Background: an optimization exercise with open tools, aiming at small area. Do not read the settings as production practice.
At most, simulation tests tie the RTL to the original design; equivalence was not proved.
Some runs may be left out. An edit can pass the tests and still lose a function that they never use.
The RTL of run 2 was laid out without a check of its function.
Power and IR drop assume default switching activity.

Figure 1. Routing view (run 1).
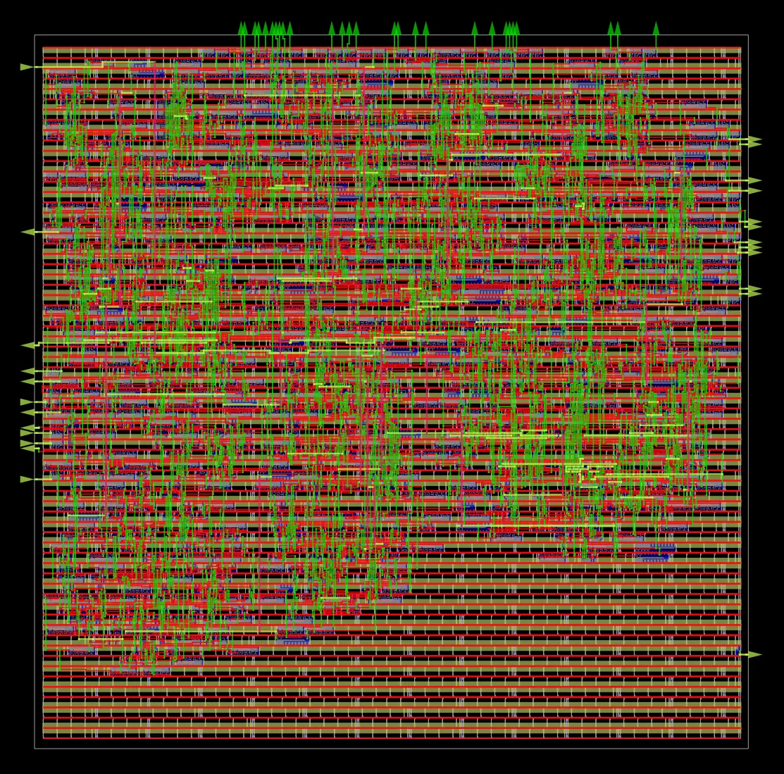
Figure 2. Gate families picked out (run 1).
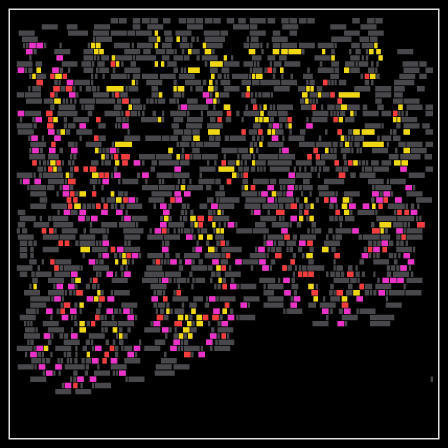
Figure 3. The metal 2 layer (run 1).
Scale bar: 50 microns.
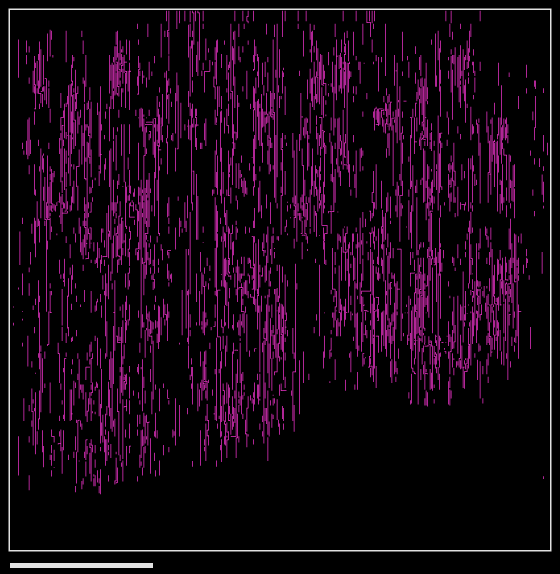
==> design/flow/design.v <==
module sevenseg (data, ledsegments);
input [3:0] data;
output [6:0] ledsegments;
reg [6:0] ledsegments;
always @ (*)
case(data)
0: ledsegments = 7'b100_0000;
1: ledsegments = 7'b111_1001;
2: ledsegments = 7'b010_0100;
3: ledsegments = 7'b011_0000;
4: ledsegments = 7'b001_1001;
5: ledsegments = 7'b001_0010;
6: ledsegments = 7'b000_0010;
7: ledsegments = 7'b111_1000;
8: ledsegments = 7'b000_0000;
9: ledsegments = 7'b001_0000;
default: ledsegments = 7'b111_1111;    
endcase
endmodule
module Light( in_key,out_key,clk,clr);  
 input in_key,clk,clr;  
 output out_key; 
 reg delay1,delay2,delay3;  
 always@( posedge clk) 
 begin  
    if(clr)  
    begin  
        delay1  <= 0;  
        delay2  <= 0;  
        delay3  <= 0;  
    end  
    else  
    begin  
        delay1  <= ~in_key;   
        delay2  <= delay1;  
        delay3  <= delay2;  
    end  
 end  
 assign out_key = delay1&delay2&delay3;  
endmodule 
module stopwatch_01(clk,rst,key_reset,key_start_pause,key_display_stop,
					hex0,hex1,hex2,hex3,hex4,hex5,
					led0,led1,led2,led3 );
	input clk,rst,key_reset,key_start_pause,key_display_stop;
	output [6:0] hex0,hex1,hex2,hex3,hex4,hex5;
	output led0,led1,led2,led3;
	reg led0,led1,led2;
	assign led3 = 1'b0;
	parameter DELAY_TIME_10MS = 10;
	parameter DEBOUNCE_TIME = 20;
	parameter DELAY_TIME_S = 1000;
	parameter DELAY_TIME_MIN = 60000;
	parameter DELAY_TIME_HOUR = 3600000;
	reg [3:0] minute_display_high;
	reg [3:0] minute_display_low;
	reg [3:0] second_display_high;
	reg [3:0] second_display_low;
	reg [3:0] msecond_display_high;
	reg [3:0] msecond_display_low;
	reg [3:0] minute_counter_high;
	reg [3:0] minute_counter_low;
	reg [3:0] second_counter_high;
	reg [3:0] second_counter_low;
	reg [3:0] msecond_counter_high;
	reg [3:0] msecond_counter_low;
	reg [31:0] counter_50M_10MS;
	reg [31:0] counter_50M_20MS;
	reg [31:0] counter_50M_S;
	reg [41:0] counter_50M_MIN;
	wire reset_1_time; 				  
	wire start_1_time;				 
	wire display_1_time;				   
	reg clr;
	sevenseg LED8_minute_display_high ( minute_display_high, hex5 );
	sevenseg LED8_minute_display_low ( minute_display_low,hex4 );
	sevenseg LED8_second_display_high( second_display_high, hex3 );
	sevenseg LED8_second_display_low ( second_display_low,  hex2 );
	sevenseg LED8_msecond_display_high( msecond_display_high, hex1 );
	sevenseg LED8_msecond_display_low ( msecond_display_low, hex0 );
	Light Segment_key_reset ( key_reset,reset_1_time,clk,clr | rst);
	Light Segment_key_start_pause ( key_start_pause,start_1_time,clk,clr | rst);
	Light Segment_key_display_stop ( key_display_stop,display_1_time,clk,clr | rst);
	always @ (posedge clk)
 		begin
		if (rst)
			begin
			counter_50M_10MS = 0;
			counter_50M_20MS = 0;
			counter_50M_S = 0;
			counter_50M_MIN = 0;
			clr <= 0;
			led0 = 0;
			led1 = 0;
			led2 = 0;
			minute_counter_high = 0;
			minute_counter_low = 0;
			second_counter_high = 0;
			second_counter_low = 0;
			msecond_counter_high = 0;
			msecond_counter_low = 0;
			minute_display_high = 0;
			minute_display_low = 0;
			second_display_high = 0;
			second_display_low = 0;
			msecond_display_high = 0;
			msecond_display_low = 0;
			end
		else
			begin
			counter_50M_10MS = counter_50M_10MS + 1;
			counter_50M_20MS = counter_50M_20MS + 1;
			counter_50M_S = counter_50M_S + 1;
			counter_50M_MIN = counter_50M_MIN + 1;
			if(counter_50M_10MS == DELAY_TIME_10MS+1)
					counter_50M_10MS =0;
			if(counter_50M_20MS == DEBOUNCE_TIME )
					clr <= 1;
			if(counter_50M_20MS == DEBOUNCE_TIME +1 )
				begin
					counter_50M_20MS = 0;
					clr <= 0;
				end
			if(counter_50M_S == DELAY_TIME_S+1)
				counter_50M_S =0;
			if(counter_50M_MIN == DELAY_TIME_MIN+1)
				counter_50M_MIN =0;
			if (start_1_time == 0) 
				begin
				led1 = 0;
				if(counter_50M_10MS == DELAY_TIME_10MS)
						begin
								msecond_counter_low = msecond_counter_low + 1;
								if(msecond_counter_low == 10)
									msecond_counter_low = 0;
								if(msecond_counter_high == 9)
									begin
										if (msecond_counter_low == 0)
											msecond_counter_high = 0;
									end
								else if(msecond_counter_low == 0)
									msecond_counter_high = msecond_counter_high + 1;
						end
				if(counter_50M_S == DELAY_TIME_S)
							begin
								second_counter_low = second_counter_low + 1;
								if(second_counter_low == 10)
									second_counter_low = 0;
								if(second_counter_high == 5) 
									begin
										if (second_counter_low == 0)
											second_counter_high = 0;
									end
								else if(second_counter_low == 0)
									second_counter_high = second_counter_high + 1;
							end
				if(counter_50M_MIN == DELAY_TIME_MIN)
							begin
								minute_counter_low = minute_counter_low + 1;
								if(minute_counter_low == 10)
									minute_counter_low = 0;
								if(minute_counter_high == 5) 
									begin
										if (minute_counter_low == 0)
											minute_counter_high = 0;
									end
								else if(minute_counter_low == 0)
									minute_counter_high = minute_counter_high + 1;
							end
				end
				if (key_display_stop == 0) 
					begin
						led2=1;
					end
				if (display_1_time==0) 
					begin
						led2=0;
						msecond_display_low = msecond_counter_low;
						msecond_display_high = msecond_counter_high;
						second_display_low = second_counter_low;
						second_display_high = second_counter_high;
						minute_display_low = minute_counter_low;
						minute_display_high = minute_counter_high;
					end
				if (reset_1_time==1) 
					begin
						led0=1;
						minute_counter_high = 0;
						minute_counter_low = 0;
						second_counter_high = 0;
						second_counter_low = 0;
						msecond_counter_high = 0;
						msecond_counter_low = 0;
					end
				if (reset_1_time == 0) 
					begin
						led0=0;
					end
				if (start_1_time == 1) 
					begin
						led1 = 1;
					end
			end
		end
endmodule
==> design/flow/run.sh <==
#!/bin/bash
# synth_recipe.tcl (not shown) runs the flow's synth.tcl, then flattens the netlist and writes it again
# the make line also repeats each setting of config.mk as NAME=value (left out here)
make -C /OpenROAD-flow-scripts/flow DESIGN_CONFIG=/design/flow/config.mk WORK_HOME=/design/flow/orfs CLKGATE_MAP_FILE= SYNTH_SCRIPT=/design/flow/synth_recipe.tcl finish
==> design/flow/config.mk <==
export PLATFORM = sky130hd
export DESIGN_NAME = stopwatch_01
export DESIGN_NICKNAME = stopwatch_01
export VERILOG_FILES = /design/flow/design.v
export SDC_FILE = /design/flow/constraint.sdc
export NUM_CORES = 4
export LEC_CHECK = 0
export CAP_MARGIN = 20
export CORE_MARGIN = 2
export CORE_UTILIZATION = 40
export SLEW_MARGIN = 20
==> design/flow/constraint.sdc <==
create_clock -name core_clock -period 10.0 [get_ports {clk}]
set_input_delay 2.0000 -clock core_clock [delete_from_list [all_inputs] [get_ports {clk}]]
set_output_delay 2.0000 -clock core_clock [all_outputs]
set_load 0.01 [all_outputs]
==> run_results.csv, run 1 <==
group,metric,value,unit
placement,place_congestion,0.850,
cells_and_area,synthToLayoutAreaGrowth,11.7,%
yosys,synthMostInstantiatedCell,"dfxtp_1",
routing,wl_per_cell,13.9,microns
pwr,power_leakage,5.60,nW
worst_setup_path,timing_worst_setup_path_type,"reg2reg",
global_route,grt_pass1_vias,10400,
placement,hpwlAfterDp,20.5,mm
worst_setup_path,r2r.worst_path.cells,15,
yosys,async_flop_share,0,%
pwr,p_per_area,133,nW/um^2
worst_setup_path,crit_path_end_kind,"flip-flop",
worst_setup_path,cp-start-kind,"flip-flop",
worst_setup_path,critical_path.reg2reg.startpoint,"counter_50M_MIN[0]$_SDFF_PP0_",
floorplanning,core_area,33500,sq um
sta,hold_viol_final,0,
sta,max_slew.worst_pin.slew,0.969,ns
sta,rsz0062_at_grt,"false",
min_path,min_delay_worst_endpoint,"Segment_key_start_pause.delay2$_SDFF_PP0_",
min_path,holdPathStages,1,
sta,worst_slew_margin_rel,35.0,%
routing,met1_length,14.0,mm
routing,detail_route.wirelength,29.1,mm
global_route,grt_overflow_total,0,
cts,worstSkewPairLatency,0.55,ns
cts,post_cts.resized_instances,0,
cts,clkSlewWorstSetupHoldPaths,0.06,ns
routing,via_per_inst,5.33,
worst_setup_path,worstReg2RegEnd,"hex4[3]$_DFF_P_",
yosys,netlist_area,13600,sq um
yosys,synth_cell_types,99,
sta,fin_worst_skew,0.0195,ns
sta,final_period_minus_worst_setup_slack,4.91,ns
placement,dpl_worst_slack,5.16,ns
cts,cts_root_buffer,"clkbuf_16",
sta,setup_viol,0,
floorplanning,io_pins,51,
yosys,synth.net_count,1684,
outcome,run_status,"no timing/DRC/antenna violations",
routing,drcViolationCount,0,
cells_and_area,layout.nets,1681,
worst_setup_path,crit_required,10.40,ns
pwr,ir_worst_vdd,0.000141,V
cts,cts_htree_levels,1,
flow_run,drv_cap,0,
floorplanning,site_rows,67,
cts,post-cts-setup-buffers,0,
yosys,yosys_most_used_dff,"dfxtp_1",
yosys,yosys_register_bits,241,
yosys,edff_count_synth,0,
floorplanning,die_area,35500,sq um
cts,number_of_hold_buffers_added_after_cts,0,
routing,drtIter0Drc,585,
yosys,postSynthCellCount,1625,
worst_setup_path,largest_fanout_on_the_critical_path,12,
yosys,synth.avg_cell_area,8.36,sq um
sta,period_utilization,49.1,%
cts,clock_sink_count,241,
placement,port-buffer-count,49,
floorplanning,initial_utilization,40.5,%
yosys,synth_seq_area_share,35.5,%
cts,cts_tree,"yes",
min_path,holdCritStartpoint,"Segment_key_start_pause.delay1$_SDFF_PP0_",
global_route,grt_max_degree,48,
global_route,grt_antenna_before_repair,0,
yosys,synthDominantCellAreaShare,35.5,%
sta,slew_viol_final,0,
worst_setup_path,rrSetupSlack,5.09,ns
cts,cts-root-to-sink-buffers,3,
floorplanning,die_w,188,microns
routing,dr.pass1.iters,6,
cts,total_clock_buffers_created_by_cts,27,
cells_and_area,share_of_layout_cells_above_drive_strength_1,7.13,%
floorplanning,die_h,188,microns
sta,max_freq,204,MHz
yosys,synth_warn,3,
cells_and_area,antenna-diode-count,0,
worst_setup_path,critPathArrivalTime,5.31,ns
min_path,timing.hold.worst.class,"reg2reg",
sta,timing.final.ws_setup,5.09,ns
sta,setup_total_negative_slack,0,ns
yosys,synth_largest_area_cell,"dfxtp_1",
yosys,synth.cells.most_frequent,"dfxtp_1 (241), nor2_1 (232), nand2_1 (127)",
yosys,synth_area_leaders,"dfxtp_1 (35%), nor2_1 (6.4%), xnor2_1 (6.1%), ha_1 (5.0%), xor2_1 (3.8%)",
global_route,grt_pass1_wl,50.4,mm
routing,ant_nets,0,
## Picture notes: Figure 1
top routing layer in use: met4
via total after detailed routing: 11100
all-layer global routing usage: 16.5%
met2 routed wirelength: 13.3 mm
sum of met3 wire segment lengths after detailed routing: 1.10 mm

## Picture notes: Figure 2
xor and xnor cells -> magenta  # cells 153, most used xnor2_1
and/or cells -> red  # cells 129, most used and3_1
aoi and oai cells -> yellow  # cells 163, most used a21oi_1, where spread over the die

## Picture notes: Figure 3
main direction = vertical
longest straight run = 55.1 microns
wire length on this layer = 13300 microns
share of all routed wire = 46%
nets with wire on the layer = 1338

-- run 1: flip-flops by register name, indices dropped and copies added, names as in the netlist, 7 cells and up --
name              cells
hex4                  7
hex3                  7
counter_50M_MIN      42
hex2                  7
counter_50M_20MS     32
counter_50M_S        32
counter_50M_10MS     32
hex1                  7
hex0                  7
hex5                  7
-- run 1: final cells by class --
cell class              count  area, sq um
clock inverters             8         96.3
repair buffers             56          538
well taps                 448          561
inverters                  74          278
multi-input cells        1222         8070
flip-flops and latches    241         4820
fillers                  3320        18400
clock buffers              41          808
-- run 1: worst max-delay path, stage by stage (launching register included) --
cell,delay [ns]
dfxtp_1,0.53
ha_1,0.34
and4_1,0.47
nand4_4,0.27
nor4_1,0.52
and3_1,0.26
o2111ai_1,0.16
nor4_2,0.21
buf_4,0.21
and3_1,0.40
mux2_2,0.39
a22oi_1,0.41
inv_1,0.13
ha_1,0.23
mux2i_1,0.14
a21oi_1,0.08
-- run 1: report_power, final --
part | internal, mW | switching [mW]
Clock | 0.606 | 0.399
Sequential | 0.966 | 0.00859
Combinational | 0.0148 | 0.0313
Total | 1.59 | 0.439
-- run 1: logic make-up after synthesis --
group	synth area share [%]
AND/OR/NAND/NOR	29.2
flip-flops	35.5
AO/OA/AOI/OAI	12.0
buffers and inverters	5.18
XOR/XNOR	9.86
adder cells (fa/ha/maj)	4.97
multiplexers	3.30
other	0.0276
-- run 1: metal layers --
metal | track usage (%) | vias up
met2 | 27.5 | 196
li1 | - | 5702
met3 | 2.27 | 46
met4 | 4.63 | 0
met1 | 22.3 | 5198
met5 | 0 | -
-- run 1: cells in the final DEF, fill, tap and decap left out, drive strengths merged, types with 45 or more instances in the layout --
master / n
a21oi: 45
and3: 48
clkdlybuf4s50: 48
dfxtp: 241
ha: 54
inv: 75
nand2: 127
nand3: 86
nand4: 53
nor2: 234
nor3: 56
xnor2: 94
xor2: 59
-- run 1: per-stage QoR --
stage | power (mW) | instance area (sq um) | util (%) | hold slack (ns) | instances
2_1_floorplan | 1.03 | 13600 | - | 0.429 | 1625
3_3_place_gp | 1.04 | 14300 | 42.6 | 0.440 | 2041
3_5_place_dp | 1.04 | 14300 | 42.6 | 0.448 | 2041
4_1_cts | 2.06 | 15200 | 45.3 | 0.462 | 2090
5_1_grt | 2.11 | 15200 | 45.3 | 0.481 | 2090
6_report | 2.03 | 15200 | 45.3 | 0.460 | 2090
-- run 1: worst max-delay path by stage --
stage	from	to	slack [ns]	cells past startpoint
after global routing	counter_50M_MIN[0]$_SDFF_PP0_	hex4[3]$_DFF_P_	4.69	15
after global placement	counter_50M_MIN[0]$_SDFF_PP0_	hex4[3]$_DFF_P_	5.33	15
after detailed placement	counter_50M_MIN[0]$_SDFF_PP0_	hex4[3]$_DFF_P_	5.16	15
final	counter_50M_MIN[0]$_SDFF_PP0_	hex4[3]$_DFF_P_	5.09	15
after CTS	counter_50M_MIN[0]$_SDFF_PP0_	hex4[3]$_DFF_P_	5.14	15
after floorplan	rst	hex2[1]$_DFF_P_	5.78	10
Figure 4. Wiring heat map (run 1).
The die is cut into 38 by 38 equal tiles; dark blue is low, red is high, scaled to the fullest tile. Values are wire area over tile area, all layers added.
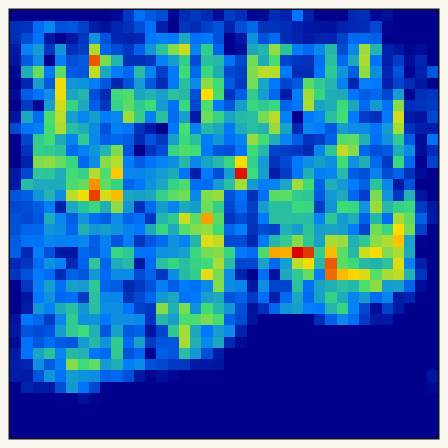

## Run 2: files that changed since run 1, shown whole
==> design/flow/design.v <==
module sevenseg (data, ledsegments);
input [3:0] data;
output [6:0] ledsegments;
wire w = data[3], x = data[2], y = data[1], z = data[0];
wire sa = w | y | (x & z) | (~x & ~z);
wire sb = ~x | (~y & ~z) | (y & z);
wire sc = x | ~y | z;
wire sd = w | (~x & ~z) | (y & ~z) | (~x & y) | (x & ~y & z);
wire se = (~x & ~z) | (y & ~z);
wire sf = w | (~y & ~z) | (x & ~y) | (x & ~z);
wire sg = w | (~x & y) | (x & ~y) | (y & ~z);
assign ledsegments = ~{sg, sf, se, sd, sc, sb, sa};
endmodule
module Light(in_key, out_key, clk, clr);
  input in_key, clk, clr;
  output out_key;
  reg [1:0] cnt;
  always @(posedge clk)
    if (clr | in_key) cnt <= 2'd0;
    else if (cnt != 2'd3) cnt <= cnt + 2'd1;
  assign out_key = (cnt == 2'd3);
endmodule
module stopwatch_01(clk,rst,key_reset,key_start_pause,key_display_stop,
					hex0,hex1,hex2,hex3,hex4,hex5,
					led0,led1,led2,led3 );
	input clk,rst,key_reset,key_start_pause,key_display_stop;
	output [6:0] hex0,hex1,hex2,hex3,hex4,hex5;
	output led0,led1,led2,led3;
	reg led0,led1,led2;
	assign led3 = 1'b0;
	reg [1:0] m3;
	reg [2:0] m7;
	reg [3:0] m11;
	reg [3:0] m13;
	reg [15:0] m60001;
	wire tick_h = (m11 == 4'd9);                                    
	wire tick_s = (m7 == 3'd5) & (m11 == 4'd9) & (m13 == 4'd11);    
	wire tick_m = (m60001 == 16'd59999);                            
	wire clr    = (m3 == 2'd2) & (m7 == 3'd6);                      
	always @(posedge clk)
		if (rst) begin
			m3 <= 0; m7 <= 0; m11 <= 0; m13 <= 0; m60001 <= 0;
		end else begin
			m3 <= (m3 == 2'd2) ? 2'd0 : m3 + 2'd1;
			m7 <= (m7 == 3'd6) ? 3'd0 : m7 + 3'd1;
			m11 <= (m11 == 4'd10) ? 4'd0 : m11 + 4'd1;
			m13 <= (m13 == 4'd12) ? 4'd0 : m13 + 4'd1;
			m60001 <= (m60001 == 16'd60000) ? 16'd0 : m60001 + 16'd1;
		end
	wire reset_1_time, start_1_time, display_1_time;
	Light Segment_key_reset ( key_reset,reset_1_time,clk,clr | rst);
	Light Segment_key_start_pause ( key_start_pause,start_1_time,clk,clr | rst);
	Light Segment_key_display_stop ( key_display_stop,display_1_time,clk,clr | rst);
	reg [3:0] ms_lo, ms_hi, s_lo, m_lo;
	reg [2:0] s_hi, m_hi;
	reg [3:0] d_ms_lo, d_ms_hi, d_s_lo, d_m_lo;
	reg [2:0] d_s_hi, d_m_hi;
	reg [3:0] n_ms_lo, n_ms_hi, n_s_lo, n_m_lo;
	reg [2:0] n_s_hi, n_m_hi;
	wire run = ~start_1_time;
	always @(*) begin
		n_ms_lo = ms_lo; n_ms_hi = ms_hi;
		n_s_lo = s_lo; n_s_hi = s_hi;
		n_m_lo = m_lo; n_m_hi = m_hi;
		if (run & tick_h) begin
			if (ms_lo == 4'd9) begin
				n_ms_lo = 0;
				n_ms_hi = (ms_hi == 4'd9) ? 4'd0 : ms_hi + 4'd1;
			end else n_ms_lo = ms_lo + 4'd1;
		end
		if (run & tick_s) begin
			if (s_lo == 4'd9) begin
				n_s_lo = 0;
				n_s_hi = (s_hi == 3'd5) ? 3'd0 : s_hi + 3'd1;
			end else n_s_lo = s_lo + 4'd1;
		end
		if (run & tick_m) begin
			if (m_lo == 4'd9) begin
				n_m_lo = 0;
				n_m_hi = (m_hi == 3'd5) ? 3'd0 : m_hi + 3'd1;
			end else n_m_lo = m_lo + 4'd1;
		end
	end
	always @(posedge clk)
		if (rst) begin
			led0 <= 0; led1 <= 0; led2 <= 0;
			ms_lo <= 0; ms_hi <= 0; s_lo <= 0; s_hi <= 0; m_lo <= 0; m_hi <= 0;
			d_ms_lo <= 0; d_ms_hi <= 0; d_s_lo <= 0; d_s_hi <= 0; d_m_lo <= 0; d_m_hi <= 0;
		end else begin
			led0 <= reset_1_time;
			led1 <= start_1_time;
			led2 <= display_1_time & (led2 | ~key_display_stop);
			if (!display_1_time) begin
				d_ms_lo <= n_ms_lo; d_ms_hi <= n_ms_hi; d_s_lo <= n_s_lo;
				d_s_hi <= n_s_hi; d_m_lo <= n_m_lo; d_m_hi <= n_m_hi;
			end
			if (reset_1_time) begin
				ms_lo <= 0; ms_hi <= 0; s_lo <= 0; s_hi <= 0; m_lo <= 0; m_hi <= 0;
			end else begin
				ms_lo <= n_ms_lo; ms_hi <= n_ms_hi; s_lo <= n_s_lo;
				s_hi <= n_s_hi; m_lo <= n_m_lo; m_hi <= n_m_hi;
			end
		end
	sevenseg LED8_minute_display_high ( {1'b0, d_m_hi}, hex5 );
	sevenseg LED8_minute_display_low ( d_m_lo, hex4 );
	sevenseg LED8_second_display_high( {1'b0, d_s_hi}, hex3 );
	sevenseg LED8_second_display_low ( d_s_lo, hex2 );
	sevenseg LED8_msecond_display_high( d_ms_hi, hex1 );
	sevenseg LED8_msecond_display_low ( d_ms_lo, hex0 );
endmodule
Figure 5. Wiring heat map (run 2).
The die is cut into 21 by 21 equal tiles; dark blue is low, red is high, scaled to the fullest tile. Values are wire area over tile area, all layers added.
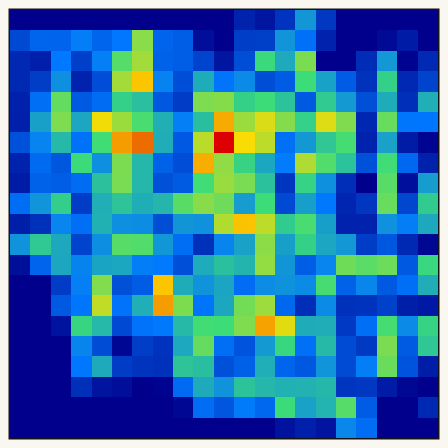
nearly empty tiles = 17%
tiles over half the peak = 16%
densest ninth of the die = middle
mean over tiles = 0.11
fullest tile = 0.41
routed length per placed instance: 12.0 microns
all-layer global routing usage: 15.0%
wirelength, routed: 8.09 mm

Figure 6. The metal 2 layer (run 2).
Scale bar: 20 microns.
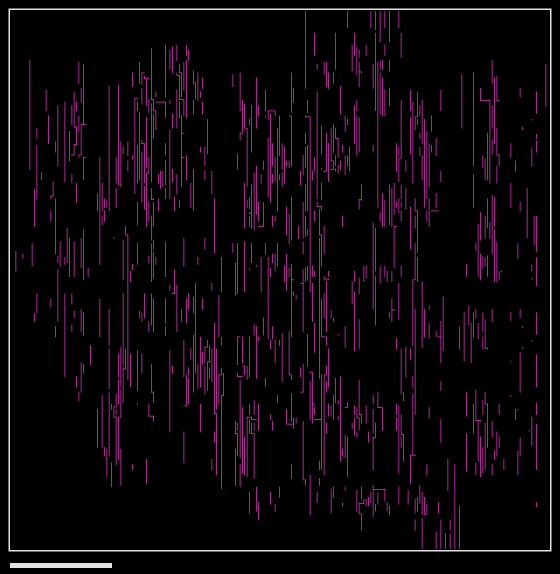
main direction = vertical
nets with wire on the layer = 442
longest straight run = 34.5 microns
share of all routed wire = 45%

Figure 7. Routing view (run 2).
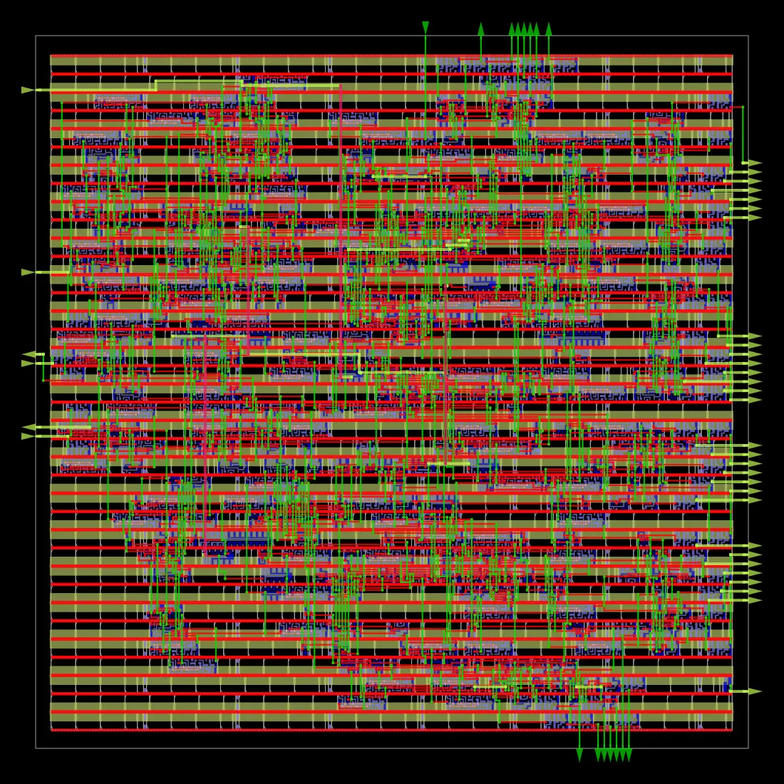
via total after detailed routing: 3484
sum of met3 wire segment lengths after detailed routing: 270 microns

==> run 2 against run 1 <==
Effect of this change:
- critical path depth down 11
- critical endpoint is now hex4[3]
- non-clock buffer count down 4
- clock-buffer cell count down 29
==> run_results.csv, run 2 <==
group,metric,value,unit
worst_setup_path,rrSetupSlack,7.55,ns
placement,hpwlAfterDp,5.81,mm
sta,max_freq,254,MHz
sta,period_utilization,39.3,%
worst_setup_path,critical_path.reg2reg.startpoint,"Segment_key_start_pause.cnt[0]$_SDFFE_PP0N_",
worst_setup_path,critPathArrivalTime,1.93,ns
floorplanning,die_h,106,microns
yosys,synth.cells.most_frequent,"dfxtp_1 (82), nor2_1 (62), a21oi_1 (34)",
floorplanning,site_rows,37,
floorplanning,die_area,11300,sq um
cells_and_area,final.fill_count,1003,
placement,dpl_worst_slack,6.35,ns
worst_setup_path,cp-start-kind,"flip-flop",
yosys,synth.net_count,515,
min_path,holdPathStages,1,
global_route,grt_max_degree,42,
cts,post-cts-setup-buffers,0,
worst_setup_path,largest_fanout_on_the_critical_path,7,
cells_and_area,max_ffs_per_register,16,
cts,post_cts.resized_instances,0,
cells_and_area,synthToLayoutAreaGrowth,18.9,%
sta,max_slew.worst_pin.slew,0.614,ns
yosys,postSynthCellCount,492,
worst_setup_path,worstReg2RegEnd,"d_s_hi[1]$_SDFFE_PP0N_",
min_path,timing.hold.worst.class,"reg2reg",
cts,cts_htree_levels,3,
pwr,power_leakage,1.87,nW
cells_and_area,antenna-diode-count,0,
routing,ant_nets,0,
yosys,synth_area_leaders,"dfxtp_1 (39%), nor2_1 (5.6%), ha_1 (5.4%), xor2_1 (4.2%), a21oi_1 (4.1%)",
cts,clock_sink_count,82,
cts,total_clock_buffers_created_by_cts,9,
yosys,yosys_most_used_dff,"dfxtp_1",
min_path,min_delay_worst_endpoint,"m3[0]$_SDFF_PP0_",
placement,port-buffer-count,49,
cts,worstSkewPairLatency,0.35,ns
global_route,grt_pass1_vias,3069,
sta,rsz0062_at_grt,"false",
cells_and_area,share_of_layout_cells_above_drive_strength_1,6.34,%
routing,drcViolationCount,0,
yosys,yosys_register_bits,82,
yosys,synth_cell_types,58,
floorplanning,die_w,106,microns
outcome,run_status,"no timing/DRC/antenna violations",
global_route,grt_pass1_wl,14.1,mm
yosys,synthMostInstantiatedCell,"dfxtp_1",
placement,place_congestion,0.719,
cts,cts-root-to-sink-buffers,2,
yosys,async_flop_share,0,%
floorplanning,io_pins,51,
sta,worst_slew_margin_rel,58.9,%
cts,clkSlewWorstSetupHoldPaths,0.09,ns
worst_setup_path,crit_path_end_kind,"primary output",
routing,drtIter0Drc,177,
sta,setup_total_negative_slack,0,ns
sta,timing.final.ws_setup,6.07,ns
sta,setup_viol,0,
worst_setup_path,r2r.worst_path.cells,5,
yosys,synth_largest_area_cell,"dfxtp_1",
sta,fin_worst_skew,0.0103,ns
yosys,edff_count_synth,0,
cells_and_area,layout_commonest_cell,"dfxtp_1",
cts,cts_root_buffer,"clkbuf_8",
yosys,synthDominantCellAreaShare,39.2,%
flow_run,drv_cap,0,
global_route,grt_antenna_before_repair,0,
cells_and_area,layout.nets,554,
cts,cts_tree,"yes",
floorplanning,initial_utilization,41.0,%
sta,hold_viol_final,0,
floorplanning,core_area,10200,sq um
yosys,synth_warn,2,
pwr,ir_worst_vdd,0.0000986,V
worst_setup_path,worst_setup_path_startpoint,"d_m_lo[1]$_SDFFE_PP0N_",
sta,final_period_minus_worst_setup_slack,3.93,ns
routing,via_per_inst,5.18,
yosys,synth.avg_cell_area,8.52,sq um
cts,number_of_hold_buffers_added_after_cts,0,
global_route,grt_overflow_total,0,
cells_and_area,layout.cells.most_common_list,"dfxtp_1 (82), nor2_1 (62), clkdlybuf4s50_1 (49), a21oi_1 (34), inv_1 (22)",
pwr,p_per_area,123,nW/um^2
routing,dr.pass1.iters,4,
yosys,netlist_area,4190,sq um
yosys,synth_seq_area_share,39.2,%
worst_setup_path,crit_required,8.00,ns
sta,slew_viol_final,0,
worst_setup_path,timing_worst_setup_path_type,"reg2out",
min_path,holdCritStartpoint,"m3[0]$_SDFF_PP0_",
-- run 2: how the worst max path moves through the flow --
stage                                  end  depth (start not counted)
global route                       hex1[3]                          4
CTS                                hex4[3]                          4
finish                             hex4[3]                          4
global placement    d_m_lo[3]$_SDFFE_PP0N_                          6
detailed placement  d_m_lo[3]$_SDFFE_PP0N_                          6
floorplan                          hex3[6]                          3
-- run 2: layout make-up --
class / count / area, sq um / area share (%)
multi-input cells: 364 / 2360 / 47.4
flip-flops and latches: 82 / 1640 / 32.9
repair buffers: 52 / 533 / 10.7
well taps: 136 / 170 / 3.41
clock buffers: 12 / 145 / 2.91
inverters: 22 / 82.6 / 1.66
clock inverters: 4 / 51.3 / 1.03
-- run 2: cells by family after synthesis --
kind of cell | synth area share (%)
AO/OA/AOI/OAI | 14.8
AND/OR/NAND/NOR | 28.0
multiplexers | 1.43
other | 0.0894
buffers and inverters | 4.48
adder cells (fa/ha/maj) | 5.37
flip-flops | 39.2
XOR/XNOR | 6.68
-- run 2: critical path, cell delays in order (launching register included) --
cell and delay (ns):
dfxtp_1 0.37, nand2b_1 0.20, or2_2 0.29, a21oi_1 0.17, clkdlybuf4s50_1 0.55
-- run 2: per-stage QoR --
stage               instance area (sq um)  total power [mW]  hold WS (ns)  util, %  instances
detailed placement                   4790             0.384         0.414     46.8        656
global route                         4990             0.648         0.445     48.7        672
finish                               4990             0.616         0.420     48.7        672
CTS                                  4990             0.625         0.424     48.7        672
floorplan                            4190             0.372         0.401        -        492
global placement                     4760             0.382         0.409     46.6        655
-- run 2: metal layers --
layer	track usage [%]	routed length, microns	vias up
li1	-	-	1824
met3	2.82	270	10
met4	5.36	121	0
met2	23.4	3640	55
met1	20.6	4070	1595
met5	0	0	-
-- run 2: report_power, final --
group / internal (mW) / switching [mW]
clock: 0.123 / 0.117
sequential: 0.334 / 0.00666
combinational: 0.0166 / 0.0189
Figure 8. Gate families picked out (run 2).
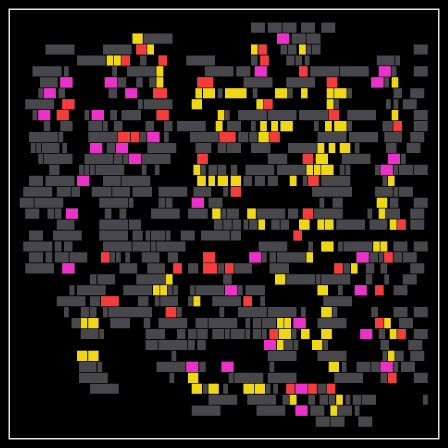

==> run 3: changes to the inputs <==
--- a/design/flow/design.v
+++ b/design/flow/design.v
@@ -30,20 +30,22 @@
 	assign led3 = 1'b0;
-	reg [1:0] m3;
-	reg [2:0] m7;
-	reg [3:0] m11;
-	reg [3:0] m13;
-	reg [15:0] m60001;
-	wire tick_h = (m11 == 4'd9);                                    
-	wire tick_s = (m7 == 3'd5) & (m11 == 4'd9) & (m13 == 4'd11);    
-	wire tick_m = (m60001 == 16'd59999);                            
-	wire clr    = (m3 == 2'd2) & (m7 == 3'd6);                      
+	reg [1:0] m3;     
+	reg [2:0] m7;     
+	reg [3:0] m11;    
+	reg [3:0] m13;    
+	reg [15:0] m60001;  
+	wire t11 = (m11 == 4'b1001);           
+	wire t13 = (m13 == 4'b1101);           
+	wire tick_h = t11;                                   
+	wire tick_s = (m7 == 3'b110) & t11 & t13;            
+	wire tick_m = (m60001 == 16'hc008);                  
+	wire clr    = m3[1] & (m7 == 3'b100);                
 	always @(posedge clk)
 		if (rst) begin
-			m3 <= 0; m7 <= 0; m11 <= 0; m13 <= 0; m60001 <= 0;
+			m3 <= 2'b00; m7 <= 3'b001; m11 <= 4'b0111; m13 <= 4'b0110; m60001 <= 16'h0021;
 		end else begin
-			m3 <= (m3 == 2'd2) ? 2'd0 : m3 + 2'd1;
-			m7 <= (m7 == 3'd6) ? 3'd0 : m7 + 3'd1;
-			m11 <= (m11 == 4'd10) ? 4'd0 : m11 + 4'd1;
-			m13 <= (m13 == 4'd12) ? 4'd0 : m13 + 4'd1;
-			m60001 <= (m60001 == 16'd60000) ? 16'd0 : m60001 + 16'd1;
+			m3 <= {m3[0], ~(m3[1] | m3[0])};
+			m7 <= {m7[1:0], m7[2] ^ m7[1]};
+			m11 <= {m11[2:0], m11[3] ^ m11[0] ^ t11};
+			m13 <= {m13[2:0], m13[3] ^ m13[0] ^ t13};
+			m60001 <= {m60001[14:0], m60001[15] ^ m60001[11] ^ m60001[5] ^ m60001[0] ^ tick_m};
 		end
--- a/design/flow/config.mk
+++ b/design/flow/config.mk
@@ -9,3 +9,5 @@
 export CORE_MARGIN = 2
-export CORE_UTILIZATION = 40
+export CORE_UTILIZATION = 70
+export CTS_BUF_LIST = sky130_fd_sc_hd__clkbuf_8
+export CTS_CLUSTER_SIZE = 40
 export SLEW_MARGIN = 20
Figure 9. Gate families picked out (run 3).
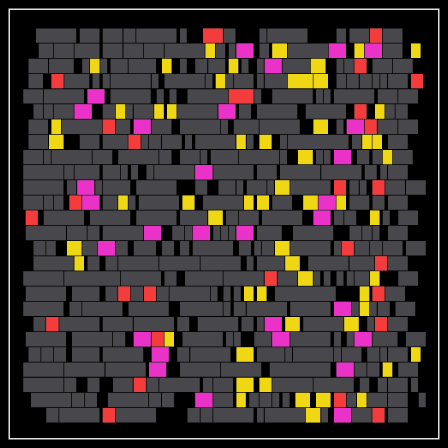
and/or cells -> red  # cells 27, most used or2_2, where spread over the die
aoi and oai cells -> yellow  # cells 56, most used a21oi_1
xor and xnor cells -> magenta  # cells 29, most used xnor2_1

Figure 10. Routing view (run 3).
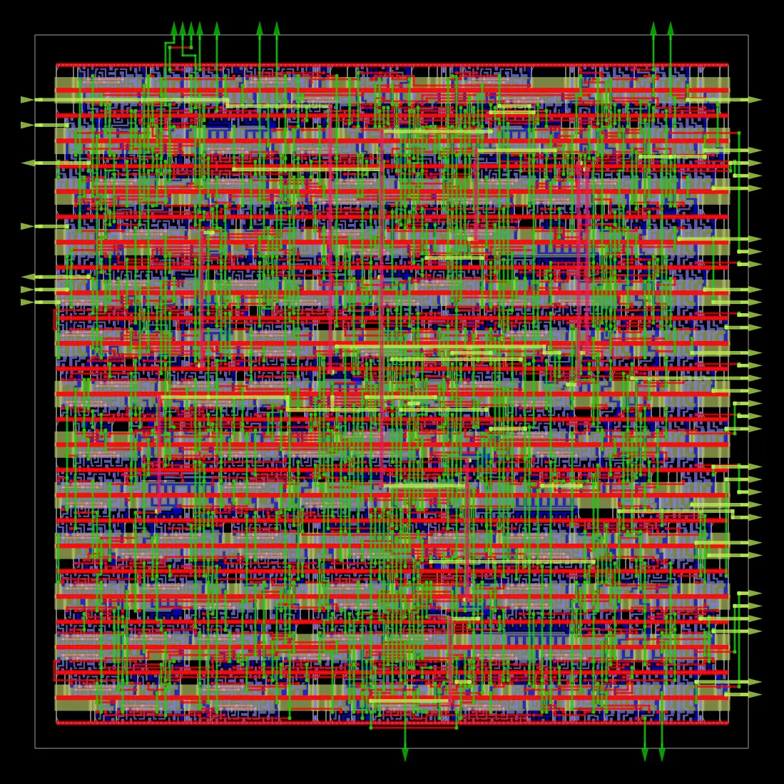
length of routed wiring on met1: 3.27 mm
met2 routed wirelength: 3.61 mm

==> run 3 against run 2 <==
Effect of this change:
- via count down 15%
- worst hold slack worse by 0.0092 ns
- first-iteration DRC count down 31%
- worst setup slack worse by 0.039 ns
- flip-flop and latch count unchanged
- clock-buffer cell count down 3
- still clean on timing, DRC and antenna
- combinational power down 23%
==> run_results.csv, run 3 <==
group,metric,value,unit
yosys,edff_count_synth,0,
placement,place_congestion,0.802,
floorplanning,site_rows,26,
placement,placedInstanceArea,4190,sq um
sta,max_freq,252,MHz
yosys,synthDominantCellAreaShare,44.4,%
floorplanning,io_pins,51,
cells_and_area,antenna-diode-count,0,
worst_setup_path,critPathArrivalTime,1.97,ns
cts,cts_tree,"yes",
pwr,p_clk_share,43.8,%
routing,via_per_inst,5.63,
cts,clock_sink_count,82,
cells_and_area,share_of_layout_cells_above_drive_strength_1,9.91,%
pwr,power.internal,0.516,mW
yosys,synth_area_leaders,"dfxtp_1 (44%), nor2b_1 (5.8%), nor2_1 (5.0%), xnor2_1 (3.6%), xor2_1 (3.3%)",
routing,dr.pass1.iters,4,
cts,cts-root-to-sink-buffers,2,
cts,cts_root_buffer,"clkbuf_8",
sta,rsz0062_at_grt,"false",
worst_setup_path,worst-path-buf-inv,2,
worst_setup_path,critPathMaxStageDelay,0.53,ns
worst_setup_path,worst_setup_path_startpoint,"d_s_hi[1]$_SDFFE_PP0N_",
global_route,grt_overflow_total,0,
sta,period_utilization,39.7,%
cells_and_area,utilization,86.8,%
global_route,grt_use_total,26.8,%
pwr,netSwitchingPower,0.140,mW
floorplanning,initial_utilization,72.4,%
yosys,netlist_area,3700,sq um
pwr,swShare,21.3,%
placement,hpwlAfterDp,4.81,mm
min_path,timing.hold.worst.class,"reg2reg",
floorplanning,die_h,76.7,microns
yosys,synth_largest_area_cell,"dfxtp_1",
cts,post-cts-setup-buffers,0,
worst_setup_path,timing_worst_setup_path_type,"reg2out",
yosys,synth_warn,2,
pwr,power.share.combinational,4.2,%
pwr,p_per_area,148,nW/um^2
worst_setup_path,cp-start-kind,"flip-flop",
worst_setup_path,crit_path_end_kind,"primary output",
yosys,synth_seq_area_share,44.4,%
cells_and_area,layout.nets,461,
yosys,synthMostInstantiatedCell,"dfxtp_1",
worst_setup_path,cell_with_the_largest_stage_delay_on_the_worst_path,"clkdlybuf4s50_1",
yosys,async_flop_share,0,%
yosys,synth_cell_types,48,
sta,slew_viol_final,0,
worst_setup_path,cp_cell_sequence,"inv_1 -> ha_1 -> a21oi_1 -> and2_1 -> clkdlybuf4s50_1",
min_path,holdCritStartpoint,"m3[0]$_SDFF_PP0_",
pwr,ir_worst_vdd,0.000147,V
cells_and_area,layout.cell_area.non_filler,4440,sq um
pwr,pwr-share-seq,52.0,%
global_route,grt_max_degree,50,
placement,port-buffer-count,49,
placement,numPlacedInstances,508,
sta,setup_total_negative_slack,0,ns
cts,total_clock_buffers_created_by_cts,9,
yosys,synth.avg_cell_area,8.99,sq um
cts,post_cts.resized_instances,0,
cells_and_area,finalNonFillerCells,524,
sta,max_slew.worst_pin.slew,0.614,ns
floorplanning,die_area,5880,sq um
cells_and_area,layout.cells.most_common_list,"dfxtp_1 (82), nor2_1 (49), clkdlybuf4s50_1 (49), nor2b_1 (34), a21oi_1 (23)",
outcome,run_status,"no timing/DRC/antenna violations",
routing,drcViolationCount,0,
cts,cts_htree_levels,3,
sta,final_period_minus_worst_setup_slack,3.97,ns
cells_and_area,synthToLayoutAreaGrowth,20.0,%
routing,detail_route.wirelength,7.40,mm
cells_and_area,layout_commonest_cell,"dfxtp_1",
routing,dr_total_vias,2949,
Figure 11. Routed clock nets over the placement (run 3).
Scale bar: 20 microns.
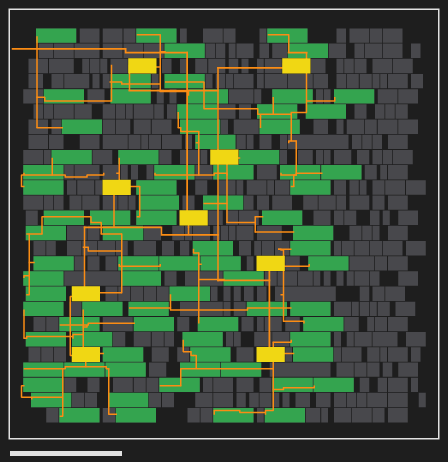
flip-flops -> green  # count 82
clock drivers -> yellow  # count 9
clock wires -> orange  # length 795 microns
flops lie = spread over the die
routed clock nets = 10
Clock net power: 0.288 mW
clock skew after layout: 0.0124 ns
worst-skew pair later-pin latency: 0.35 ns

==> run 3: cell types whose count changed in the layout (fill, tap and decap cells not counted), moves of 9 or more <==
cell	change
nor2b_1	+19
nor2_1	-13
nand4_1	-9
or2_2	+9
ha_1	-11
nand3_1	-9
inv_1	-14
or4_1	-10
a21oi_1	-11
==> run 3: final cells by class <==
type	instances	area (sq um)	share of cell area, %
clock buffers	9	124	2.79
clock inverters	7	124	2.79
inverters	9	33.8	0.762
multi-input cells	297	1930	43.4
flip-flops and latches	82	1640	37.0
well taps	70	87.6	1.97
repair buffers	50	498	11.2
==> run 3: power by group through the flow <==
stage	Combinational (mW)	Sequential, mW	Clock (mW)
final	0.0275	0.341	0.288
after global routing	0.0308	0.342	0.304
after CTS	0.0277	0.341	0.292
after detailed placement	0.0273	0.349	0
after global placement	0.0261	0.348	0
after floorplan	0.0204	0.347	0
==> run 3: final timing paths <==
kind,to,slack (ns),depth (start not counted)
max,hex3[3],6.03,5
min,m3[0]$_SDFF_PP0_,0.41,1
max reg2reg,d_m_hi[1]$_SDFFE_PP0N_,7.95,5
min reg2reg,m3[0]$_SDFF_PP0_,0.41,1
==> run 3: logic make-up after synthesis <==
family	Yosys count	share of synthesized area, %
other	1	0.101
AOI/OAI and AO/OA	62	10.6
xor gates and xnor gates	29	6.87
and+or+nand+nor	186	28.9
adders and majority gates	7	2.37
DFF	82	44.4
muxes	12	3.25
buffers and inverters	32	3.45
==> run 3: stage by stage <==
stage	power, mW	setup WS (ns)	hold WS, ns
2_1_floorplan	0.367	6.97	0.383
3_3_place_gp	0.374	6.49	0.394
3_5_place_dp	0.376	6.42	0.397
4_1_cts	0.661	6.02	0.414
5_1_grt	0.677	5.90	0.433
6_report	0.657	6.03	0.411
==> run 3: per-layer routing <==
metal / track usage (%) / vias to the layer above / part of all wire [%] / wire length, microns
met5: 0 / - / 0 / 0
met3: 5.29 / 22 / 4.7 / 349
met2: 46.3 / 86 / 49 / 3610
met1: 32.4 / 1378 / 44 / 3270
li1: - / 1463 / - / -
met4: 11.8 / 0 / 2.3 / 170
Figure 12. Wiring heat map (run 3).
The die is cut into 15 by 15 equal tiles; dark blue is low, red is high, scaled to the fullest tile. Values are wire area over tile area, all layers added.
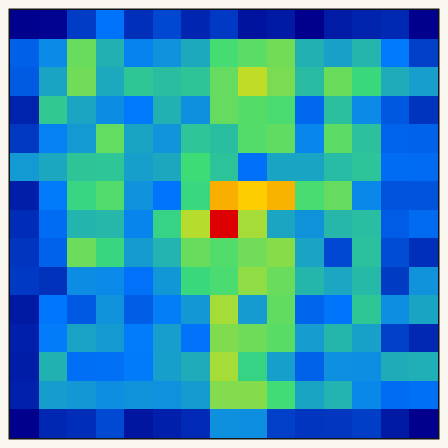

==> run 4: changes to the inputs <==
--- a/design/flow/config.mk
+++ b/design/flow/config.mk
@@ -10,4 +10,5 @@
 export CORE_UTILIZATION = 70
-export CTS_BUF_LIST = sky130_fd_sc_hd__clkbuf_8
-export CTS_CLUSTER_SIZE = 40
+export CTS_BUF_LIST = sky130_fd_sc_hd__clkbuf_16
+export CTS_CLUSTER_DIAMETER = 200
+export CTS_CLUSTER_SIZE = 90
 export SLEW_MARGIN = 20
Figure 13. Wiring heat map (run 4).
The die is cut into 15 by 15 equal tiles; dark blue is low, red is high, scaled to the fullest tile. Values are wire area over tile area, all layers added.
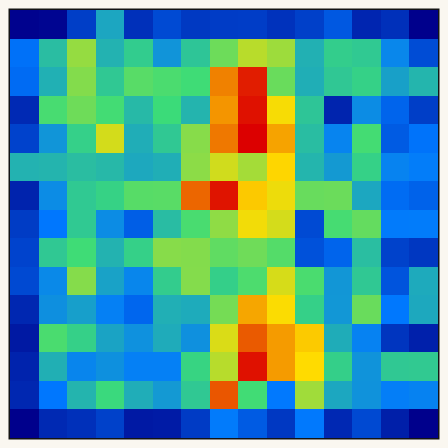
mean over tiles = 0.21
nearly empty tiles = 2.2%
densest ninth of the die = middle
fullest tile = 0.52
tiles over half the peak = 30%

Figure 14. The metal 2 layer (run 4).
Scale bar: 20 microns.
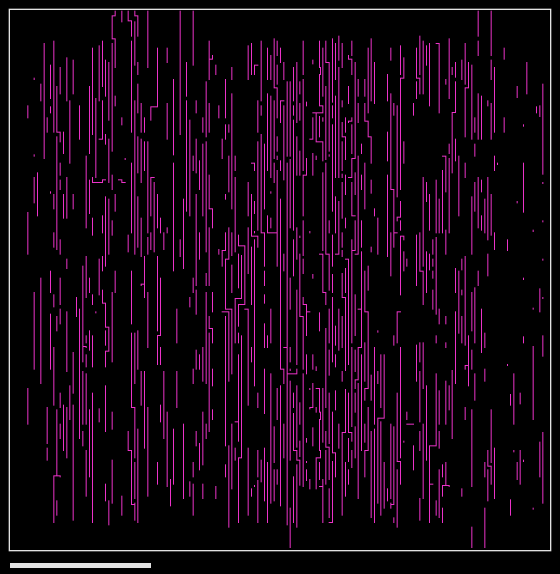
nets with wire on the layer = 406
main direction = vertical
share of all routed wire = 49%
longest straight run = 51.3 microns
wire length on this layer = 3720 microns

Figure 15. Routed clock nets over the placement (run 4).
Scale bar: 20 microns.
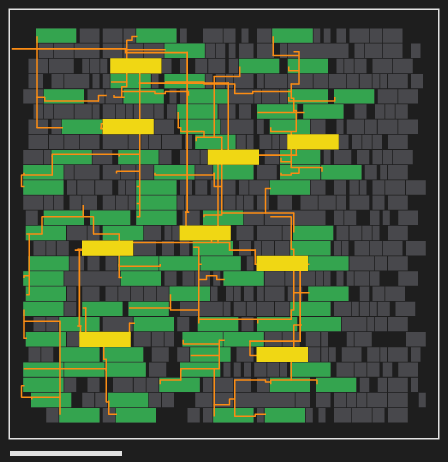
flip-flops -> green  # count 82
clock drivers -> yellow  # count 9
clock wires -> orange  # length 870 microns
flops lie = spread over the die
routed clock nets = 10

==> run 4 against run 3 <==
Effect of this change:
- clock skew decreased by 0.0032 ns
- first-iteration DRC count increased by 61%
- final cell count unchanged
- synthesized cell count unchanged
- core utilization increased by 2.0 points
- global-route usage increased by 0.58 points
- worst setup slack improved by 0.039 ns
- fmax increased by 0.98%
- critical path depth unchanged
- routed wire length increased by 2.8%
- sequential power about the same
==> run_results.csv, run 4 <==
group,metric,value,unit
global_route,grt_max_degree,50,
min_path,holdCritStartpoint,"m3[0]$_SDFF_PP0_",
worst_setup_path,crit_path_end_kind,"primary output",
floorplanning,die_h,76.7,microns
worst_setup_path,r2r.worst_path.cells,5,
cts,clock_sink_count,82,
yosys,synthMostInstantiatedCell,"dfxtp_1",
yosys,synth_seq_area_share,44.4,%
worst_setup_path,critical-path-top-delay-family,"buffers and inverters",
worst_setup_path,rrSetupSlack,8.12,ns
cts,worstSkewPairLatency,0.34,ns
worst_setup_path,critical_path.reg2reg.startpoint,"Segment_key_start_pause.cnt[0]$_SDFFE_PP0N_",
yosys,postSynthCellCount,411,
sta,slew_viol_final,0,
worst_setup_path,timing_worst_setup_path_type,"reg2out",
yosys,edff_count_synth,0,
cells_and_area,max_ffs_per_register,16,
cells_and_area,share_of_layout_cells_above_drive_strength_1,9.91,%
cells_and_area,antenna-diode-count,0,
cts,post-cts-setup-buffers,0,
routing,dr_total_vias,2981,
cts,cts_tree,"yes",
sta,final_period_minus_worst_setup_slack,3.93,ns
worst_setup_path,worst-path-buf-inv,2,
sta,hold_viol_final,0,
worst_setup_path,largest_fanout_on_the_critical_path,5,
sta,worst_slew_margin_rel,57.8,%
routing,via_per_inst,5.69,
worst_setup_path,crit_required,8.00,ns
min_path,holdPathStages,1,
floorplanning,initial_utilization,72.4,%
sta,max_slew.worst_pin.slew,0.631,ns
global_route,grt_antenna_before_repair,0,
yosys,synth.cells.most_frequent,"dfxtp_1 (82), nor2_1 (49), nor2b_1 (34)",
routing,drtIter0Drc,198,
pwr,power_leakage,1.78,nW
outcome,run_status,"no timing/DRC/antenna violations",
yosys,synth_cell_types,48,
yosys,synth_largest_area_cell,"dfxtp_1",
global_route,grt_use_total,27.4,%
cells_and_area,final.fill_count,248,
worst_setup_path,cp_cell_sequence,"inv_1 -> ha_1 -> a21oi_1 -> and2_1 -> clkdlybuf4s50_1",
yosys,synth.net_count,423,
cells_and_area,synthToLayoutAreaGrowth,22.7,%
yosys,synth_warn,2,
sta,setup_viol,0,
pwr,ir_worst_vdd,0.000165,V
cts,number_of_hold_buffers_added_after_cts,0,
cts,cts_root_buffer,"clkbuf_16",
worst_setup_path,path_depth,5,
cells_and_area,finalNonFillerCells,524,
min_path,timing.hold.worst.class,"reg2reg",
worst_setup_path,cell_with_the_largest_stage_delay_on_the_worst_path,"clkdlybuf4s50_1",
pwr,p_per_area,165,nW/um^2
cts,total_clock_buffers_created_by_cts,9,
routing,wl_per_cell,14.5,microns
sta,hold_ws,0.407,ns
routing,detail_route.wirelength,7.61,mm
worst_setup_path,cp-start-kind,"flip-flop",
floorplanning,io_pins,51,
cts,clkSlewWorstSetupHoldPaths,0.06,ns
floorplanning,die_w,76.7,microns
placement,port-buffer-count,49,
cts,cts_htree_levels,3,
floorplanning,core_area,5110,sq um
routing,ant_nets,0,
yosys,yosys_most_used_dff,"dfxtp_1",
cts,cts-root-to-sink-buffers,2,
placement,hpwlAfterDp,4.81,mm
routing,dr.pass1.iters,4,
yosys,async_flop_share,0,%
sta,fin_worst_skew,0.00914,ns
flow_run,drv_cap,0,
global_route,grt_pass1_vias,2822,
floorplanning,die_area,5880,sq um
yosys,yosys_register_bits,82,
placement,placedInstanceArea,4190,sq um
routing,drcViolationCount,0,
cts,post_cts.resized_instances,0,
worst_setup_path,worst_setup_path_startpoint,"d_s_hi[1]$_SDFFE_PP0N_",
worst_setup_path,critPathMaxStageDelay,0.53,ns
placement,place_congestion,0.802,
cells_and_area,layout.cells.most_common_list,"dfxtp_1 (82), nor2_1 (49), clkdlybuf4s50_1 (49), nor2b_1 (34), a21oi_1 (23)",
cells_and_area,layout.cell_area.non_filler,4540,sq um
sta,period_utilization,39.3,%
global_route,grt_overflow_total,0,
yosys,synthDominantCellAreaShare,44.4,%
floorplanning,site_rows,26,
cells_and_area,layout.nets,461,
==> run 4: cell count changes in the layout (fill, tap and decap cells not counted) <==
cell / delta
clkbuf_16: +9
clkbuf_8: -9
==> run 4: logic make-up (layout without fill, tap and decap cells) <==
| logic type | Yosys count | in the layout | share of synthesized area, % |
|---|---|---|---|
| xor+xnor | 29 | 29 | 6.87 |
| mux | 12 | 12 | 3.25 |
| buf+inv | 32 | 75 | 3.45 |
| fa+ha+maj | 7 | 7 | 2.37 |
| other cells | 1 | 1 | 0.101 |
| flops | 82 | 82 | 44.4 |
| simple gates | 186 | 186 | 28.9 |
| compound gates | 62 | 62 | 10.6 |
==> run 4: stage by stage <==
stage | total power, mW | setup slack (ns)
2_1_floorplan | 0.367 | 6.97
3_3_place_gp | 0.374 | 6.49
3_5_place_dp | 0.376 | 6.42
4_1_cts | 0.749 | 6.07
5_1_grt | 0.768 | 5.95
6_report | 0.749 | 6.07
==> run 4: layout make-up <==
type	count	area (sq um)	area share, %
clock inverter	7	124	2.73
multi-input combinational	297	1930	42.5
inverter	9	33.8	0.745
clock buffer	9	225	4.96
timing repair buffer	50	498	11.0
tap	70	87.6	1.93
sequential	82	1640	36.2
==> run 4: power breakdown <==
| part | internal (mW) | total, mW | switching (mW) |
|---|---|---|---|
| clock | 0.246 | 0.380 | 0.134 |
| sequential | 0.335 | 0.342 | 0.00696 |
| combinational | 0.0143 | 0.0276 | 0.0133 |
| total | 0.595 | 0.749 | 0.154 |
==> run 4: worst paths after layout <==
check / end
worst min-delay path: m3[0]$_SDFF_PP0_
worst max register to register: d_m_hi[2]$_SDFFE_PP0N_
worst max-delay path: hex3[3]
worst min register to register: m3[0]$_SDFF_PP0_
==> run 4: worst register-to-register path, delay by kind of cell, from the launching register on <==
family	cells	cell delay, ns
flops	1	0.32
simple gates	2	0.69
mux	1	0.26
compound gates	1	0.10
fa+ha+maj	1	0.36
==> run 4: per-layer routing <==
metal / GRT usage, % / up-vias / routed length [microns]
met5: 0 / - / 0
met4: 10.5 / 0 / 146
met3: 5.88 / 18 / 349
met2: 46.6 / 101 / 3720
met1: 34.1 / 1402 / 3400
li1: - / 1460 / -
Figure 16. Routing view (run 4).
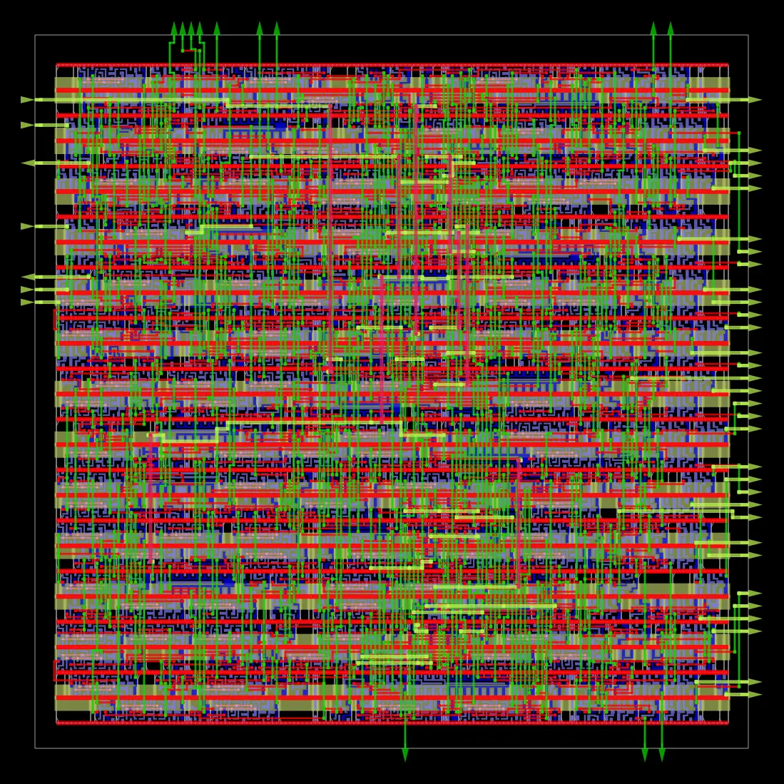

==> run 5: changes to the inputs <==
==> design/flow/flow/run.sh (new file) <==
#!/bin/bash
# Layout flow: standard.sh (ORFS) with
#  - the standard synthesis, unchanged, then the combinational logic between
#    the registers re-mapped by ABC for area (registers and their names kept);
#  - buf_1 port buffers;
#  - a clock tree without dummy loads.
# Every tool's output goes to a log file of its own in this folder.
set -euo pipefail
RES=orfs/results/sky130hd/stopwatch_01/base
LIB=$FLOW_HOME/platforms/sky130hd/lib/sky130_fd_sc_hd__tt_025C_1v80.lib
export BUFFER_PORTS_ARGS="-buffer_cell sky130_fd_sc_hd__buf_1"
export CTS_ARGS="-sink_clustering_enable -repair_clock_nets -dont_use_dummy_load -buf_list sky130_fd_sc_hd__clkbuf_4"

bash standard.sh synth > standard_synth.log 2>&1
cp $RES/1_2_yosys.v synth_standard.v
yosys -c flow/remap.tcl > remap.log 2>&1
cp synth_remapped.v $RES/1_2_yosys.v
rm -f $RES/1_synth.odb $RES/1_synth.sdc
bash standard.sh > standard_finish.log 2>&1
==> design/flow/flow/area.abc (new file) <==
strash; dch -f; amap; topo
==> design/flow/flow/remap.tcl (new file) <==
# Re-map the combinational logic of the standard synthesis for area.
# Flip-flops and tie cells are kept as they are (same instances, same names).
yosys -import
set lib $::env(FLOW_HOME)/platforms/sky130hd/lib/sky130_fd_sc_hd__tt_025C_1v80.lib
read_liberty -ignore_miss_func $lib
blackbox sky130_fd_sc_hd__dfxtp_1 sky130_fd_sc_hd__conb_1
read_verilog synth_standard.v
hierarchy -top $::env(FLOW_TOP)
flatten
opt_clean
abc -liberty $lib -dont_use *lpflow* -dont_use *probe* -script flow/area.abc
opt_clean
tee -o remap_stat.txt stat -liberty $lib
write_verilog -noattr -noexpr -nohex -nodec synth_remapped.v
==> design/flow/standard.sh (new file) <==
#!/bin/bash
# synth_recipe.tcl (not shown) runs the flow's synth.tcl, then flattens the netlist and writes it again
# the make line also repeats each setting of config.mk as NAME=value (left out here)
make -C /OpenROAD-flow-scripts/flow DESIGN_CONFIG=/design/flow/config.mk WORK_HOME=/design/flow/orfs CLKGATE_MAP_FILE= SYNTH_SCRIPT=/design/flow/synth_recipe.tcl "${@:-finish}"
--- a/design/flow/config.mk
+++ b/design/flow/config.mk
@@ -10,5 +10,4 @@
 export CORE_UTILIZATION = 70
-export CTS_BUF_LIST = sky130_fd_sc_hd__clkbuf_16
-export CTS_CLUSTER_DIAMETER = 200
-export CTS_CLUSTER_SIZE = 90
+export CTS_BUF_LIST = sky130_fd_sc_hd__clkbuf_8
+export CTS_CLUSTER_SIZE = 40
 export SLEW_MARGIN = 20
removed: design/flow/run.sh
Figure 17. Routing view (run 5).
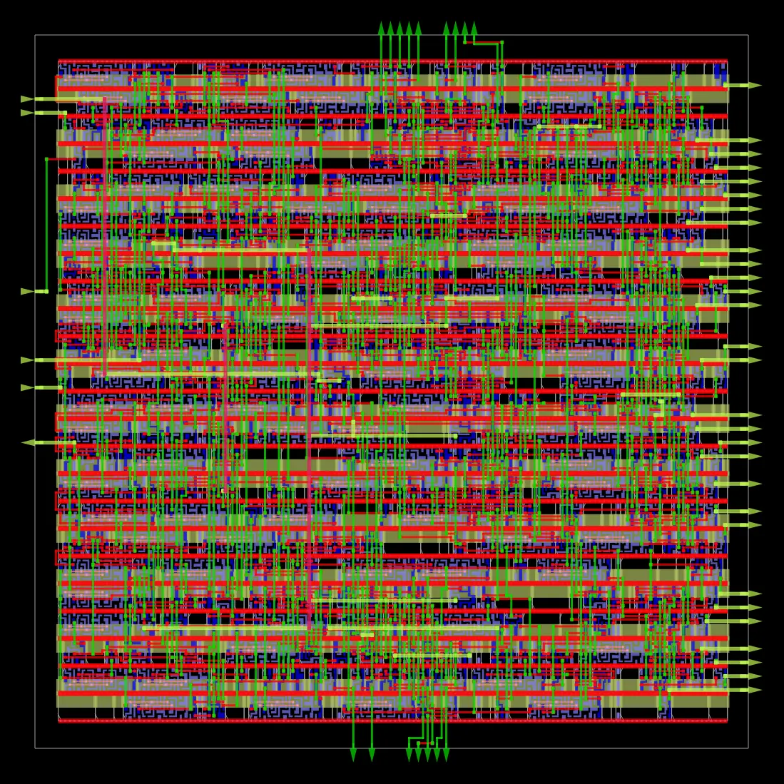
length of routed wiring on met1: 2.69 mm
sum of met3 wire segment lengths after detailed routing: 284 microns

Figure 18. Wiring heat map (run 5).
The die is cut into 14 by 14 equal tiles; dark blue is low, red is high, scaled to the fullest tile. Values are wire area over tile area, all layers added.
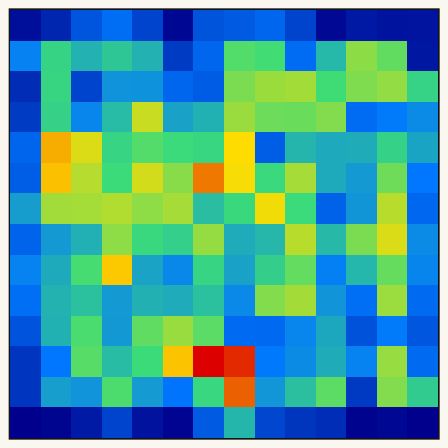
fullest tile = 0.50
tiles over half the peak = 30%
mean over tiles = 0.19
nearly empty tiles = 4.1%
all-layer global routing usage: 25.2%
wirelength, routed: 6.08 mm
via total after detailed routing: 2807
routed length per placed instance: 12.1 microns

Figure 19. Routed clock nets over the placement (run 5).
Scale bar: 20 microns.
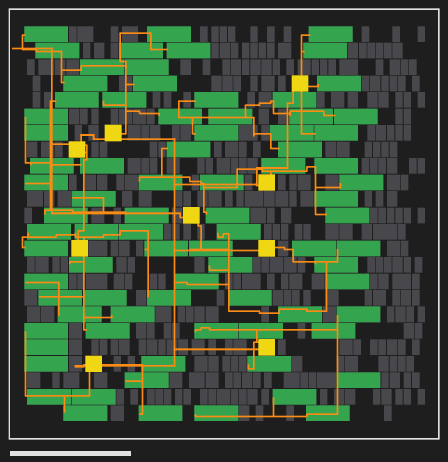
clock drivers -> yellow  # count 9
flip-flops -> green  # count 82
clock wires -> orange  # length 782 microns
routed clock nets = 10
flops lie = spread over the die
worst-skew pair later-pin latency: 0.41 ns
clock skew after layout: 0.0285 ns
Clock net power: 0.133 mW
Clk network pwr share: 27.3%

==> run 5 against run 4 <==
Effect of this change:
- sequential share of layout area is 12 points higher
- clock power down 65%
- still clean
- routed wire length down 20%
- power is 35% lower
- via count is 5.8% lower
- worst hold slack improved by 0.0088 ns
- area after synthesis down 16%
- clock-buffer cell count is the same
- sequential power shrank 1%
- combinational power fell by 41%
==> run_results.csv, run 5 <==
group,metric,value,unit
outcome,run_status,"no timing/DRC/antenna violations",
sta,rsz0062_at_grt,"false",
cells_and_area,final.fill_count,312,
sta,setup_total_negative_slack,0,ns
floorplanning,site_rows,24,
yosys,synth_warn,2,
cells_and_area,finalNonFillerCells,503,
global_route,grt_max_degree,31,
global_route,grt_overflow_total,0,
pwr,ir_worst_vdd,0.000138,V
sta,worst_slew_margin_rel,50.5,%
placement,port-buffer-count,49,
cts,cts-root-to-sink-buffers,2,
pwr,p_per_area,142,nW/um^2
worst_setup_path,largest_fanout_on_the_critical_path,6,
cts,cts_htree_levels,3,
sta,timing.final.ws_setup,6.42,ns
placement,hpwlAfterDp,4.48,mm
routing,ant_nets,0,
cells_and_area,share_of_layout_cells_above_drive_strength_1,2.22,%
global_route,grt_pass1_vias,2533,
worst_setup_path,critical-path-top-delay-family,"compound AO/OA/AOI/OAI gates",
sta,slew_viol_final,0,
yosys,synth.net_count,397,
flow_run,drv_cap,0,
yosys,postSynthCellCount,392,
worst_setup_path,critPathArrivalTime,1.58,ns
cells_and_area,layout_commonest_cell,"nor2_1",
routing,dr.pass1.iters,5,
sta,max_slew.worst_pin.slew,0.741,ns
cts,clock_sink_count,82,
cts,total_clock_buffers_created_by_cts,9,
floorplanning,die_h,70.6,microns
cells_and_area,utilization,79.3,%
cells_and_area,sequential_cell_area,1640,sq um
floorplanning,initial_utilization,71.8,%
floorplanning,die_w,70.6,microns
cts,number_of_hold_buffers_added_after_cts,0,
yosys,netlist_area,3110,sq um
worst_setup_path,cell_with_the_largest_stage_delay_on_the_worst_path,"dfxtp_1",
sta,setup_viol,0,
placement,numPlacedInstances,494,
worst_setup_path,crit_required,8.00,ns
cells_and_area,layout.cells.most_common_list,"nor2_1 (97), dfxtp_1 (82), clkinv_1 (53), buf_1 (49), o22ai_1 (28)",
global_route,grt_antenna_before_repair,0,
worst_setup_path,worst-path-buf-inv,1,
placement,place_congestion,0.802,
cts,post-cts-setup-buffers,0,
cells_and_area,multiInputGateArea,1260,sq um
routing,via_per_inst,5.58,
cts,cts_tree,"yes",
routing,drcViolationCount,0,
worst_setup_path,cp-start-kind,"flip-flop",
sta,final_period_minus_worst_setup_slack,3.58,ns
cells_and_area,max_ffs_per_register,16,
yosys,synth.avg_cell_area,7.92,sq um
worst_setup_path,cp_cell_sequence,"o22ai_1 -> a2111oi_0 -> buf_1",
cts,post_cts.resized_instances,0,
sta,period_utilization,35.8,%
floorplanning,die_area,4990,sq um
sta,max_freq,279,MHz
floorplanning,core_area,4320,sq um
worst_setup_path,crit_path_end_kind,"primary output",
sta,hold_viol_final,0,
min_path,timing.hold.worst.class,"reg2reg",
cts,cts_root_buffer,"clkbuf_4",
placement,dpl_worst_slack,6.49,ns
pwr,power_leakage,1.23,nW
pwr,power,0.487,mW
worst_setup_path,critPathMaxStageDelay,0.44,ns
global_route,grt_pass1_wl,10.1,mm
floorplanning,io_pins,51,
cts,clkSlewWorstSetupHoldPaths,0.10,ns
cells_and_area,synthToLayoutAreaGrowth,10.4,%
routing,drtIter0Drc,116,
worst_setup_path,timing_worst_setup_path_type,"reg2out",
cells_and_area,layout.nets,458,
cells_and_area,antenna-diode-count,0,
run 5: changes by cell type in the layout (fill, tap and decap cells not counted), moves of 16 or more:
cell,change
nor2b_1,-24
clkdlybuf4s50_1,-49
o22ai_1,+28
or2_2,-17
nor2_1,+48
nand2b_1,-16
buf_1,+49
clkinv_1,+53
run 5: metrics by stage:
stage                     instance area, sq um  hold WS (ns)
after floorplan                           3110         0.389
after detailed placement                  3360         0.406
after CTS                                 3430         0.420
final                                     3430         0.416
after global routing                      3430         0.442
after global placement                    3360         0.398
run 5: routing by layer:
| metal | wire length, microns | vias up | global-route usage, % | part of all wire, % |
|---|---|---|---|---|
| li1 | - | 1457 | - | - |
| met1 | 2690 | 1277 | 30.2 | 44 |
| met2 | 3020 | 64 | 43.1 | 50 |
| met3 | 284 | 9 | 4.27 | 4.7 |
| met4 | 80 | 0 | 14.5 | 1.3 |
| met5 | 0 | - | 0 | 0 |
run 5: path summary, 6_finish.rpt:
kind / slack, ns / startpoint / cells past startpoint / endpoint
setup reg to reg: 7.72 / m60001[8]$_SDFF_PP0_ / 7 / d_m_hi[1]$_SDFFE_PP0N_
hold / removal: 0.42 / m3[0]$_SDFF_PP0_ / 1 / m3[0]$_SDFF_PP0_
hold reg to reg: 0.42 / m3[0]$_SDFF_PP0_ / 1 / m3[0]$_SDFF_PP0_
setup / recovery: 6.42 / d_ms_hi[0]$_SDFFE_PP0N_ / 3 / hex1[3]
run 5: worst reg2reg max path: stages (launching register included):
cell and delay [ns]:
dfxtp_1 0.31, or4_1 0.54, and4b_1 0.30, nand2_1 0.17
nor3b_1 0.32, clkinv_1 0.18, a21oi_1 0.24, o22ai_1 0.09
run 5: where the power goes:
| group | switching (mW) | internal (mW) |
|---|---|---|
| clock | 0.0909 | 0.0419 |
| sequential | 0.00399 | 0.334 |
| combinational | 0.0109 | 0.00543 |
| total | 0.106 | 0.381 |
run 5: final cells by class:
class,instances,share of cell area [%]
Tap cell,52,1.90
Multi-Input combinational cell,257,36.9
Inverter,53,5.80
Timing Repair Buffer,50,5.58
Clock buffer,9,1.97
Sequential cell,82,47.9
Figure 20. The metal 2 layer (run 5).
Scale bar: 20 microns.
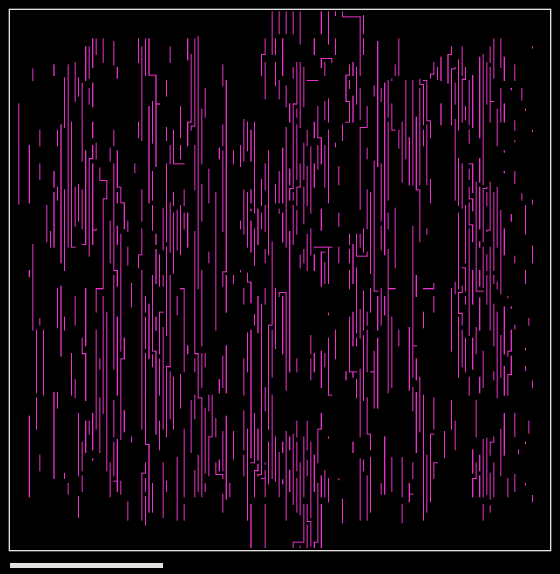

==> run 6: changes to the inputs <==
--- a/design/flow/flow/run.sh
+++ b/design/flow/flow/run.sh
@@ -11,3 +11,3 @@
 export BUFFER_PORTS_ARGS="-buffer_cell sky130_fd_sc_hd__buf_1"
-export CTS_ARGS="-sink_clustering_enable -repair_clock_nets -dont_use_dummy_load -buf_list sky130_fd_sc_hd__clkbuf_4"
+export CTS_ARGS="-sink_clustering_enable -repair_clock_nets -dont_use_dummy_load -buf_list sky130_fd_sc_hd__clkbuf_8"
 
Figure 21. The metal 2 layer (run 6).
Scale bar: 20 microns.
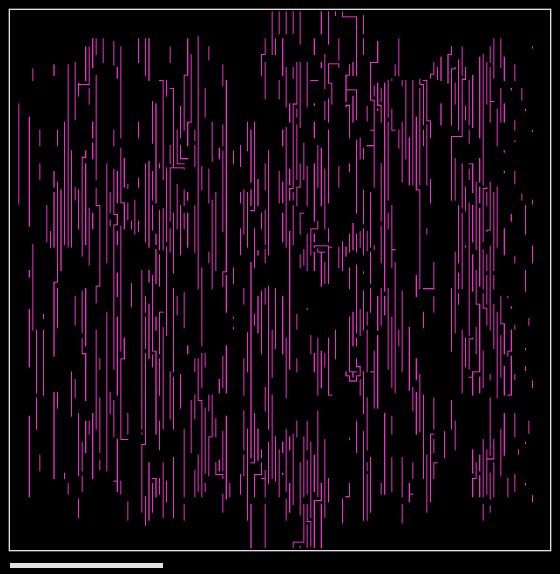
nets with wire on the layer = 403
longest straight run = 33.0 microns
main direction = vertical
met2 track utilization from global routing: 44.9%
via total after detailed routing: 2830
wirelength, routed: 6.14 mm

Figure 22. Routed clock nets over the placement (run 6).
Scale bar: 20 microns.
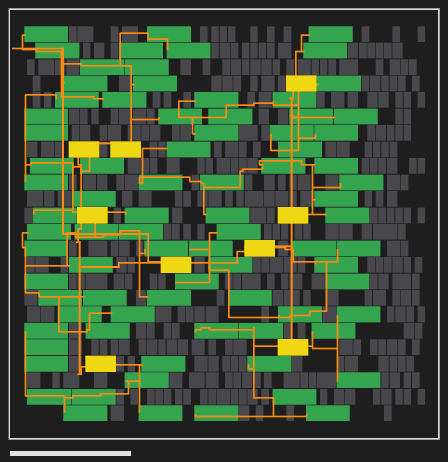
clock drivers -> yellow  # count 9
flip-flops -> green  # count 82
clock wires -> orange  # length 758 microns
routed clock nets = 10
flops lie = spread over the die
clock skew after layout: 0.0181 ns
worst-skew pair later-pin latency: 0.34 ns
Clk network pwr share: 33.2%
Clock net power: 0.176 mW

==> run 6 against run 5 <==
Effect of this change:
- clock power grew 32%
- die area unchanged
- clock skew is 0.010 ns lower
- first-iteration DRC count up 26%
- core utilization rose by 1.3 points
- critical path depth is 2 higher
- final cell count is the same
- critical path type unchanged
==> run_results.csv, run 6 <==
group,metric,value,unit
worst_setup_path,critPathArrivalTime,1.51,ns
floorplanning,site_rows,24,
placement,hpwlAfterDp,4.48,mm
floorplanning,die_area,4990,sq um
cts,clock_sink_count,82,
cts,post-cts-setup-buffers,0,
worst_setup_path,largest_fanout_on_the_critical_path,5,
yosys,synth_warn,2,
worst_setup_path,cp-start-kind,"flip-flop",
yosys,synth.avg_cell_area,7.92,sq um
routing,ant_nets,0,
cells_and_area,antenna-diode-count,0,
cells_and_area,utilization,80.6,%
routing,dr.pass1.iters,4,
global_route,grt_antenna_before_repair,0,
global_route,grt_pass1_vias,2539,
cts,cts_htree_levels,3,
global_route,grt_max_degree,31,
routing,via_per_inst,5.63,
sta,final_period_minus_worst_setup_slack,3.51,ns
sta,timing.final.ws_setup,6.49,ns
cells_and_area,finalNonFillerCells,503,
pwr,ir_worst_vdd,0.000145,V
flow_run,drv_cap,0,
floorplanning,die_h,70.6,microns
placement,port-buffer-count,49,
cts,total_clock_buffers_created_by_cts,9,
worst_setup_path,crit_path_end_kind,"primary output",
routing,drtIter0Drc,146,
pwr,power,0.530,mW
placement,place_congestion,0.802,
worst_setup_path,timing_worst_setup_path_type,"reg2out",
cells_and_area,share_of_layout_cells_above_drive_strength_1,2.22,%
cells_and_area,max_ffs_per_register,16,
min_path,timing.hold.worst.class,"reg2reg",
sta,worst_slew_margin_rel,50.6,%
cts,number_of_hold_buffers_added_after_cts,0,
cells_and_area,layout.cells.most_common_list,"nor2_1 (97), dfxtp_1 (82), clkinv_1 (53), buf_1 (49), o22ai_1 (28)",
cells_and_area,synthToLayoutAreaGrowth,12.2,%
min_path,holdPathStages,1,
cts,cts_root_buffer,"clkbuf_8",
cts,cts-root-to-sink-buffers,2,
outcome,run_status,"no timing/DRC/antenna violations",
sta,max_freq,285,MHz
cts,clkSlewWorstSetupHoldPaths,0.06,ns
sta,setup_total_negative_slack,0,ns
pwr,p_per_area,152,nW/um^2
placement,dpl_worst_slack,6.49,ns
cells_and_area,layout_commonest_cell,"nor2_1",
sta,period_utilization,35.1,%
sta,slew_viol_final,0,
floorplanning,core_area,4320,sq um
sta,max_slew.worst_pin.slew,0.740,ns
yosys,synth.net_count,397,
sta,rsz0062_at_grt,"false",
floorplanning,initial_utilization,71.8,%
placement,numPlacedInstances,494,
cts,post_cts.resized_instances,0,
worst_setup_path,crit_required,8.00,ns
cts,cts_tree,"yes",
floorplanning,die_w,70.6,microns
yosys,netlist_area,3110,sq um
Figure 23. Routing view (run 6).
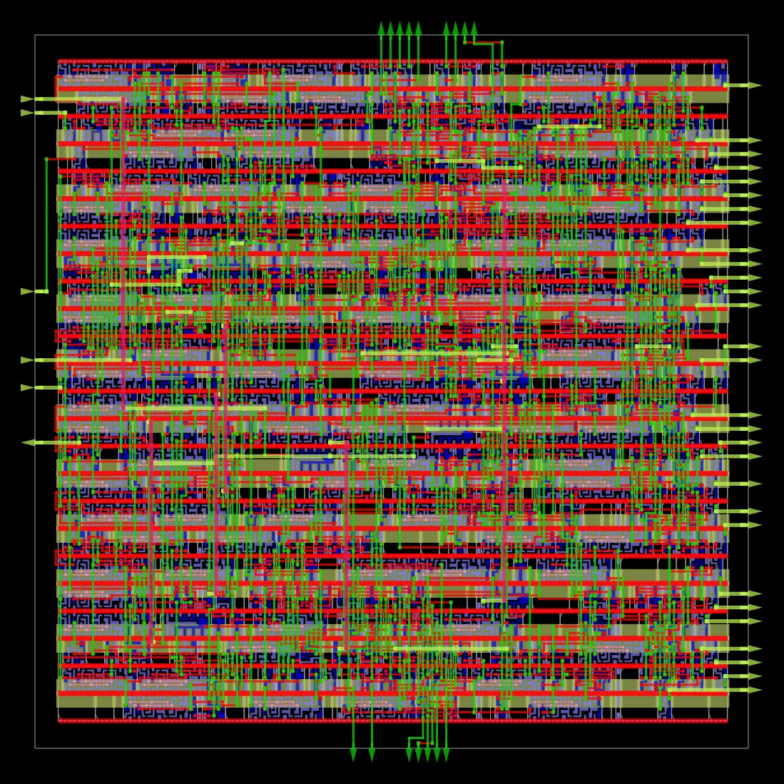
routed length per placed instance: 12.2 microns
all-layer global routing usage: 25.5%
sum of met3 wire segment lengths after detailed routing: 258 microns
met2 routed wirelength: 3.04 mm
length of routed wiring on met1: 2.70 mm

## run 6: per-stage QoR
step | hold WS [ns] | instance area [sq um]
3_5_place_dp | 0.406 | 3360
5_1_grt | 0.436 | 3490
3_3_place_gp | 0.398 | 3360
2_1_floorplan | 0.389 | 3110
4_1_cts | 0.415 | 3490
6_report | 0.413 | 3490
## run 6: where the power goes
group	internal (mW)	switching, mW
Combinational	0.00543	0.0110
Sequential	0.334	0.00406
Clock	0.0804	0.0952
Total	0.419	0.110
## run 6: layer usage
metal,global-route usage [%],part of all wire (%),vias to the layer above
li1,-,-,1457
met1,29.8,44,1286
met2,44.9,49,72
met3,4.13,4.2,15
met4,13.6,2.4,0
met5,0,0,-
## run 6: critical path, stage by stage, from the launching register on
cell,delay [ns]
dfxtp_1,0.37
clkinv_1,0.14
nor2_1,0.27
nor2_1,0.10
nor3_1,0.14
buf_1,0.17
## run 6: path summary, 6_finish.rpt
kind                                          endpoint  slack, ns               startpoint
worst max-delay path                           hex0[3]       6.49  d_ms_lo[2]$_SDFFE_PP0N_
worst min-delay path                  m3[0]$_SDFF_PP0_       0.41         m3[0]$_SDFF_PP0_
worst max register to register  d_m_hi[1]$_SDFFE_PP0N_       7.72     m60001[8]$_SDFF_PP0_
worst min register to register        m3[0]$_SDFF_PP0_       0.41         m3[0]$_SDFF_PP0_
## run 6: cell type report
| type | instances | area, sq um |
|---|---|---|
| multi-input combinational | 257 | 1260 |
| tap | 52 | 65.1 |
| fill | 299 | 838 |
| timing repair buffer | 50 | 191 |
| sequential | 82 | 1640 |
| clock buffer | 9 | 124 |
| inverter | 53 | 199 |
Figure 24. Gate families picked out (run 6).
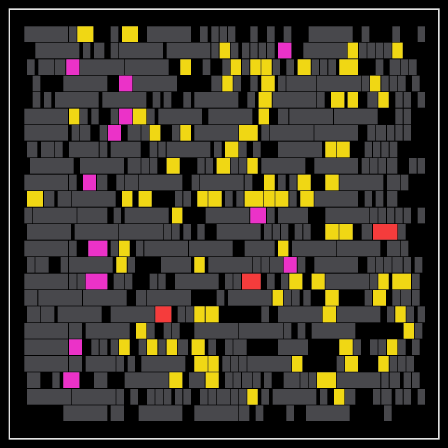

==> run 7: a larger rewrite; changed files in full <==
==> design/flow/design.v <==
module sevenseg (data, ledsegments);
input [3:0] data;
output [6:0] ledsegments;
assign ledsegments[0] = (~data[0] & ~data[1] & data[2]) | (data[0] & ~data[1] & ~data[2] & ~data[3]);
assign ledsegments[1] = (data[0] & ~data[1] & data[2]) | (~data[0] & data[1] & data[2]);
assign ledsegments[2] = (~data[0] & data[1] & ~data[2]);
assign ledsegments[3] = (~data[0] & ~data[1] & data[2]) | (data[0] & data[1] & data[2]) | (data[0] & ~data[1] & ~data[2] & ~data[3]);
assign ledsegments[4] = data[0] | (~data[1] & data[2]);
assign ledsegments[5] = (data[1] & ~data[2]) | (data[0] & data[1]) | (data[0] & ~data[2] & ~data[3]);
assign ledsegments[6] = (data[0] & data[1] & data[2]) | (~data[1] & ~data[2] & ~data[3]);
endmodule
module sevenseg6 (data, ledsegments);
input [2:0] data;
output [6:0] ledsegments;
assign ledsegments[0] = (~data[0] & data[2]) | (data[0] & ~data[1] & ~data[2]);
assign ledsegments[1] = (data[0] & data[2]);
assign ledsegments[2] = (~data[0] & data[1]);
assign ledsegments[3] = (~data[0] & data[2]) | (data[0] & ~data[1] & ~data[2]);
assign ledsegments[4] = data[2] | data[0];
assign ledsegments[5] = (data[0] & ~data[2]) | data[1];
assign ledsegments[6] = (~data[1] & ~data[2]);
endmodule
module digit10 (c, s, last);
input [3:0] c;
output [3:0] s;
output last;
assign s[0] = ~c[0];
assign s[1] = (c[0] & ~c[1] & ~c[3]) | (~c[0] & c[1]);
assign s[2] = (~c[0] & c[2]) | (~c[1] & c[2]) | (c[0] & c[1] & ~c[2]);
assign s[3] = (~c[0] & c[3]) | (c[0] & c[1] & c[2]);
assign last = (c[0] & c[3]);
endmodule
module digit6 (c, s, last);
input [2:0] c;
output [2:0] s;
output last;
assign s[0] = ~c[0];
assign s[1] = (~c[0] & c[1]) | (c[0] & ~c[1] & ~c[2]);
assign s[2] = (~c[0] & c[2]) | (c[0] & c[1]);
assign last = (c[0] & c[2]);
endmodule
module Light(in_key, out_key, clk, clr);
  input in_key, clk, clr;
  output out_key;
  reg [1:0] cnt;
  always @(posedge clk)
    if (clr | in_key) cnt <= 2'd0;
    else if (cnt != 2'd3) cnt <= cnt + 2'd1;
  assign out_key = (cnt == 2'd3);
endmodule
module stopwatch_01(clk,rst,key_reset,key_start_pause,key_display_stop,
					hex0,hex1,hex2,hex3,hex4,hex5,
					led0,led1,led2,led3 );
	input clk,rst,key_reset,key_start_pause,key_display_stop;
	output [6:0] hex0,hex1,hex2,hex3,hex4,hex5;
	output led0,led1,led2,led3;
	reg led0,led1,led2;
	assign led3 = 1'b0;
	reg [1:0] m3;     
	reg [2:0] m7;     
	reg [3:0] m11;    
	reg [3:0] m13;    
	reg [15:0] m60001;  
	localparam [2:0] P7 = 3'b010;
	localparam [3:0] P4 = 4'b1010;
	localparam [15:0] P16 = 16'haaaa;
	wire [2:0] s7 = m7 ^ P7;
	wire [3:0] s11 = m11 ^ P4;
	wire [3:0] s13 = m13 ^ P4;
	wire [15:0] s60001 = m60001 ^ P16;
	wire t11 = (s11 == 4'b1001);           
	wire t13 = (s13 == 4'b1101);           
	wire tick_h = t11;                                   
	wire tick_s = (s7 == 3'b110) & t11 & t13;            
	wire tick_m = (s60001 == 16'hc008);                  
	wire clr    = ~m3[1] & (s7 == 3'b100);               
	always @(posedge clk)
		if (rst) begin
			m3 <= 2'b10; m7 <= 3'b001 ^ P7; m11 <= 4'b0111 ^ P4; m13 <= 4'b0110 ^ P4; m60001 <= 16'h0021 ^ P16;
		end else begin
			m3 <= {~m3[0], ~(~m3[1] | m3[0])};
			m7 <= {s7[1:0], s7[2] ^ s7[1]} ^ P7;
			m11 <= {s11[2:0], s11[3] ^ s11[0] ^ t11} ^ P4;
			m13 <= {s13[2:0], s13[3] ^ s13[0] ^ t13} ^ P4;
			m60001 <= {s60001[14:0], s60001[15] ^ s60001[11] ^ s60001[5] ^ s60001[0] ^ tick_m} ^ P16;
		end
	wire reset_1_time, start_1_time, display_1_time;
	Light Segment_key_reset ( key_reset,reset_1_time,clk,clr | rst);
	Light Segment_key_start_pause ( key_start_pause,start_1_time,clk,clr | rst);
	Light Segment_key_display_stop ( key_display_stop,display_1_time,clk,clr | rst);
	localparam [3:0] Z10 = 4'd0;
	localparam [2:0] Z6 = 3'd0;
	reg [3:0] ms_lo, ms_hi, s_lo, m_lo;
	reg [2:0] s_hi, m_hi;
	reg [3:0] d_ms_lo, d_ms_hi, d_s_lo, d_m_lo;
	reg [2:0] d_s_hi, d_m_hi;
	wire [3:0] sc_ms_lo, sc_ms_hi, sc_s_lo, sc_m_lo;
	wire [2:0] sc_s_hi, sc_m_hi;
	wire l_ms_lo, l_ms_hi, l_s_lo, l_m_lo, l_s_hi, l_m_hi;
	digit10 u_ms_lo (ms_lo, sc_ms_lo, l_ms_lo);
	digit10 u_ms_hi (ms_hi, sc_ms_hi, l_ms_hi);
	digit10 u_s_lo (s_lo, sc_s_lo, l_s_lo);
	digit6  u_s_hi (s_hi, sc_s_hi, l_s_hi);
	digit10 u_m_lo (m_lo, sc_m_lo, l_m_lo);
	digit6  u_m_hi (m_hi, sc_m_hi, l_m_hi);
	wire run = ~start_1_time;
	wire i_ms_lo = run & tick_h;
	wire i_ms_hi = i_ms_lo & l_ms_lo;
	wire i_s_lo = run & tick_s;
	wire i_s_hi = i_s_lo & l_s_lo;
	wire i_m_lo = run & tick_m;
	wire i_m_hi = i_m_lo & l_m_lo;
	wire [3:0] n_ms_lo = i_ms_lo ? sc_ms_lo : ms_lo;
	wire [3:0] n_ms_hi = i_ms_hi ? sc_ms_hi : ms_hi;
	wire [3:0] n_s_lo = i_s_lo ? sc_s_lo : s_lo;
	wire [2:0] n_s_hi = i_s_hi ? sc_s_hi : s_hi;
	wire [3:0] n_m_lo = i_m_lo ? sc_m_lo : m_lo;
	wire [2:0] n_m_hi = i_m_hi ? sc_m_hi : m_hi;
	always @(posedge clk)
		if (rst) begin
			led0 <= 0; led1 <= 0; led2 <= 0;
			ms_lo <= Z10; ms_hi <= Z10; s_lo <= Z10; s_hi <= Z6; m_lo <= Z10; m_hi <= Z6;
			d_ms_lo <= Z10; d_ms_hi <= Z10; d_s_lo <= Z10; d_s_hi <= Z6; d_m_lo <= Z10; d_m_hi <= Z6;
		end else begin
			led0 <= reset_1_time;
			led1 <= start_1_time;
			led2 <= display_1_time & (led2 | ~key_display_stop);
			if (!display_1_time) begin
				d_ms_lo <= n_ms_lo; d_ms_hi <= n_ms_hi; d_s_lo <= n_s_lo;
				d_s_hi <= n_s_hi; d_m_lo <= n_m_lo; d_m_hi <= n_m_hi;
			end
			if (reset_1_time) begin
				ms_lo <= Z10; ms_hi <= Z10; s_lo <= Z10; s_hi <= Z6; m_lo <= Z10; m_hi <= Z6;
			end else begin
				ms_lo <= n_ms_lo; ms_hi <= n_ms_hi; s_lo <= n_s_lo;
				s_hi <= n_s_hi; m_lo <= n_m_lo; m_hi <= n_m_hi;
			end
		end
	sevenseg6 LED8_minute_display_high ( d_m_hi, hex5 );
	sevenseg  LED8_minute_display_low ( d_m_lo, hex4 );
	sevenseg6 LED8_second_display_high( d_s_hi, hex3 );
	sevenseg  LED8_second_display_low ( d_s_lo, hex2 );
	sevenseg  LED8_msecond_display_high( d_ms_hi, hex1 );
	sevenseg  LED8_msecond_display_low ( d_ms_lo, hex0 );
endmodule
==> design/flow/flow/run.sh <==
#!/bin/bash
# Layout flow: standard.sh (ORFS) with
#  - the standard synthesis, unchanged, then the combinational logic between
#    the registers re-mapped by ABC for area (registers and their names kept);
#  - buf_1 port buffers;
#  - a clock tree without dummy loads.
# Every tool's output goes to a log file of its own in this folder.
set -euo pipefail
RES=orfs/results/sky130hd/stopwatch_01/base
LIB=$FLOW_HOME/platforms/sky130hd/lib/sky130_fd_sc_hd__tt_025C_1v80.lib
export BUFFER_PORTS_ARGS="-buffer_cell sky130_fd_sc_hd__buf_1"
export CTS_ARGS="-sink_clustering_enable -repair_clock_nets -dont_use_dummy_load -buf_list sky130_fd_sc_hd__clkbuf_16 -sink_clustering_size 100 -sink_clustering_max_diameter 500"

bash standard.sh synth > standard_synth.log 2>&1
cp $RES/1_2_yosys.v synth_standard.v
yosys -c flow/remap.tcl > remap.log 2>&1
cp synth_remapped.v $RES/1_2_yosys.v
rm -f $RES/1_synth.odb $RES/1_synth.sdc
bash standard.sh > standard_finish.log 2>&1
==> design/flow/flow/area.abc <==
strash; dch -f; amap; strash; dch -f; amap; topo
Figure 25. Gate families picked out (run 7).
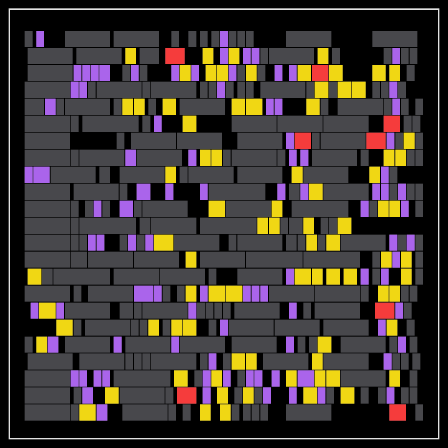
nor cells -> purple  # cells 93, most used nor2_1, where spread over the die
non-inverting ao/oa cells -> red  # cells 8, most used o22a_1
aoi and oai cells -> yellow  # cells 81, most used o21ai_0

Figure 26. Wiring heat map (run 7).
The die is cut into 14 by 14 equal tiles; dark blue is low, red is high, scaled to the fullest tile. Values are wire area over tile area, all layers added.
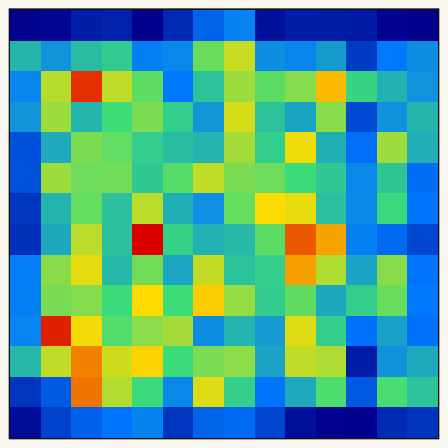
tiles over half the peak = 36%
fullest tile = 0.48
densest ninth of the die = middle
mean over tiles = 0.20

Figure 27. The metal 2 layer (run 7).
Scale bar: 20 microns.
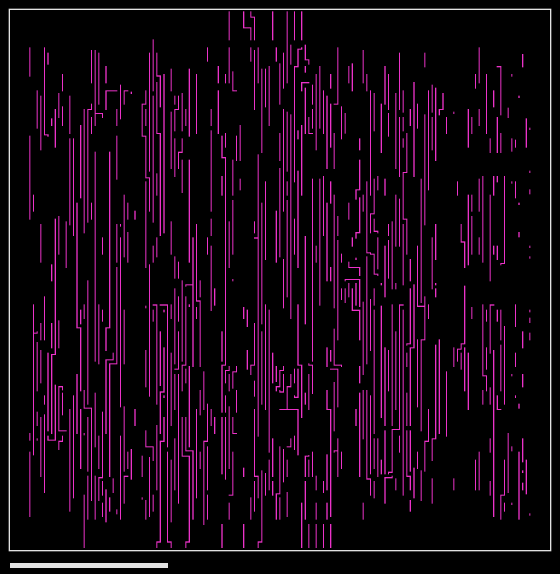
main direction = vertical
longest straight run = 35.7 microns

==> run 7 against run 6 <==
Effect of this change:
- still clean on timing, DRC and antenna
- sequential power about the same
- final cell count shrank 7.4%
- non-clock buffer count fell by 1
- largest cell class unchanged
==> run_results.csv, run 7 <==
group,metric,value,unit
cells_and_area,antenna-diode-count,0,
worst_setup_path,rrSetupSlack,7.78,ns
yosys,synth.avg_cell_area,8.15,sq um
worst_setup_path,cp-start-kind,"input pin",
placement,place_congestion,0.782,
worst_setup_path,largest_fanout_on_the_critical_path,22,
sta,setup_total_negative_slack,0,ns
yosys,synth.net_count,363,
global_route,grt_max_degree,23,
global_route,grt_use_total,26.3,%
cells_and_area,layout.nets,423,
cts,clkSlewWorstSetupHoldPaths,0.05,ns
sta,max_freq,250,MHz
worst_setup_path,critical_path.reg2reg.startpoint,"Segment_key_start_pause.cnt[0]$_SDFFE_PP0N_",
cts,post_cts.resized_instances,0,
pwr,ir_worst_vdd,0.000180,V
flow_run,drv_cap,0,
pwr,power_leakage,1.26,nW
routing,wl_per_cell,12.7,microns
sta,hold_ws,0.389,ns
routing,via_per_inst,5.53,
global_route,grt_pass1_wl,9.13,mm
cells_and_area,share_of_layout_cells_above_drive_strength_1,2.16,%
cts,cts_htree_levels,3,
worst_setup_path,r2r.worst_path.cells,12,
worst_setup_path,timing_worst_setup_path_type,"in2reg",
routing,drcViolationCount,0,
floorplanning,core_area,4000,sq um
cts,cts-root-to-sink-buffers,2,
global_route,grt_antenna_before_repair,0,
pwr,power,0.621,mW
min_path,holdPathStages,1,
pwr,p_per_area,183,nW/um^2
sta,slew_viol_final,0,
cells_and_area,layout.cell_area.non_filler,3390,sq um
floorplanning,initial_utilization,72.9,%
floorplanning,die_h,68.6,microns
floorplanning,die_w,68.6,microns
worst_setup_path,critPathArrivalTime,4.16,ns
cells_and_area,layout.cells.most_common_list,"dfxtp_1 (82), nor2_1 (82), buf_1 (49), nand2_1 (42), clkinv_1 (41)",
placement,port-buffer-count,49,
routing,dr.pass1.iters,5,
cells_and_area,synthToLayoutAreaGrowth,16.2,%
yosys,netlist_area,2920,sq um
min_path,min_delay_worst_endpoint,"m11[3]$_SDFF_PP1_",
sta,timing.final.ws_setup,6.00,ns
routing,detail_route.wirelength,5.92,mm
routing,ant_nets,0,
sta,setup_viol,0,
min_path,timing.hold.worst.class,"reg2reg",
worst_setup_path,worstReg2RegEnd,"d_s_hi[2]$_SDFFE_PP0N_",
sta,final_period_minus_worst_setup_slack,4.00,ns
floorplanning,die_area,4700,sq um
cts,post-cts-setup-buffers,0,
sta,fin_worst_skew,0.0125,ns
cts,cts_root_buffer,"clkbuf_16",
cts,total_clock_buffers_created_by_cts,9,
worst_setup_path,crit_required,10.16,ns
sta,worst_slew_margin_rel,50.1,%
cts,number_of_hold_buffers_added_after_cts,0,
cts,clock_sink_count,82,
global_route,grt_pass1_vias,2148,
min_path,holdCritStartpoint,"m11[2]$_SDFF_PP1_",
sta,period_utilization,40.0,%
sta,max_slew.worst_pin.slew,0.749,ns
placement,dpl_worst_slack,5.79,ns
outcome,run_status,"no timing/DRC/antenna violations",
cells_and_area,max_ffs_per_register,16,
floorplanning,io_pins,51,
sta,rsz0062_at_grt,"false",
routing,dr_total_vias,2579,
worst_setup_path,crit_path_end_kind,"flip-flop",
sta,hold_viol_final,0,
cts,worstSkewPairLatency,0.32,ns
global_route,grt_overflow_total,0,
run 7: layout make-up:
type	count	area, sq um
inverter	41	154
sequential	82	1640
tap	50	62.6
clock buffer	9	225
fill	228	611
multi-input combinational	235	1120
timing repair buffer	49	184
run 7: how the worst max path moves through the flow:
stage          depth (start not counted)                 endpoint  from  slack [ns]
5_1_grt                                4  d_ms_lo[3]$_SDFFE_PP0N_   rst        5.72
4_1_cts                                4   d_m_lo[3]$_SDFFE_PP0N_   rst        6.02
3_3_place_gp                           4   d_m_hi[0]$_SDFFE_PP0N_   rst        5.87
2_1_floorplan                          3   d_m_hi[1]$_SDFFE_PP0N_   rst        7.00
6_report                               4   d_m_lo[3]$_SDFFE_PP0N_   rst        6.00
3_5_place_dp                           4   d_m_lo[1]$_SDFFE_PP0N_   rst        5.79
run 7: power breakdown:
part	switching, mW	leakage, nW	total, mW	internal, mW
sequential	0.00499	0.667	0.340	0.335
clock	0.107	0.111	0.264	0.158
combinational	0.0111	0.486	0.0164	0.00529
total	0.123	1.26	0.621	0.498
run 7: metal layers:
metal | vias up | routed length (microns) | global-route usage [%] | share of wire, %
met2 | 71 | 3020 | 46.6 | 51
met1 | 1172 | 2540 | 29.8 | 43
li1 | 1326 | - | - | -
met5 | - | 0 | 0 | 0
met3 | 10 | 275 | 6.01 | 4.6
met4 | 0 | 85 | 12.3 | 1.4
run 7: stage by stage:
step	utilization [%]	cells
floorplan	-	358
global placement	79.1	457
detailed placement	79.1	457
CTS	84.7	466
global route	84.7	466
finish	84.7	466
run 7: critical path, cell delays in order:
cell and delay [ns]:
buf_1 0.55, clkinv_1 0.63, nand2_1 0.75, o21ai_0 0.23
Figure 28. Routed clock nets over the placement (run 7).
Scale bar: 20 microns.
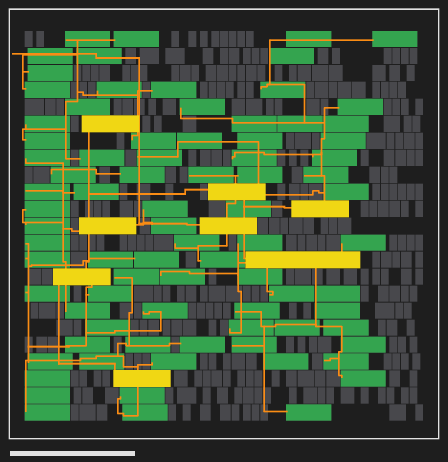

==> run 8: changes to the inputs <==
--- a/design/flow/flow/run.sh
+++ b/design/flow/flow/run.sh
@@ -11,3 +11,3 @@
 export BUFFER_PORTS_ARGS="-buffer_cell sky130_fd_sc_hd__buf_1"
-export CTS_ARGS="-sink_clustering_enable -repair_clock_nets -dont_use_dummy_load -buf_list sky130_fd_sc_hd__clkbuf_16 -sink_clustering_size 100 -sink_clustering_max_diameter 500"
+export CTS_ARGS="-sink_clustering_enable -repair_clock_nets -dont_use_dummy_load -buf_list sky130_fd_sc_hd__clkbuf_4"
 
Figure 29. Routed clock nets over the placement (run 8).
Scale bar: 20 microns.
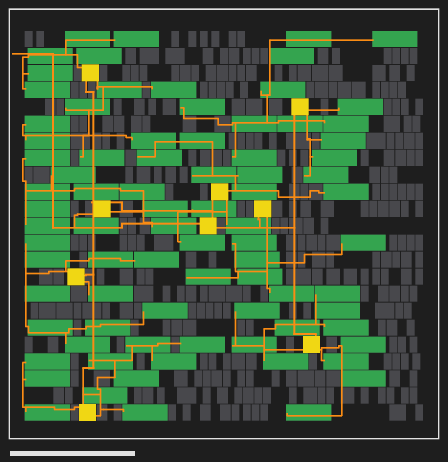
clock wires -> orange  # length 734 microns
flip-flops -> green  # count 82
clock drivers -> yellow  # count 9
routed clock nets = 10
flops lie = spread over the die
Clk network pwr share: 26.9%
worst-skew pair later-pin latency: 0.40 ns
Clock net power: 0.130 mW
clock skew after layout: 0.0244 ns

Figure 30. Wiring heat map (run 8).
The die is cut into 14 by 14 equal tiles; dark blue is low, red is high, scaled to the fullest tile. Values are wire area over tile area, all layers added.
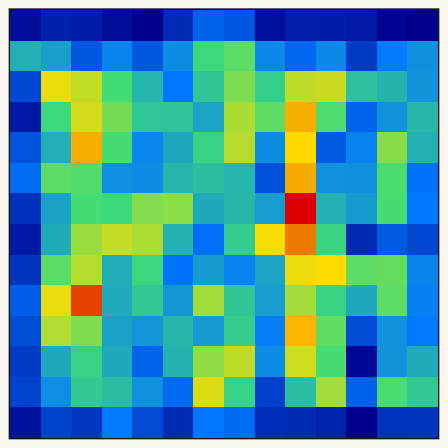
tiles over half the peak = 28%
mean over tiles = 0.18
fullest tile = 0.47
all-layer global routing usage: 23.8%
routed length per placed instance: 11.2 microns
via total after detailed routing: 2521
wirelength, routed: 5.20 mm

Figure 31. Routing view (run 8).
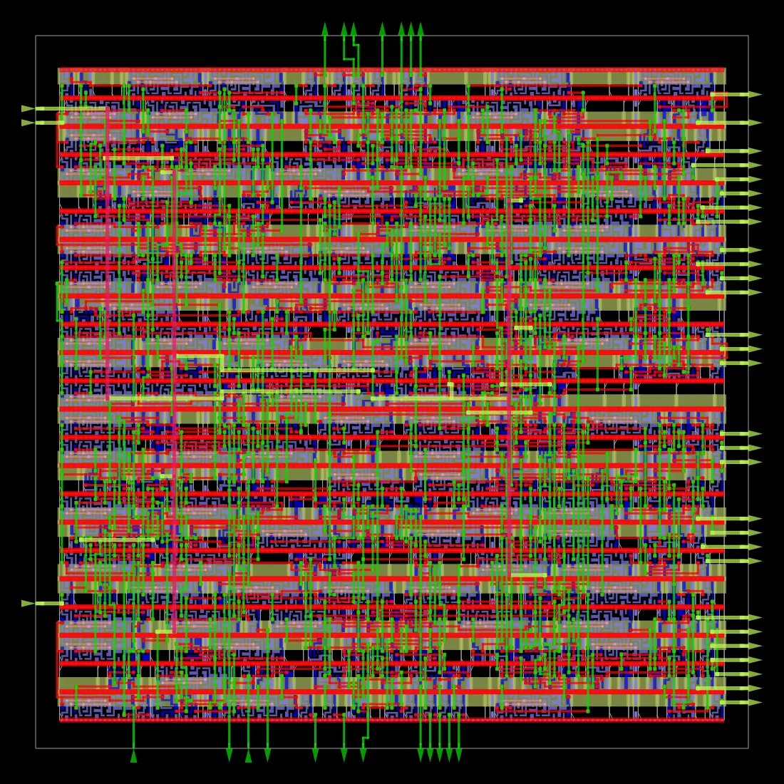
met2 routed wirelength: 2.47 mm
length of routed wiring on met1: 2.43 mm
sum of met3 wire segment lengths after detailed routing: 198 microns

==> run 8 against run 7 <==
Effect of this change:
- first-iteration DRC count down 7.8%
- sequential power about the same
- power down 22%
- largest cell class unchanged
- critical path type unchanged
- critical endpoint unchanged
- fmax increased by 5.2%
- register-to-register slack better by 0.02 ns
- die area is the same
- worst hold slack got worse by 0.0077 ns
- non-clock buffer count unchanged
- core utilization fell by 3.9 points
==> run_results.csv, run 8 <==
group,metric,value,unit
outcome,run_status,"no timing/DRC/antenna violations",
worst_setup_path,cp_cell_sequence,"buf_1 -> clkinv_1 -> nand2_1 -> o21ai_0",
sta,hold_ws,0.381,ns
cts,post_cts.resized_instances,0,
cts,number_of_hold_buffers_added_after_cts,0,
routing,dr.pass1.iters,4,
placement,hpwlAfterDp,3.80,mm
cells_and_area,layout.cells.most_common_list,"dfxtp_1 (82), nor2_1 (82), buf_1 (49), nand2_1 (42), clkinv_1 (41)",
global_route,grt_overflow_total,0,
yosys,netlist_area,2920,sq um
sta,final_period_minus_worst_setup_slack,3.81,ns
worst_setup_path,critical-path-top-delay-family,"buffers and inverters",
yosys,synth.net_count,363,
global_route,grt_pass1_vias,2023,
cts,cts_tree,"yes",
cts,cts-root-to-sink-buffers,2,
floorplanning,die_w,68.6,microns
routing,via_per_inst,5.41,
cts,cts_root_buffer,"clkbuf_4",
yosys,synth.avg_cell_area,8.15,sq um
worst_setup_path,cell_with_the_largest_stage_delay_on_the_worst_path,"nand2_1",
cts,post-cts-setup-buffers,0,
cts,clock_sink_count,82,
sta,rsz0062_at_grt,"false",
floorplanning,core_area,4000,sq um
worst_setup_path,largest_fanout_on_the_critical_path,22,
placement,dpl_worst_slack,5.79,ns
cells_and_area,synthToLayoutAreaGrowth,10.8,%
sta,timing.final.ws_setup,6.19,ns
sta,worst_slew_margin_rel,52.1,%
pwr,ir_worst_vdd,0.000131,V
pwr,p_per_area,150,nW/um^2
min_path,holdCritStartpoint,"m60001[9]$_SDFF_PP1_",
routing,ant_nets,0,
cells_and_area,antenna-diode-count,0,
global_route,grt_max_degree,23,
yosys,postSynthCellCount,358,
worst_setup_path,cp-start-kind,"input pin",
floorplanning,die_area,4700,sq um
sta,setup_total_negative_slack,0,ns
routing,drcViolationCount,0,
min_path,timing.hold.worst.class,"reg2reg",
flow_run,drv_cap,0,
cells_and_area,max_ffs_per_register,16,
global_route,grt_pass1_wl,8.22,mm
sta,setup_viol,0,
sta,slew_viol_final,0,
cts,cts_htree_levels,3,
cells_and_area,share_of_layout_cells_above_drive_strength_1,2.16,%
cts,clkSlewWorstSetupHoldPaths,0.12,ns
worst_setup_path,critPathMaxStageDelay,0.72,ns
worst_setup_path,critical_path.reg2reg.startpoint,"Segment_key_start_pause.cnt[0]$_SDFFE_PP0N_",
sta,max_freq,263,MHz
pwr,power_leakage,1.20,nW
floorplanning,io_pins,51,
sta,period_utilization,38.1,%
floorplanning,die_h,68.6,microns
worst_setup_path,crit_required,10.25,ns
sta,max_slew.worst_pin.slew,0.716,ns
sta,hold_viol_final,0,
cts,total_clock_buffers_created_by_cts,9,
yosys,synth_warn,2,
worst_setup_path,worst-path-buf-inv,2,
placement,place_congestion,0.782,
worst_setup_path,critPathArrivalTime,4.06,ns
routing,drtIter0Drc,106,
worst_setup_path,crit_path_end_kind,"flip-flop",
cells_and_area,layout.nets,423,
floorplanning,site_rows,23,
global_route,grt_antenna_before_repair,0,
worst_setup_path,worst_setup_path_startpoint,"rst",
worst_setup_path,timing_worst_setup_path_type,"in2reg",
placement,port-buffer-count,49,
floorplanning,initial_utilization,72.9,%
-- run 8: where the power goes --
group          internal [mW]  total (mW)  switching [mW]
clock network         0.0419       0.130          0.0883
registers              0.334       0.339         0.00461
logic                0.00528      0.0156          0.0103
total                  0.381       0.485           0.103
-- run 8: stage by stage --
step	power, mW	area (sq um)	instances	util (%)
after CTS	0.488	3230	466	80.8
final	0.485	3230	466	80.8
after floorplan	0.356	2920	358	-
after global placement	0.361	3160	457	79.1
after global routing	0.506	3230	466	80.8
after detailed placement	0.362	3160	457	79.1
-- run 8: worst paths after layout --
kind	slack (ns)	cells after the start	end
min reg2reg	0.38	1	m60001[10]$_SDFF_PP0_
max reg2reg	7.80	12	d_s_hi[2]$_SDFFE_PP0N_
max	6.19	4	d_m_lo[3]$_SDFFE_PP0N_
min	0.38	1	m60001[10]$_SDFF_PP0_
-- run 8: area by class of cell --
type | count | area [sq um]
sequential | 82 | 1640
multi-input combinational | 235 | 1120
fill | 269 | 768
timing repair buffer | 49 | 184
inverter | 41 | 154
clock buffer | 9 | 67.6
tap | 50 | 62.6
-- run 8: per-layer routing --
layer | routed length (microns) | global-route usage (%) | part of all wire (%)
met4 | 108 | 13.5 | 2.1
met1 | 2430 | 26.8 | 47
met2 | 2470 | 41.6 | 47
met3 | 198 | 4.87 | 3.8
met5 | 0 | 0 | 0
Figure 32. Gate families picked out (run 8).
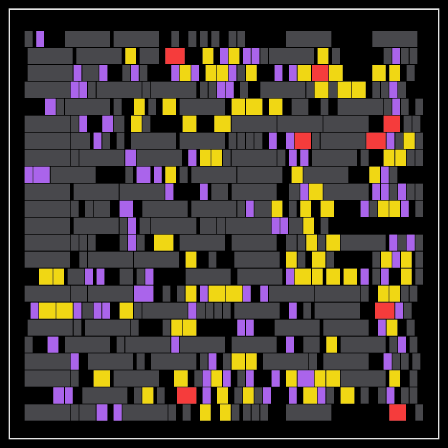

==> run 9: a larger rewrite; changed files in full <==
removed: design/flow/flow/area.abc
==> design/flow/design.v <==
module sevenseg (data, ledsegments);
input [3:0] data;
output [6:0] ledsegments;
assign ledsegments[0] = (~data[0] & ~data[3]);
assign ledsegments[1] = (data[0] & data[3]);
assign ledsegments[2] = (data[0] & ~data[1] & ~data[3]);
assign ledsegments[3] = (data[2] & ~data[3]) | (~data[0] & ~data[3]);
assign ledsegments[4] = (~data[0] & ~data[3]) | (~data[1] & data[2]) | (data[1] & ~data[3]);
assign ledsegments[5] = (~data[1] & ~data[3]) | (data[0] & ~data[3]);
assign ledsegments[6] = (~data[0] & ~data[2]) | (data[0] & data[1] & data[2]);
endmodule
module sevenseg6 (data, ledsegments);
input [2:0] data;
output [6:0] ledsegments;
assign ledsegments[0] = (data[0] & ~data[1]) | (~data[0] & data[1]);
assign ledsegments[1] = (~data[1] & data[2]);
assign ledsegments[2] = (data[1] & ~data[2]);
assign ledsegments[3] = (data[0] & ~data[1]) | (~data[0] & data[1]);
assign ledsegments[4] = (data[0] & ~data[1]) | data[2];
assign ledsegments[5] = data[0];
assign ledsegments[6] = (~data[1] & ~data[2]);
endmodule
module digit10 (c, s, last);
input [3:0] c;
output [3:0] s;
output last;
assign s[0] = (~c[0] & ~c[3]) | (~c[1] & ~c[3]) | (c[0] & c[3]);
assign s[1] = c[0];
assign s[2] = c[1];
assign s[3] = c[2];
assign last = (~c[0] & ~c[1] & c[2]);
endmodule
module digit6 (c, s, last);
input [2:0] c;
output [2:0] s;
output last;
assign s[0] = ~c[2];
assign s[1] = c[0];
assign s[2] = c[1];
assign last = (~c[1] & c[2]);
endmodule
module Light(in_key, out_key, clk, clr);
  input in_key, clk, clr;
  output out_key;
  reg [1:0] cnt;
  always @(posedge clk)
    if (clr | in_key) cnt <= 2'd0;
    else if (cnt != 2'd3) cnt <= cnt + 2'd1;
  assign out_key = (cnt == 2'd3);
endmodule
module stopwatch_01(clk,rst,key_reset,key_start_pause,key_display_stop,
					hex0,hex1,hex2,hex3,hex4,hex5,
					led0,led1,led2,led3 );
	input clk,rst,key_reset,key_start_pause,key_display_stop;
	output [6:0] hex0,hex1,hex2,hex3,hex4,hex5;
	output led0,led1,led2,led3;
	reg led0,led1,led2;
	assign led3 = 1'b0;
	reg [1:0] m3;       
	reg [2:0] m7;       
	reg [3:0] m11;      
	reg [3:0] m13;      
	reg [15:0] m60001;  
	localparam [2:0] P7 = 3'b010;
	localparam [3:0] P4 = 4'b1010;
	localparam [15:0] P16 = 16'haaaa;
	wire [2:0] s7 = m7 ^ P7;
	wire [3:0] s11 = m11 ^ P4;
	wire [3:0] s13 = m13 ^ P4;
	wire [15:0] s60001 = m60001 ^ P16;
	wire t11 = s11[3] & s11[0];                          
	wire t13 = ~s13[3] & s13[1] & ~s13[0];               
	wire tick_h = t11;                                   
	wire tick_s = s7[2] & s7[0] & t11 & t13;             
	wire tick_m = (s60001 == 16'h7993);                  
	wire clr    = ~m3[1] & s7[1] & s7[0];                
	wire f7 = ~(s7[2] ^ s7[0]);
	wire f11 = (~s11[2] & ~s11[3]) | (~s11[0] & ~s11[1] & s11[3]);
	wire f13 = (s13[0] & ~s13[2] & s13[3]) | (~s13[0] & ~s13[3]) | (s13[1] & ~s13[3]);
	wire f60001 = tick_m | (s60001[15] ^ s60001[6]);
	always @(posedge clk)
		if (rst) begin
			m3 <= 2'b10; m7 <= 3'b110 ^ P7; m11 <= 4'b0101 ^ P4; m13 <= 4'b1010 ^ P4; m60001 <= 16'he64f ^ P16;
		end else begin
			m3 <= {~m3[0], ~(~m3[1] | m3[0])};
			m7 <= {s7[1:0], f7} ^ P7;
			m11 <= {s11[2:0], f11} ^ P4;
			m13 <= {s13[2:0], f13} ^ P4;
			m60001 <= {s60001[14:0], f60001} ^ P16;
		end
	wire reset_1_time, start_1_time, display_1_time;
	Light Segment_key_reset ( key_reset,reset_1_time,clk,clr | rst);
	Light Segment_key_start_pause ( key_start_pause,start_1_time,clk,clr | rst);
	Light Segment_key_display_stop ( key_display_stop,display_1_time,clk,clr | rst);
	localparam [3:0] Z10 = 4'd8;
	localparam [2:0] Z6 = 3'd0;
	reg [3:0] ms_lo, ms_hi, s_lo, m_lo;
	reg [2:0] s_hi, m_hi;
	reg [3:0] d_ms_lo, d_ms_hi, d_s_lo, d_m_lo;
	reg [2:0] d_s_hi, d_m_hi;
	wire [3:0] sc_ms_lo, sc_ms_hi, sc_s_lo, sc_m_lo;
	wire [2:0] sc_s_hi, sc_m_hi;
	wire l_ms_lo, l_ms_hi, l_s_lo, l_m_lo, l_s_hi, l_m_hi;
	digit10 u_ms_lo (ms_lo, sc_ms_lo, l_ms_lo);
	digit10 u_ms_hi (ms_hi, sc_ms_hi, l_ms_hi);
	digit10 u_s_lo (s_lo, sc_s_lo, l_s_lo);
	digit6  u_s_hi (s_hi, sc_s_hi, l_s_hi);
	digit10 u_m_lo (m_lo, sc_m_lo, l_m_lo);
	digit6  u_m_hi (m_hi, sc_m_hi, l_m_hi);
	wire run = ~start_1_time;
	wire i_ms_lo = run & tick_h;
	wire i_ms_hi = i_ms_lo & l_ms_lo;
	wire i_s_lo = run & tick_s;
	wire i_s_hi = i_s_lo & l_s_lo;
	wire i_m_lo = run & tick_m;
	wire i_m_hi = i_m_lo & l_m_lo;
	wire [3:0] n_ms_lo = i_ms_lo ? sc_ms_lo : ms_lo;
	wire [3:0] n_ms_hi = i_ms_hi ? sc_ms_hi : ms_hi;
	wire [3:0] n_s_lo = i_s_lo ? sc_s_lo : s_lo;
	wire [2:0] n_s_hi = i_s_hi ? sc_s_hi : s_hi;
	wire [3:0] n_m_lo = i_m_lo ? sc_m_lo : m_lo;
	wire [2:0] n_m_hi = i_m_hi ? sc_m_hi : m_hi;
	always @(posedge clk)
		if (rst) begin
			led0 <= 0; led1 <= 0; led2 <= 0;
			ms_lo <= Z10; ms_hi <= Z10; s_lo <= Z10; s_hi <= Z6; m_lo <= Z10; m_hi <= Z6;
			d_ms_lo <= Z10; d_ms_hi <= Z10; d_s_lo <= Z10; d_s_hi <= Z6; d_m_lo <= Z10; d_m_hi <= Z6;
		end else begin
			led0 <= reset_1_time;
			led1 <= start_1_time;
			led2 <= display_1_time & (led2 | ~key_display_stop);
			if (!display_1_time) begin
				d_ms_lo <= n_ms_lo; d_ms_hi <= n_ms_hi; d_s_lo <= n_s_lo;
				d_s_hi <= n_s_hi; d_m_lo <= n_m_lo; d_m_hi <= n_m_hi;
			end
			if (reset_1_time) begin
				ms_lo <= Z10; ms_hi <= Z10; s_lo <= Z10; s_hi <= Z6; m_lo <= Z10; m_hi <= Z6;
			end else begin
				ms_lo <= n_ms_lo; ms_hi <= n_ms_hi; s_lo <= n_s_lo;
				s_hi <= n_s_hi; m_lo <= n_m_lo; m_hi <= n_m_hi;
			end
		end
	sevenseg6 LED8_minute_display_high ( d_m_hi, hex5 );
	sevenseg  LED8_minute_display_low ( d_m_lo, hex4 );
	sevenseg6 LED8_second_display_high( d_s_hi, hex3 );
	sevenseg  LED8_second_display_low ( d_s_lo, hex2 );
	sevenseg  LED8_msecond_display_high( d_ms_hi, hex1 );
	sevenseg  LED8_msecond_display_low ( d_ms_lo, hex0 );
endmodule
==> design/flow/flow/run.sh <==
#!/bin/bash
# Layout flow: standard.sh (ORFS) with
#  - the standard synthesis, unchanged, then the combinational logic between
#    the registers re-mapped by ABC for area with a few scripts, keeping the
#    smallest netlist (registers, their names and cell types kept);
#  - buf_1 port buffers;
#  - a clock tree of clkbuf_4 without dummy loads.
# Every tool's output goes to a log file of its own in this folder.
set -euo pipefail
RES=orfs/results/sky130hd/stopwatch_01/base
export BUFFER_PORTS_ARGS="-buffer_cell sky130_fd_sc_hd__buf_1"
export CTS_ARGS="-sink_clustering_enable -repair_clock_nets -dont_use_dummy_load -buf_list sky130_fd_sc_hd__clkbuf_4"

bash standard.sh synth > standard_synth.log 2>&1
cp $RES/1_2_yosys.v synth_standard.v
best=""; bestarea=""
for s in flow/abc_*.script; do
  n=$(basename $s .script)
  if ABC_SCRIPT=$s OUT=remap_$n.v yosys -c flow/remap.tcl > remap_$n.log 2>&1; then
    a=$(grep "Chip area" remap_$n.v.stat | awk '{print $NF}')
    echo "$n $a" >> remap_areas.log
    if [ -z "$best" ] || awk "BEGIN{exit !($a < $bestarea)}"; then best=$n; bestarea=$a; fi
  fi
done
echo "picked $best $bestarea" >> remap_areas.log
cp remap_$best.v $RES/1_2_yosys.v
rm -f $RES/1_synth.odb $RES/1_synth.sdc
bash standard.sh > standard_finish.log 2>&1
==> design/flow/flow/abc_a.script <==
strash; dch -f; amap; topo
==> design/flow/flow/abc_b.script <==
strash; dc2; dch -f; amap; topo
==> design/flow/flow/abc_c.script <==
strash; dch -f; amap; strash; dch -f; amap; topo
==> design/flow/flow/abc_d.script <==
strash; dch -f; map -a; topo
==> design/flow/flow/remap.tcl <==
# Re-map the combinational logic of the standard synthesis for area with the
# ABC script $ABC_SCRIPT, writing $OUT. Flip-flops and tie cells are kept as
# they are (same instances, same names, same cell types).
yosys -import
set lib $::env(FLOW_HOME)/platforms/sky130hd/lib/sky130_fd_sc_hd__tt_025C_1v80.lib
read_liberty -ignore_miss_func $lib
blackbox sky130_fd_sc_hd__dfxtp_1 sky130_fd_sc_hd__conb_1
read_verilog synth_standard.v
hierarchy -top $::env(FLOW_TOP)
flatten
opt_clean
abc -liberty $lib -dont_use *lpflow* -dont_use *probe* -script $::env(ABC_SCRIPT)
opt_clean
tee -o $::env(OUT).stat stat -liberty $lib
write_verilog -noattr -noexpr -nohex -nodec $::env(OUT)
Figure 33. Gate families picked out (run 9).
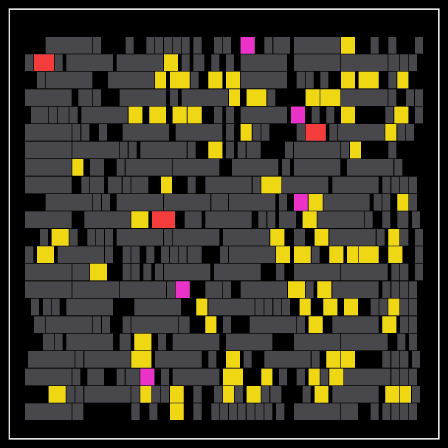
and/or cells -> magenta  # cells 5, most used or2_0
non-inverting ao/oa cells -> red  # cells 3
aoi and oai cells -> yellow  # cells 70, most used o22ai_1

Figure 34. Wiring heat map (run 9).
The die is cut into 13 by 13 equal tiles; dark blue is low, red is high, scaled to the fullest tile. Values are wire area over tile area, all layers added.
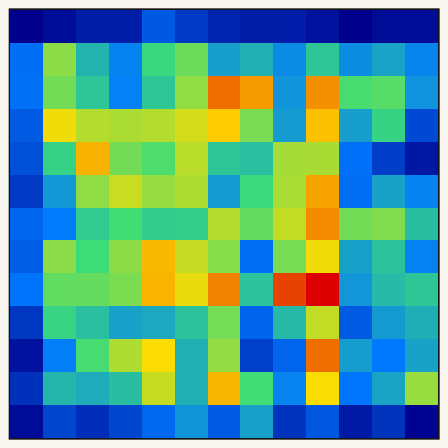
nearly empty tiles = 1.8%
mean over tiles = 0.20
tiles over half the peak = 37%
densest ninth of the die = middle
fullest tile = 0.48

Figure 35. Routed clock nets over the placement (run 9).
Scale bar: 20 microns.
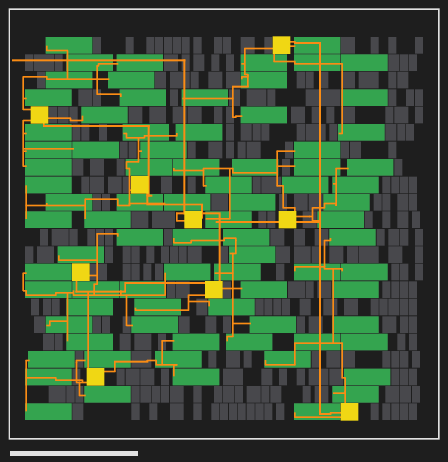
clock wires -> orange  # length 733 microns
clock drivers -> yellow  # count 9
flip-flops -> green  # count 82
flops lie = spread over the die
routed clock nets = 10

==> run 9 against run 8 <==
Effect of this change:
- fmax down 1.0%
- critical path depth is 1 higher
- flip-flop and latch count unchanged
- combinational power is 72% higher
- clock power hardly changed
- global-route usage increased by 3.9 points
- final cell count decreased by 10%
- synthesized cell count decreased by 13%
- worst hold slack improved by 0.018 ns
- critical endpoint is now d_m_lo[3]$_SDFFE_PP1N_
- largest cell class unchanged
- highest routed layer unchanged
==> run_results.csv, run 9 <==
group,metric,value,unit
outcome,run_status,"no timing/DRC/antenna violations",
cts,clkSlewWorstSetupHoldPaths,0.11,ns
worst_setup_path,cell_with_the_largest_stage_delay_on_the_worst_path,"nand2_1",
worst_setup_path,worst-path-buf-inv,2,
min_path,holdCritStartpoint,"m11[1]$_SDFF_PP1_",
pwr,power,0.507,mW
floorplanning,core_area,3720,sq um
routing,dr.pass1.iters,4,
floorplanning,io_pins,51,
min_path,timing.hold.worst.class,"reg2reg",
routing,ant_nets,0,
global_route,grt_pass1_vias,2047,
sta,period_utilization,38.5,%
worst_setup_path,cp_cell_sequence,"buf_1 -> clkinv_1 -> nand2_1 -> nor3_1 -> a21oi_1",
worst_setup_path,rrSetupSlack,6.84,ns
worst_setup_path,timing_worst_setup_path_type,"in2reg",
cells_and_area,final.fill_count,260,
cts,number_of_hold_buffers_added_after_cts,0,
cells_and_area,layout.cells.most_common_list,"dfxtp_1 (82), nor2_1 (68), buf_1 (49), clkinv_1 (35), o22ai_1 (32)",
pwr,power_leakage,1.13,nW
routing,via_per_inst,5.66,
routing,detail_route.wirelength,5.50,mm
cells_and_area,antenna-diode-count,0,
flow_run,drv_cap,0,
global_route,grt_pass1_wl,8.94,mm
floorplanning,die_w,66.7,microns
worst_setup_path,critical_path.reg2reg.startpoint,"m60001[6]$_SDFF_PP1_",
placement,place_congestion,0.763,
sta,fin_worst_skew,0.0211,ns
sta,slew_viol_final,0,
global_route,grt_use_total,27.7,%
cells_and_area,layout.nets,377,
worst_setup_path,critPathMaxStageDelay,0.75,ns
yosys,synth.net_count,317,
cts,cts_tree,"yes",
sta,rsz0062_at_grt,"false",
cts,worstSkewPairLatency,0.42,ns
pwr,p_per_area,166,nW/um^2
floorplanning,site_rows,22,
cells_and_area,share_of_layout_cells_above_drive_strength_1,2.43,%
placement,placedInstanceArea,2990,sq um
cts,cts_htree_levels,3,
cts,post_cts.resized_instances,0,
sta,worst_slew_margin_rel,42.0,%
yosys,netlist_area,2750,sq um
global_route,grt_antenna_before_repair,0,
cells_and_area,max_ffs_per_register,16,
cells_and_area,layout.cell_area.non_filler,3060,sq um
pwr,ir_worst_vdd,0.000124,V
global_route,grt_overflow_total,0,
yosys,synth_warn,2,
cts,cts_root_buffer,"clkbuf_4",
sta,max_slew.worst_pin.slew,0.862,ns
routing,wl_per_cell,13.2,microns
sta,max_freq,260,MHz
placement,port-buffer-count,49,
worst_setup_path,critPathArrivalTime,4.19,ns
global_route,grt_max_degree,23,
sta,final_period_minus_worst_setup_slack,3.85,ns
placement,hpwlAfterDp,4.05,mm
routing,dr_total_vias,2366,
sta,setup_total_negative_slack,0,ns
routing,drcViolationCount,0,
cells_and_area,utilization,82.4,%
worst_setup_path,largest_fanout_on_the_critical_path,22,
cts,total_clock_buffers_created_by_cts,9,
worst_setup_path,critical-path-top-delay-family,"buffers and inverters",
worst_setup_path,crit_path_end_kind,"flip-flop",
routing,drtIter0Drc,154,
cells_and_area,layout_commonest_cell,"dfxtp_1",
floorplanning,initial_utilization,74.0,%
floorplanning,die_area,4450,sq um
yosys,postSynthCellCount,312,
worst_setup_path,crit_required,10.34,ns
floorplanning,die_h,66.7,microns
cts,post-cts-setup-buffers,0,
worst_setup_path,cp-start-kind,"input pin",
yosys,synth.avg_cell_area,8.81,sq um
cells_and_area,synthToLayoutAreaGrowth,11.3,%
cts,cts-root-to-sink-buffers,2,
sta,setup_viol,0,
sta,hold_viol_final,0,
cts,clock_sink_count,82,
worst_setup_path,worst_setup_path_startpoint,"rst",
[run 9: cell types whose count changed in the layout (fill, tap and decap cells not counted), moves of 4 or more]
cell	previous run	this run
clkinv_1	41	35
nand2_1	42	29
nor2_1	82	68
nor4_1	0	4
o21ai_0	33	6
o22ai_1	24	32
o32ai_1	0	8
[run 9: worst paths after layout]
path,end,cells past startpoint
hold reg to reg,m11[2]$_SDFF_PP1_,1
setup / recovery,d_m_lo[3]$_SDFFE_PP1N_,5
hold / removal,m11[2]$_SDFF_PP1_,1
setup reg to reg,d_m_hi[2]$_SDFFE_PP0N_,10
[run 9: cell type report]
cell class,instances,area [sq um],share of cell area [%]
Clock buffer,9,67.6,2.21
Inverter,35,131,4.29
Multi-Input combinational cell,195,977,31.9
Sequential cell,82,1640,53.6
Tap cell,48,60.1,1.96
Timing Repair Buffer,49,184,6.01
[run 9: worst register-to-register path, cell delays in order, from the launching register on]
cell and delay, ns:
dfxtp_1 0.36, nor2_1 0.11, nand3_1 0.08, nor4_1 0.21
nand4_1 0.13, nor4_1 0.57, nand2_1 0.28, nor4_1 0.71
clkinv_1 0.25, o22ai_1 0.23, o22ai_1 0.10
[run 9: per-stage QoR]
stage / cells / hold WS, ns / worst slack, ns
floorplan: 312 / 0.366 / 6.92
global placement: 409 / 0.372 / 5.87
detailed placement: 409 / 0.376 / 5.77
CTS: 418 / 0.401 / 6.22
global route: 418 / 0.414 / 5.95
finish: 418 / 0.399 / 6.15
[run 9: per-layer routing]
layer / vias up / part of all wire (%) / track usage (%)
li1: 1215 / - / -
met1: 1068 / 43 / 31.8
met2: 72 / 49 / 47.1
met3: 11 / 5.9 / 6.59
met4: 0 / 2.0 / 15.3
met5: - / 0 / 0
[run 9: report_power, final]
group	switching, mW	total, mW	internal, mW	leakage [nW]
Combinational	0.0178	0.0269	0.00906	0.419
Clock	0.0906	0.132	0.0418	0.0414
Sequential	0.00920	0.348	0.339	0.671
Total	0.118	0.507	0.390	1.13

separate check: timing with driven ports:
The results above use ideal ports. As a check the final layouts listed here were re-extracted and re-timed, cells and wires unchanged.
Step 1 (the two cells are an assumption about what drives the block):
set clk [get_ports {clk}]
set_driving_cell -lib_cell sky130_fd_sc_hd__clkbuf_16 $clk
set_driving_cell -lib_cell sky130_fd_sc_hd__buf_2 [delete_from_list [all_inputs] $clk]
Step 2 times the ports against the registers' clock, not the clock port: input delays grow and output delays shrink by t, the midpoint of the rising clock arrivals with the driver on.
Slacks: no drivers / after step 1 / after step 2; pairs: no drivers / after step 1.
| run | t (ns) | slack for setup (ns) | pins driven straight from the clock port |
|---|---|---|---|
| run 1 | 0.588 | 5.088 / 5.088 / 5.088 | 1 |
| run 2 | 0.376 | 6.068 / 6.034 / 6.329 | 1 |
| run 3 | 0.376 | 6.029 / 6.001 / 6.377 | 1 |
| run 4 | 0.366 | 6.068 / 6.034 / 6.401 | 1 |
| run 5 | 0.425 | 6.416 / 6.390 / 6.492 | 1 |
| run 6 | 0.358 | 6.488 / 6.460 / 6.490 | 1 |
| run 7 | 0.344 | 5.995 / 6.001 / 5.657 | 1 |
| run 8 | 0.416 | 6.193 / 6.192 / 5.775 | 1 |
| run 9 | 0.439 | 6.153 / 6.154 / 5.715 | 1 |
After both steps setup and hold are still met in every run listed. For run 9, which loses most, drivers alone change the setup slack by +0.001 ns; drivers and shift together by -0.438 ns.
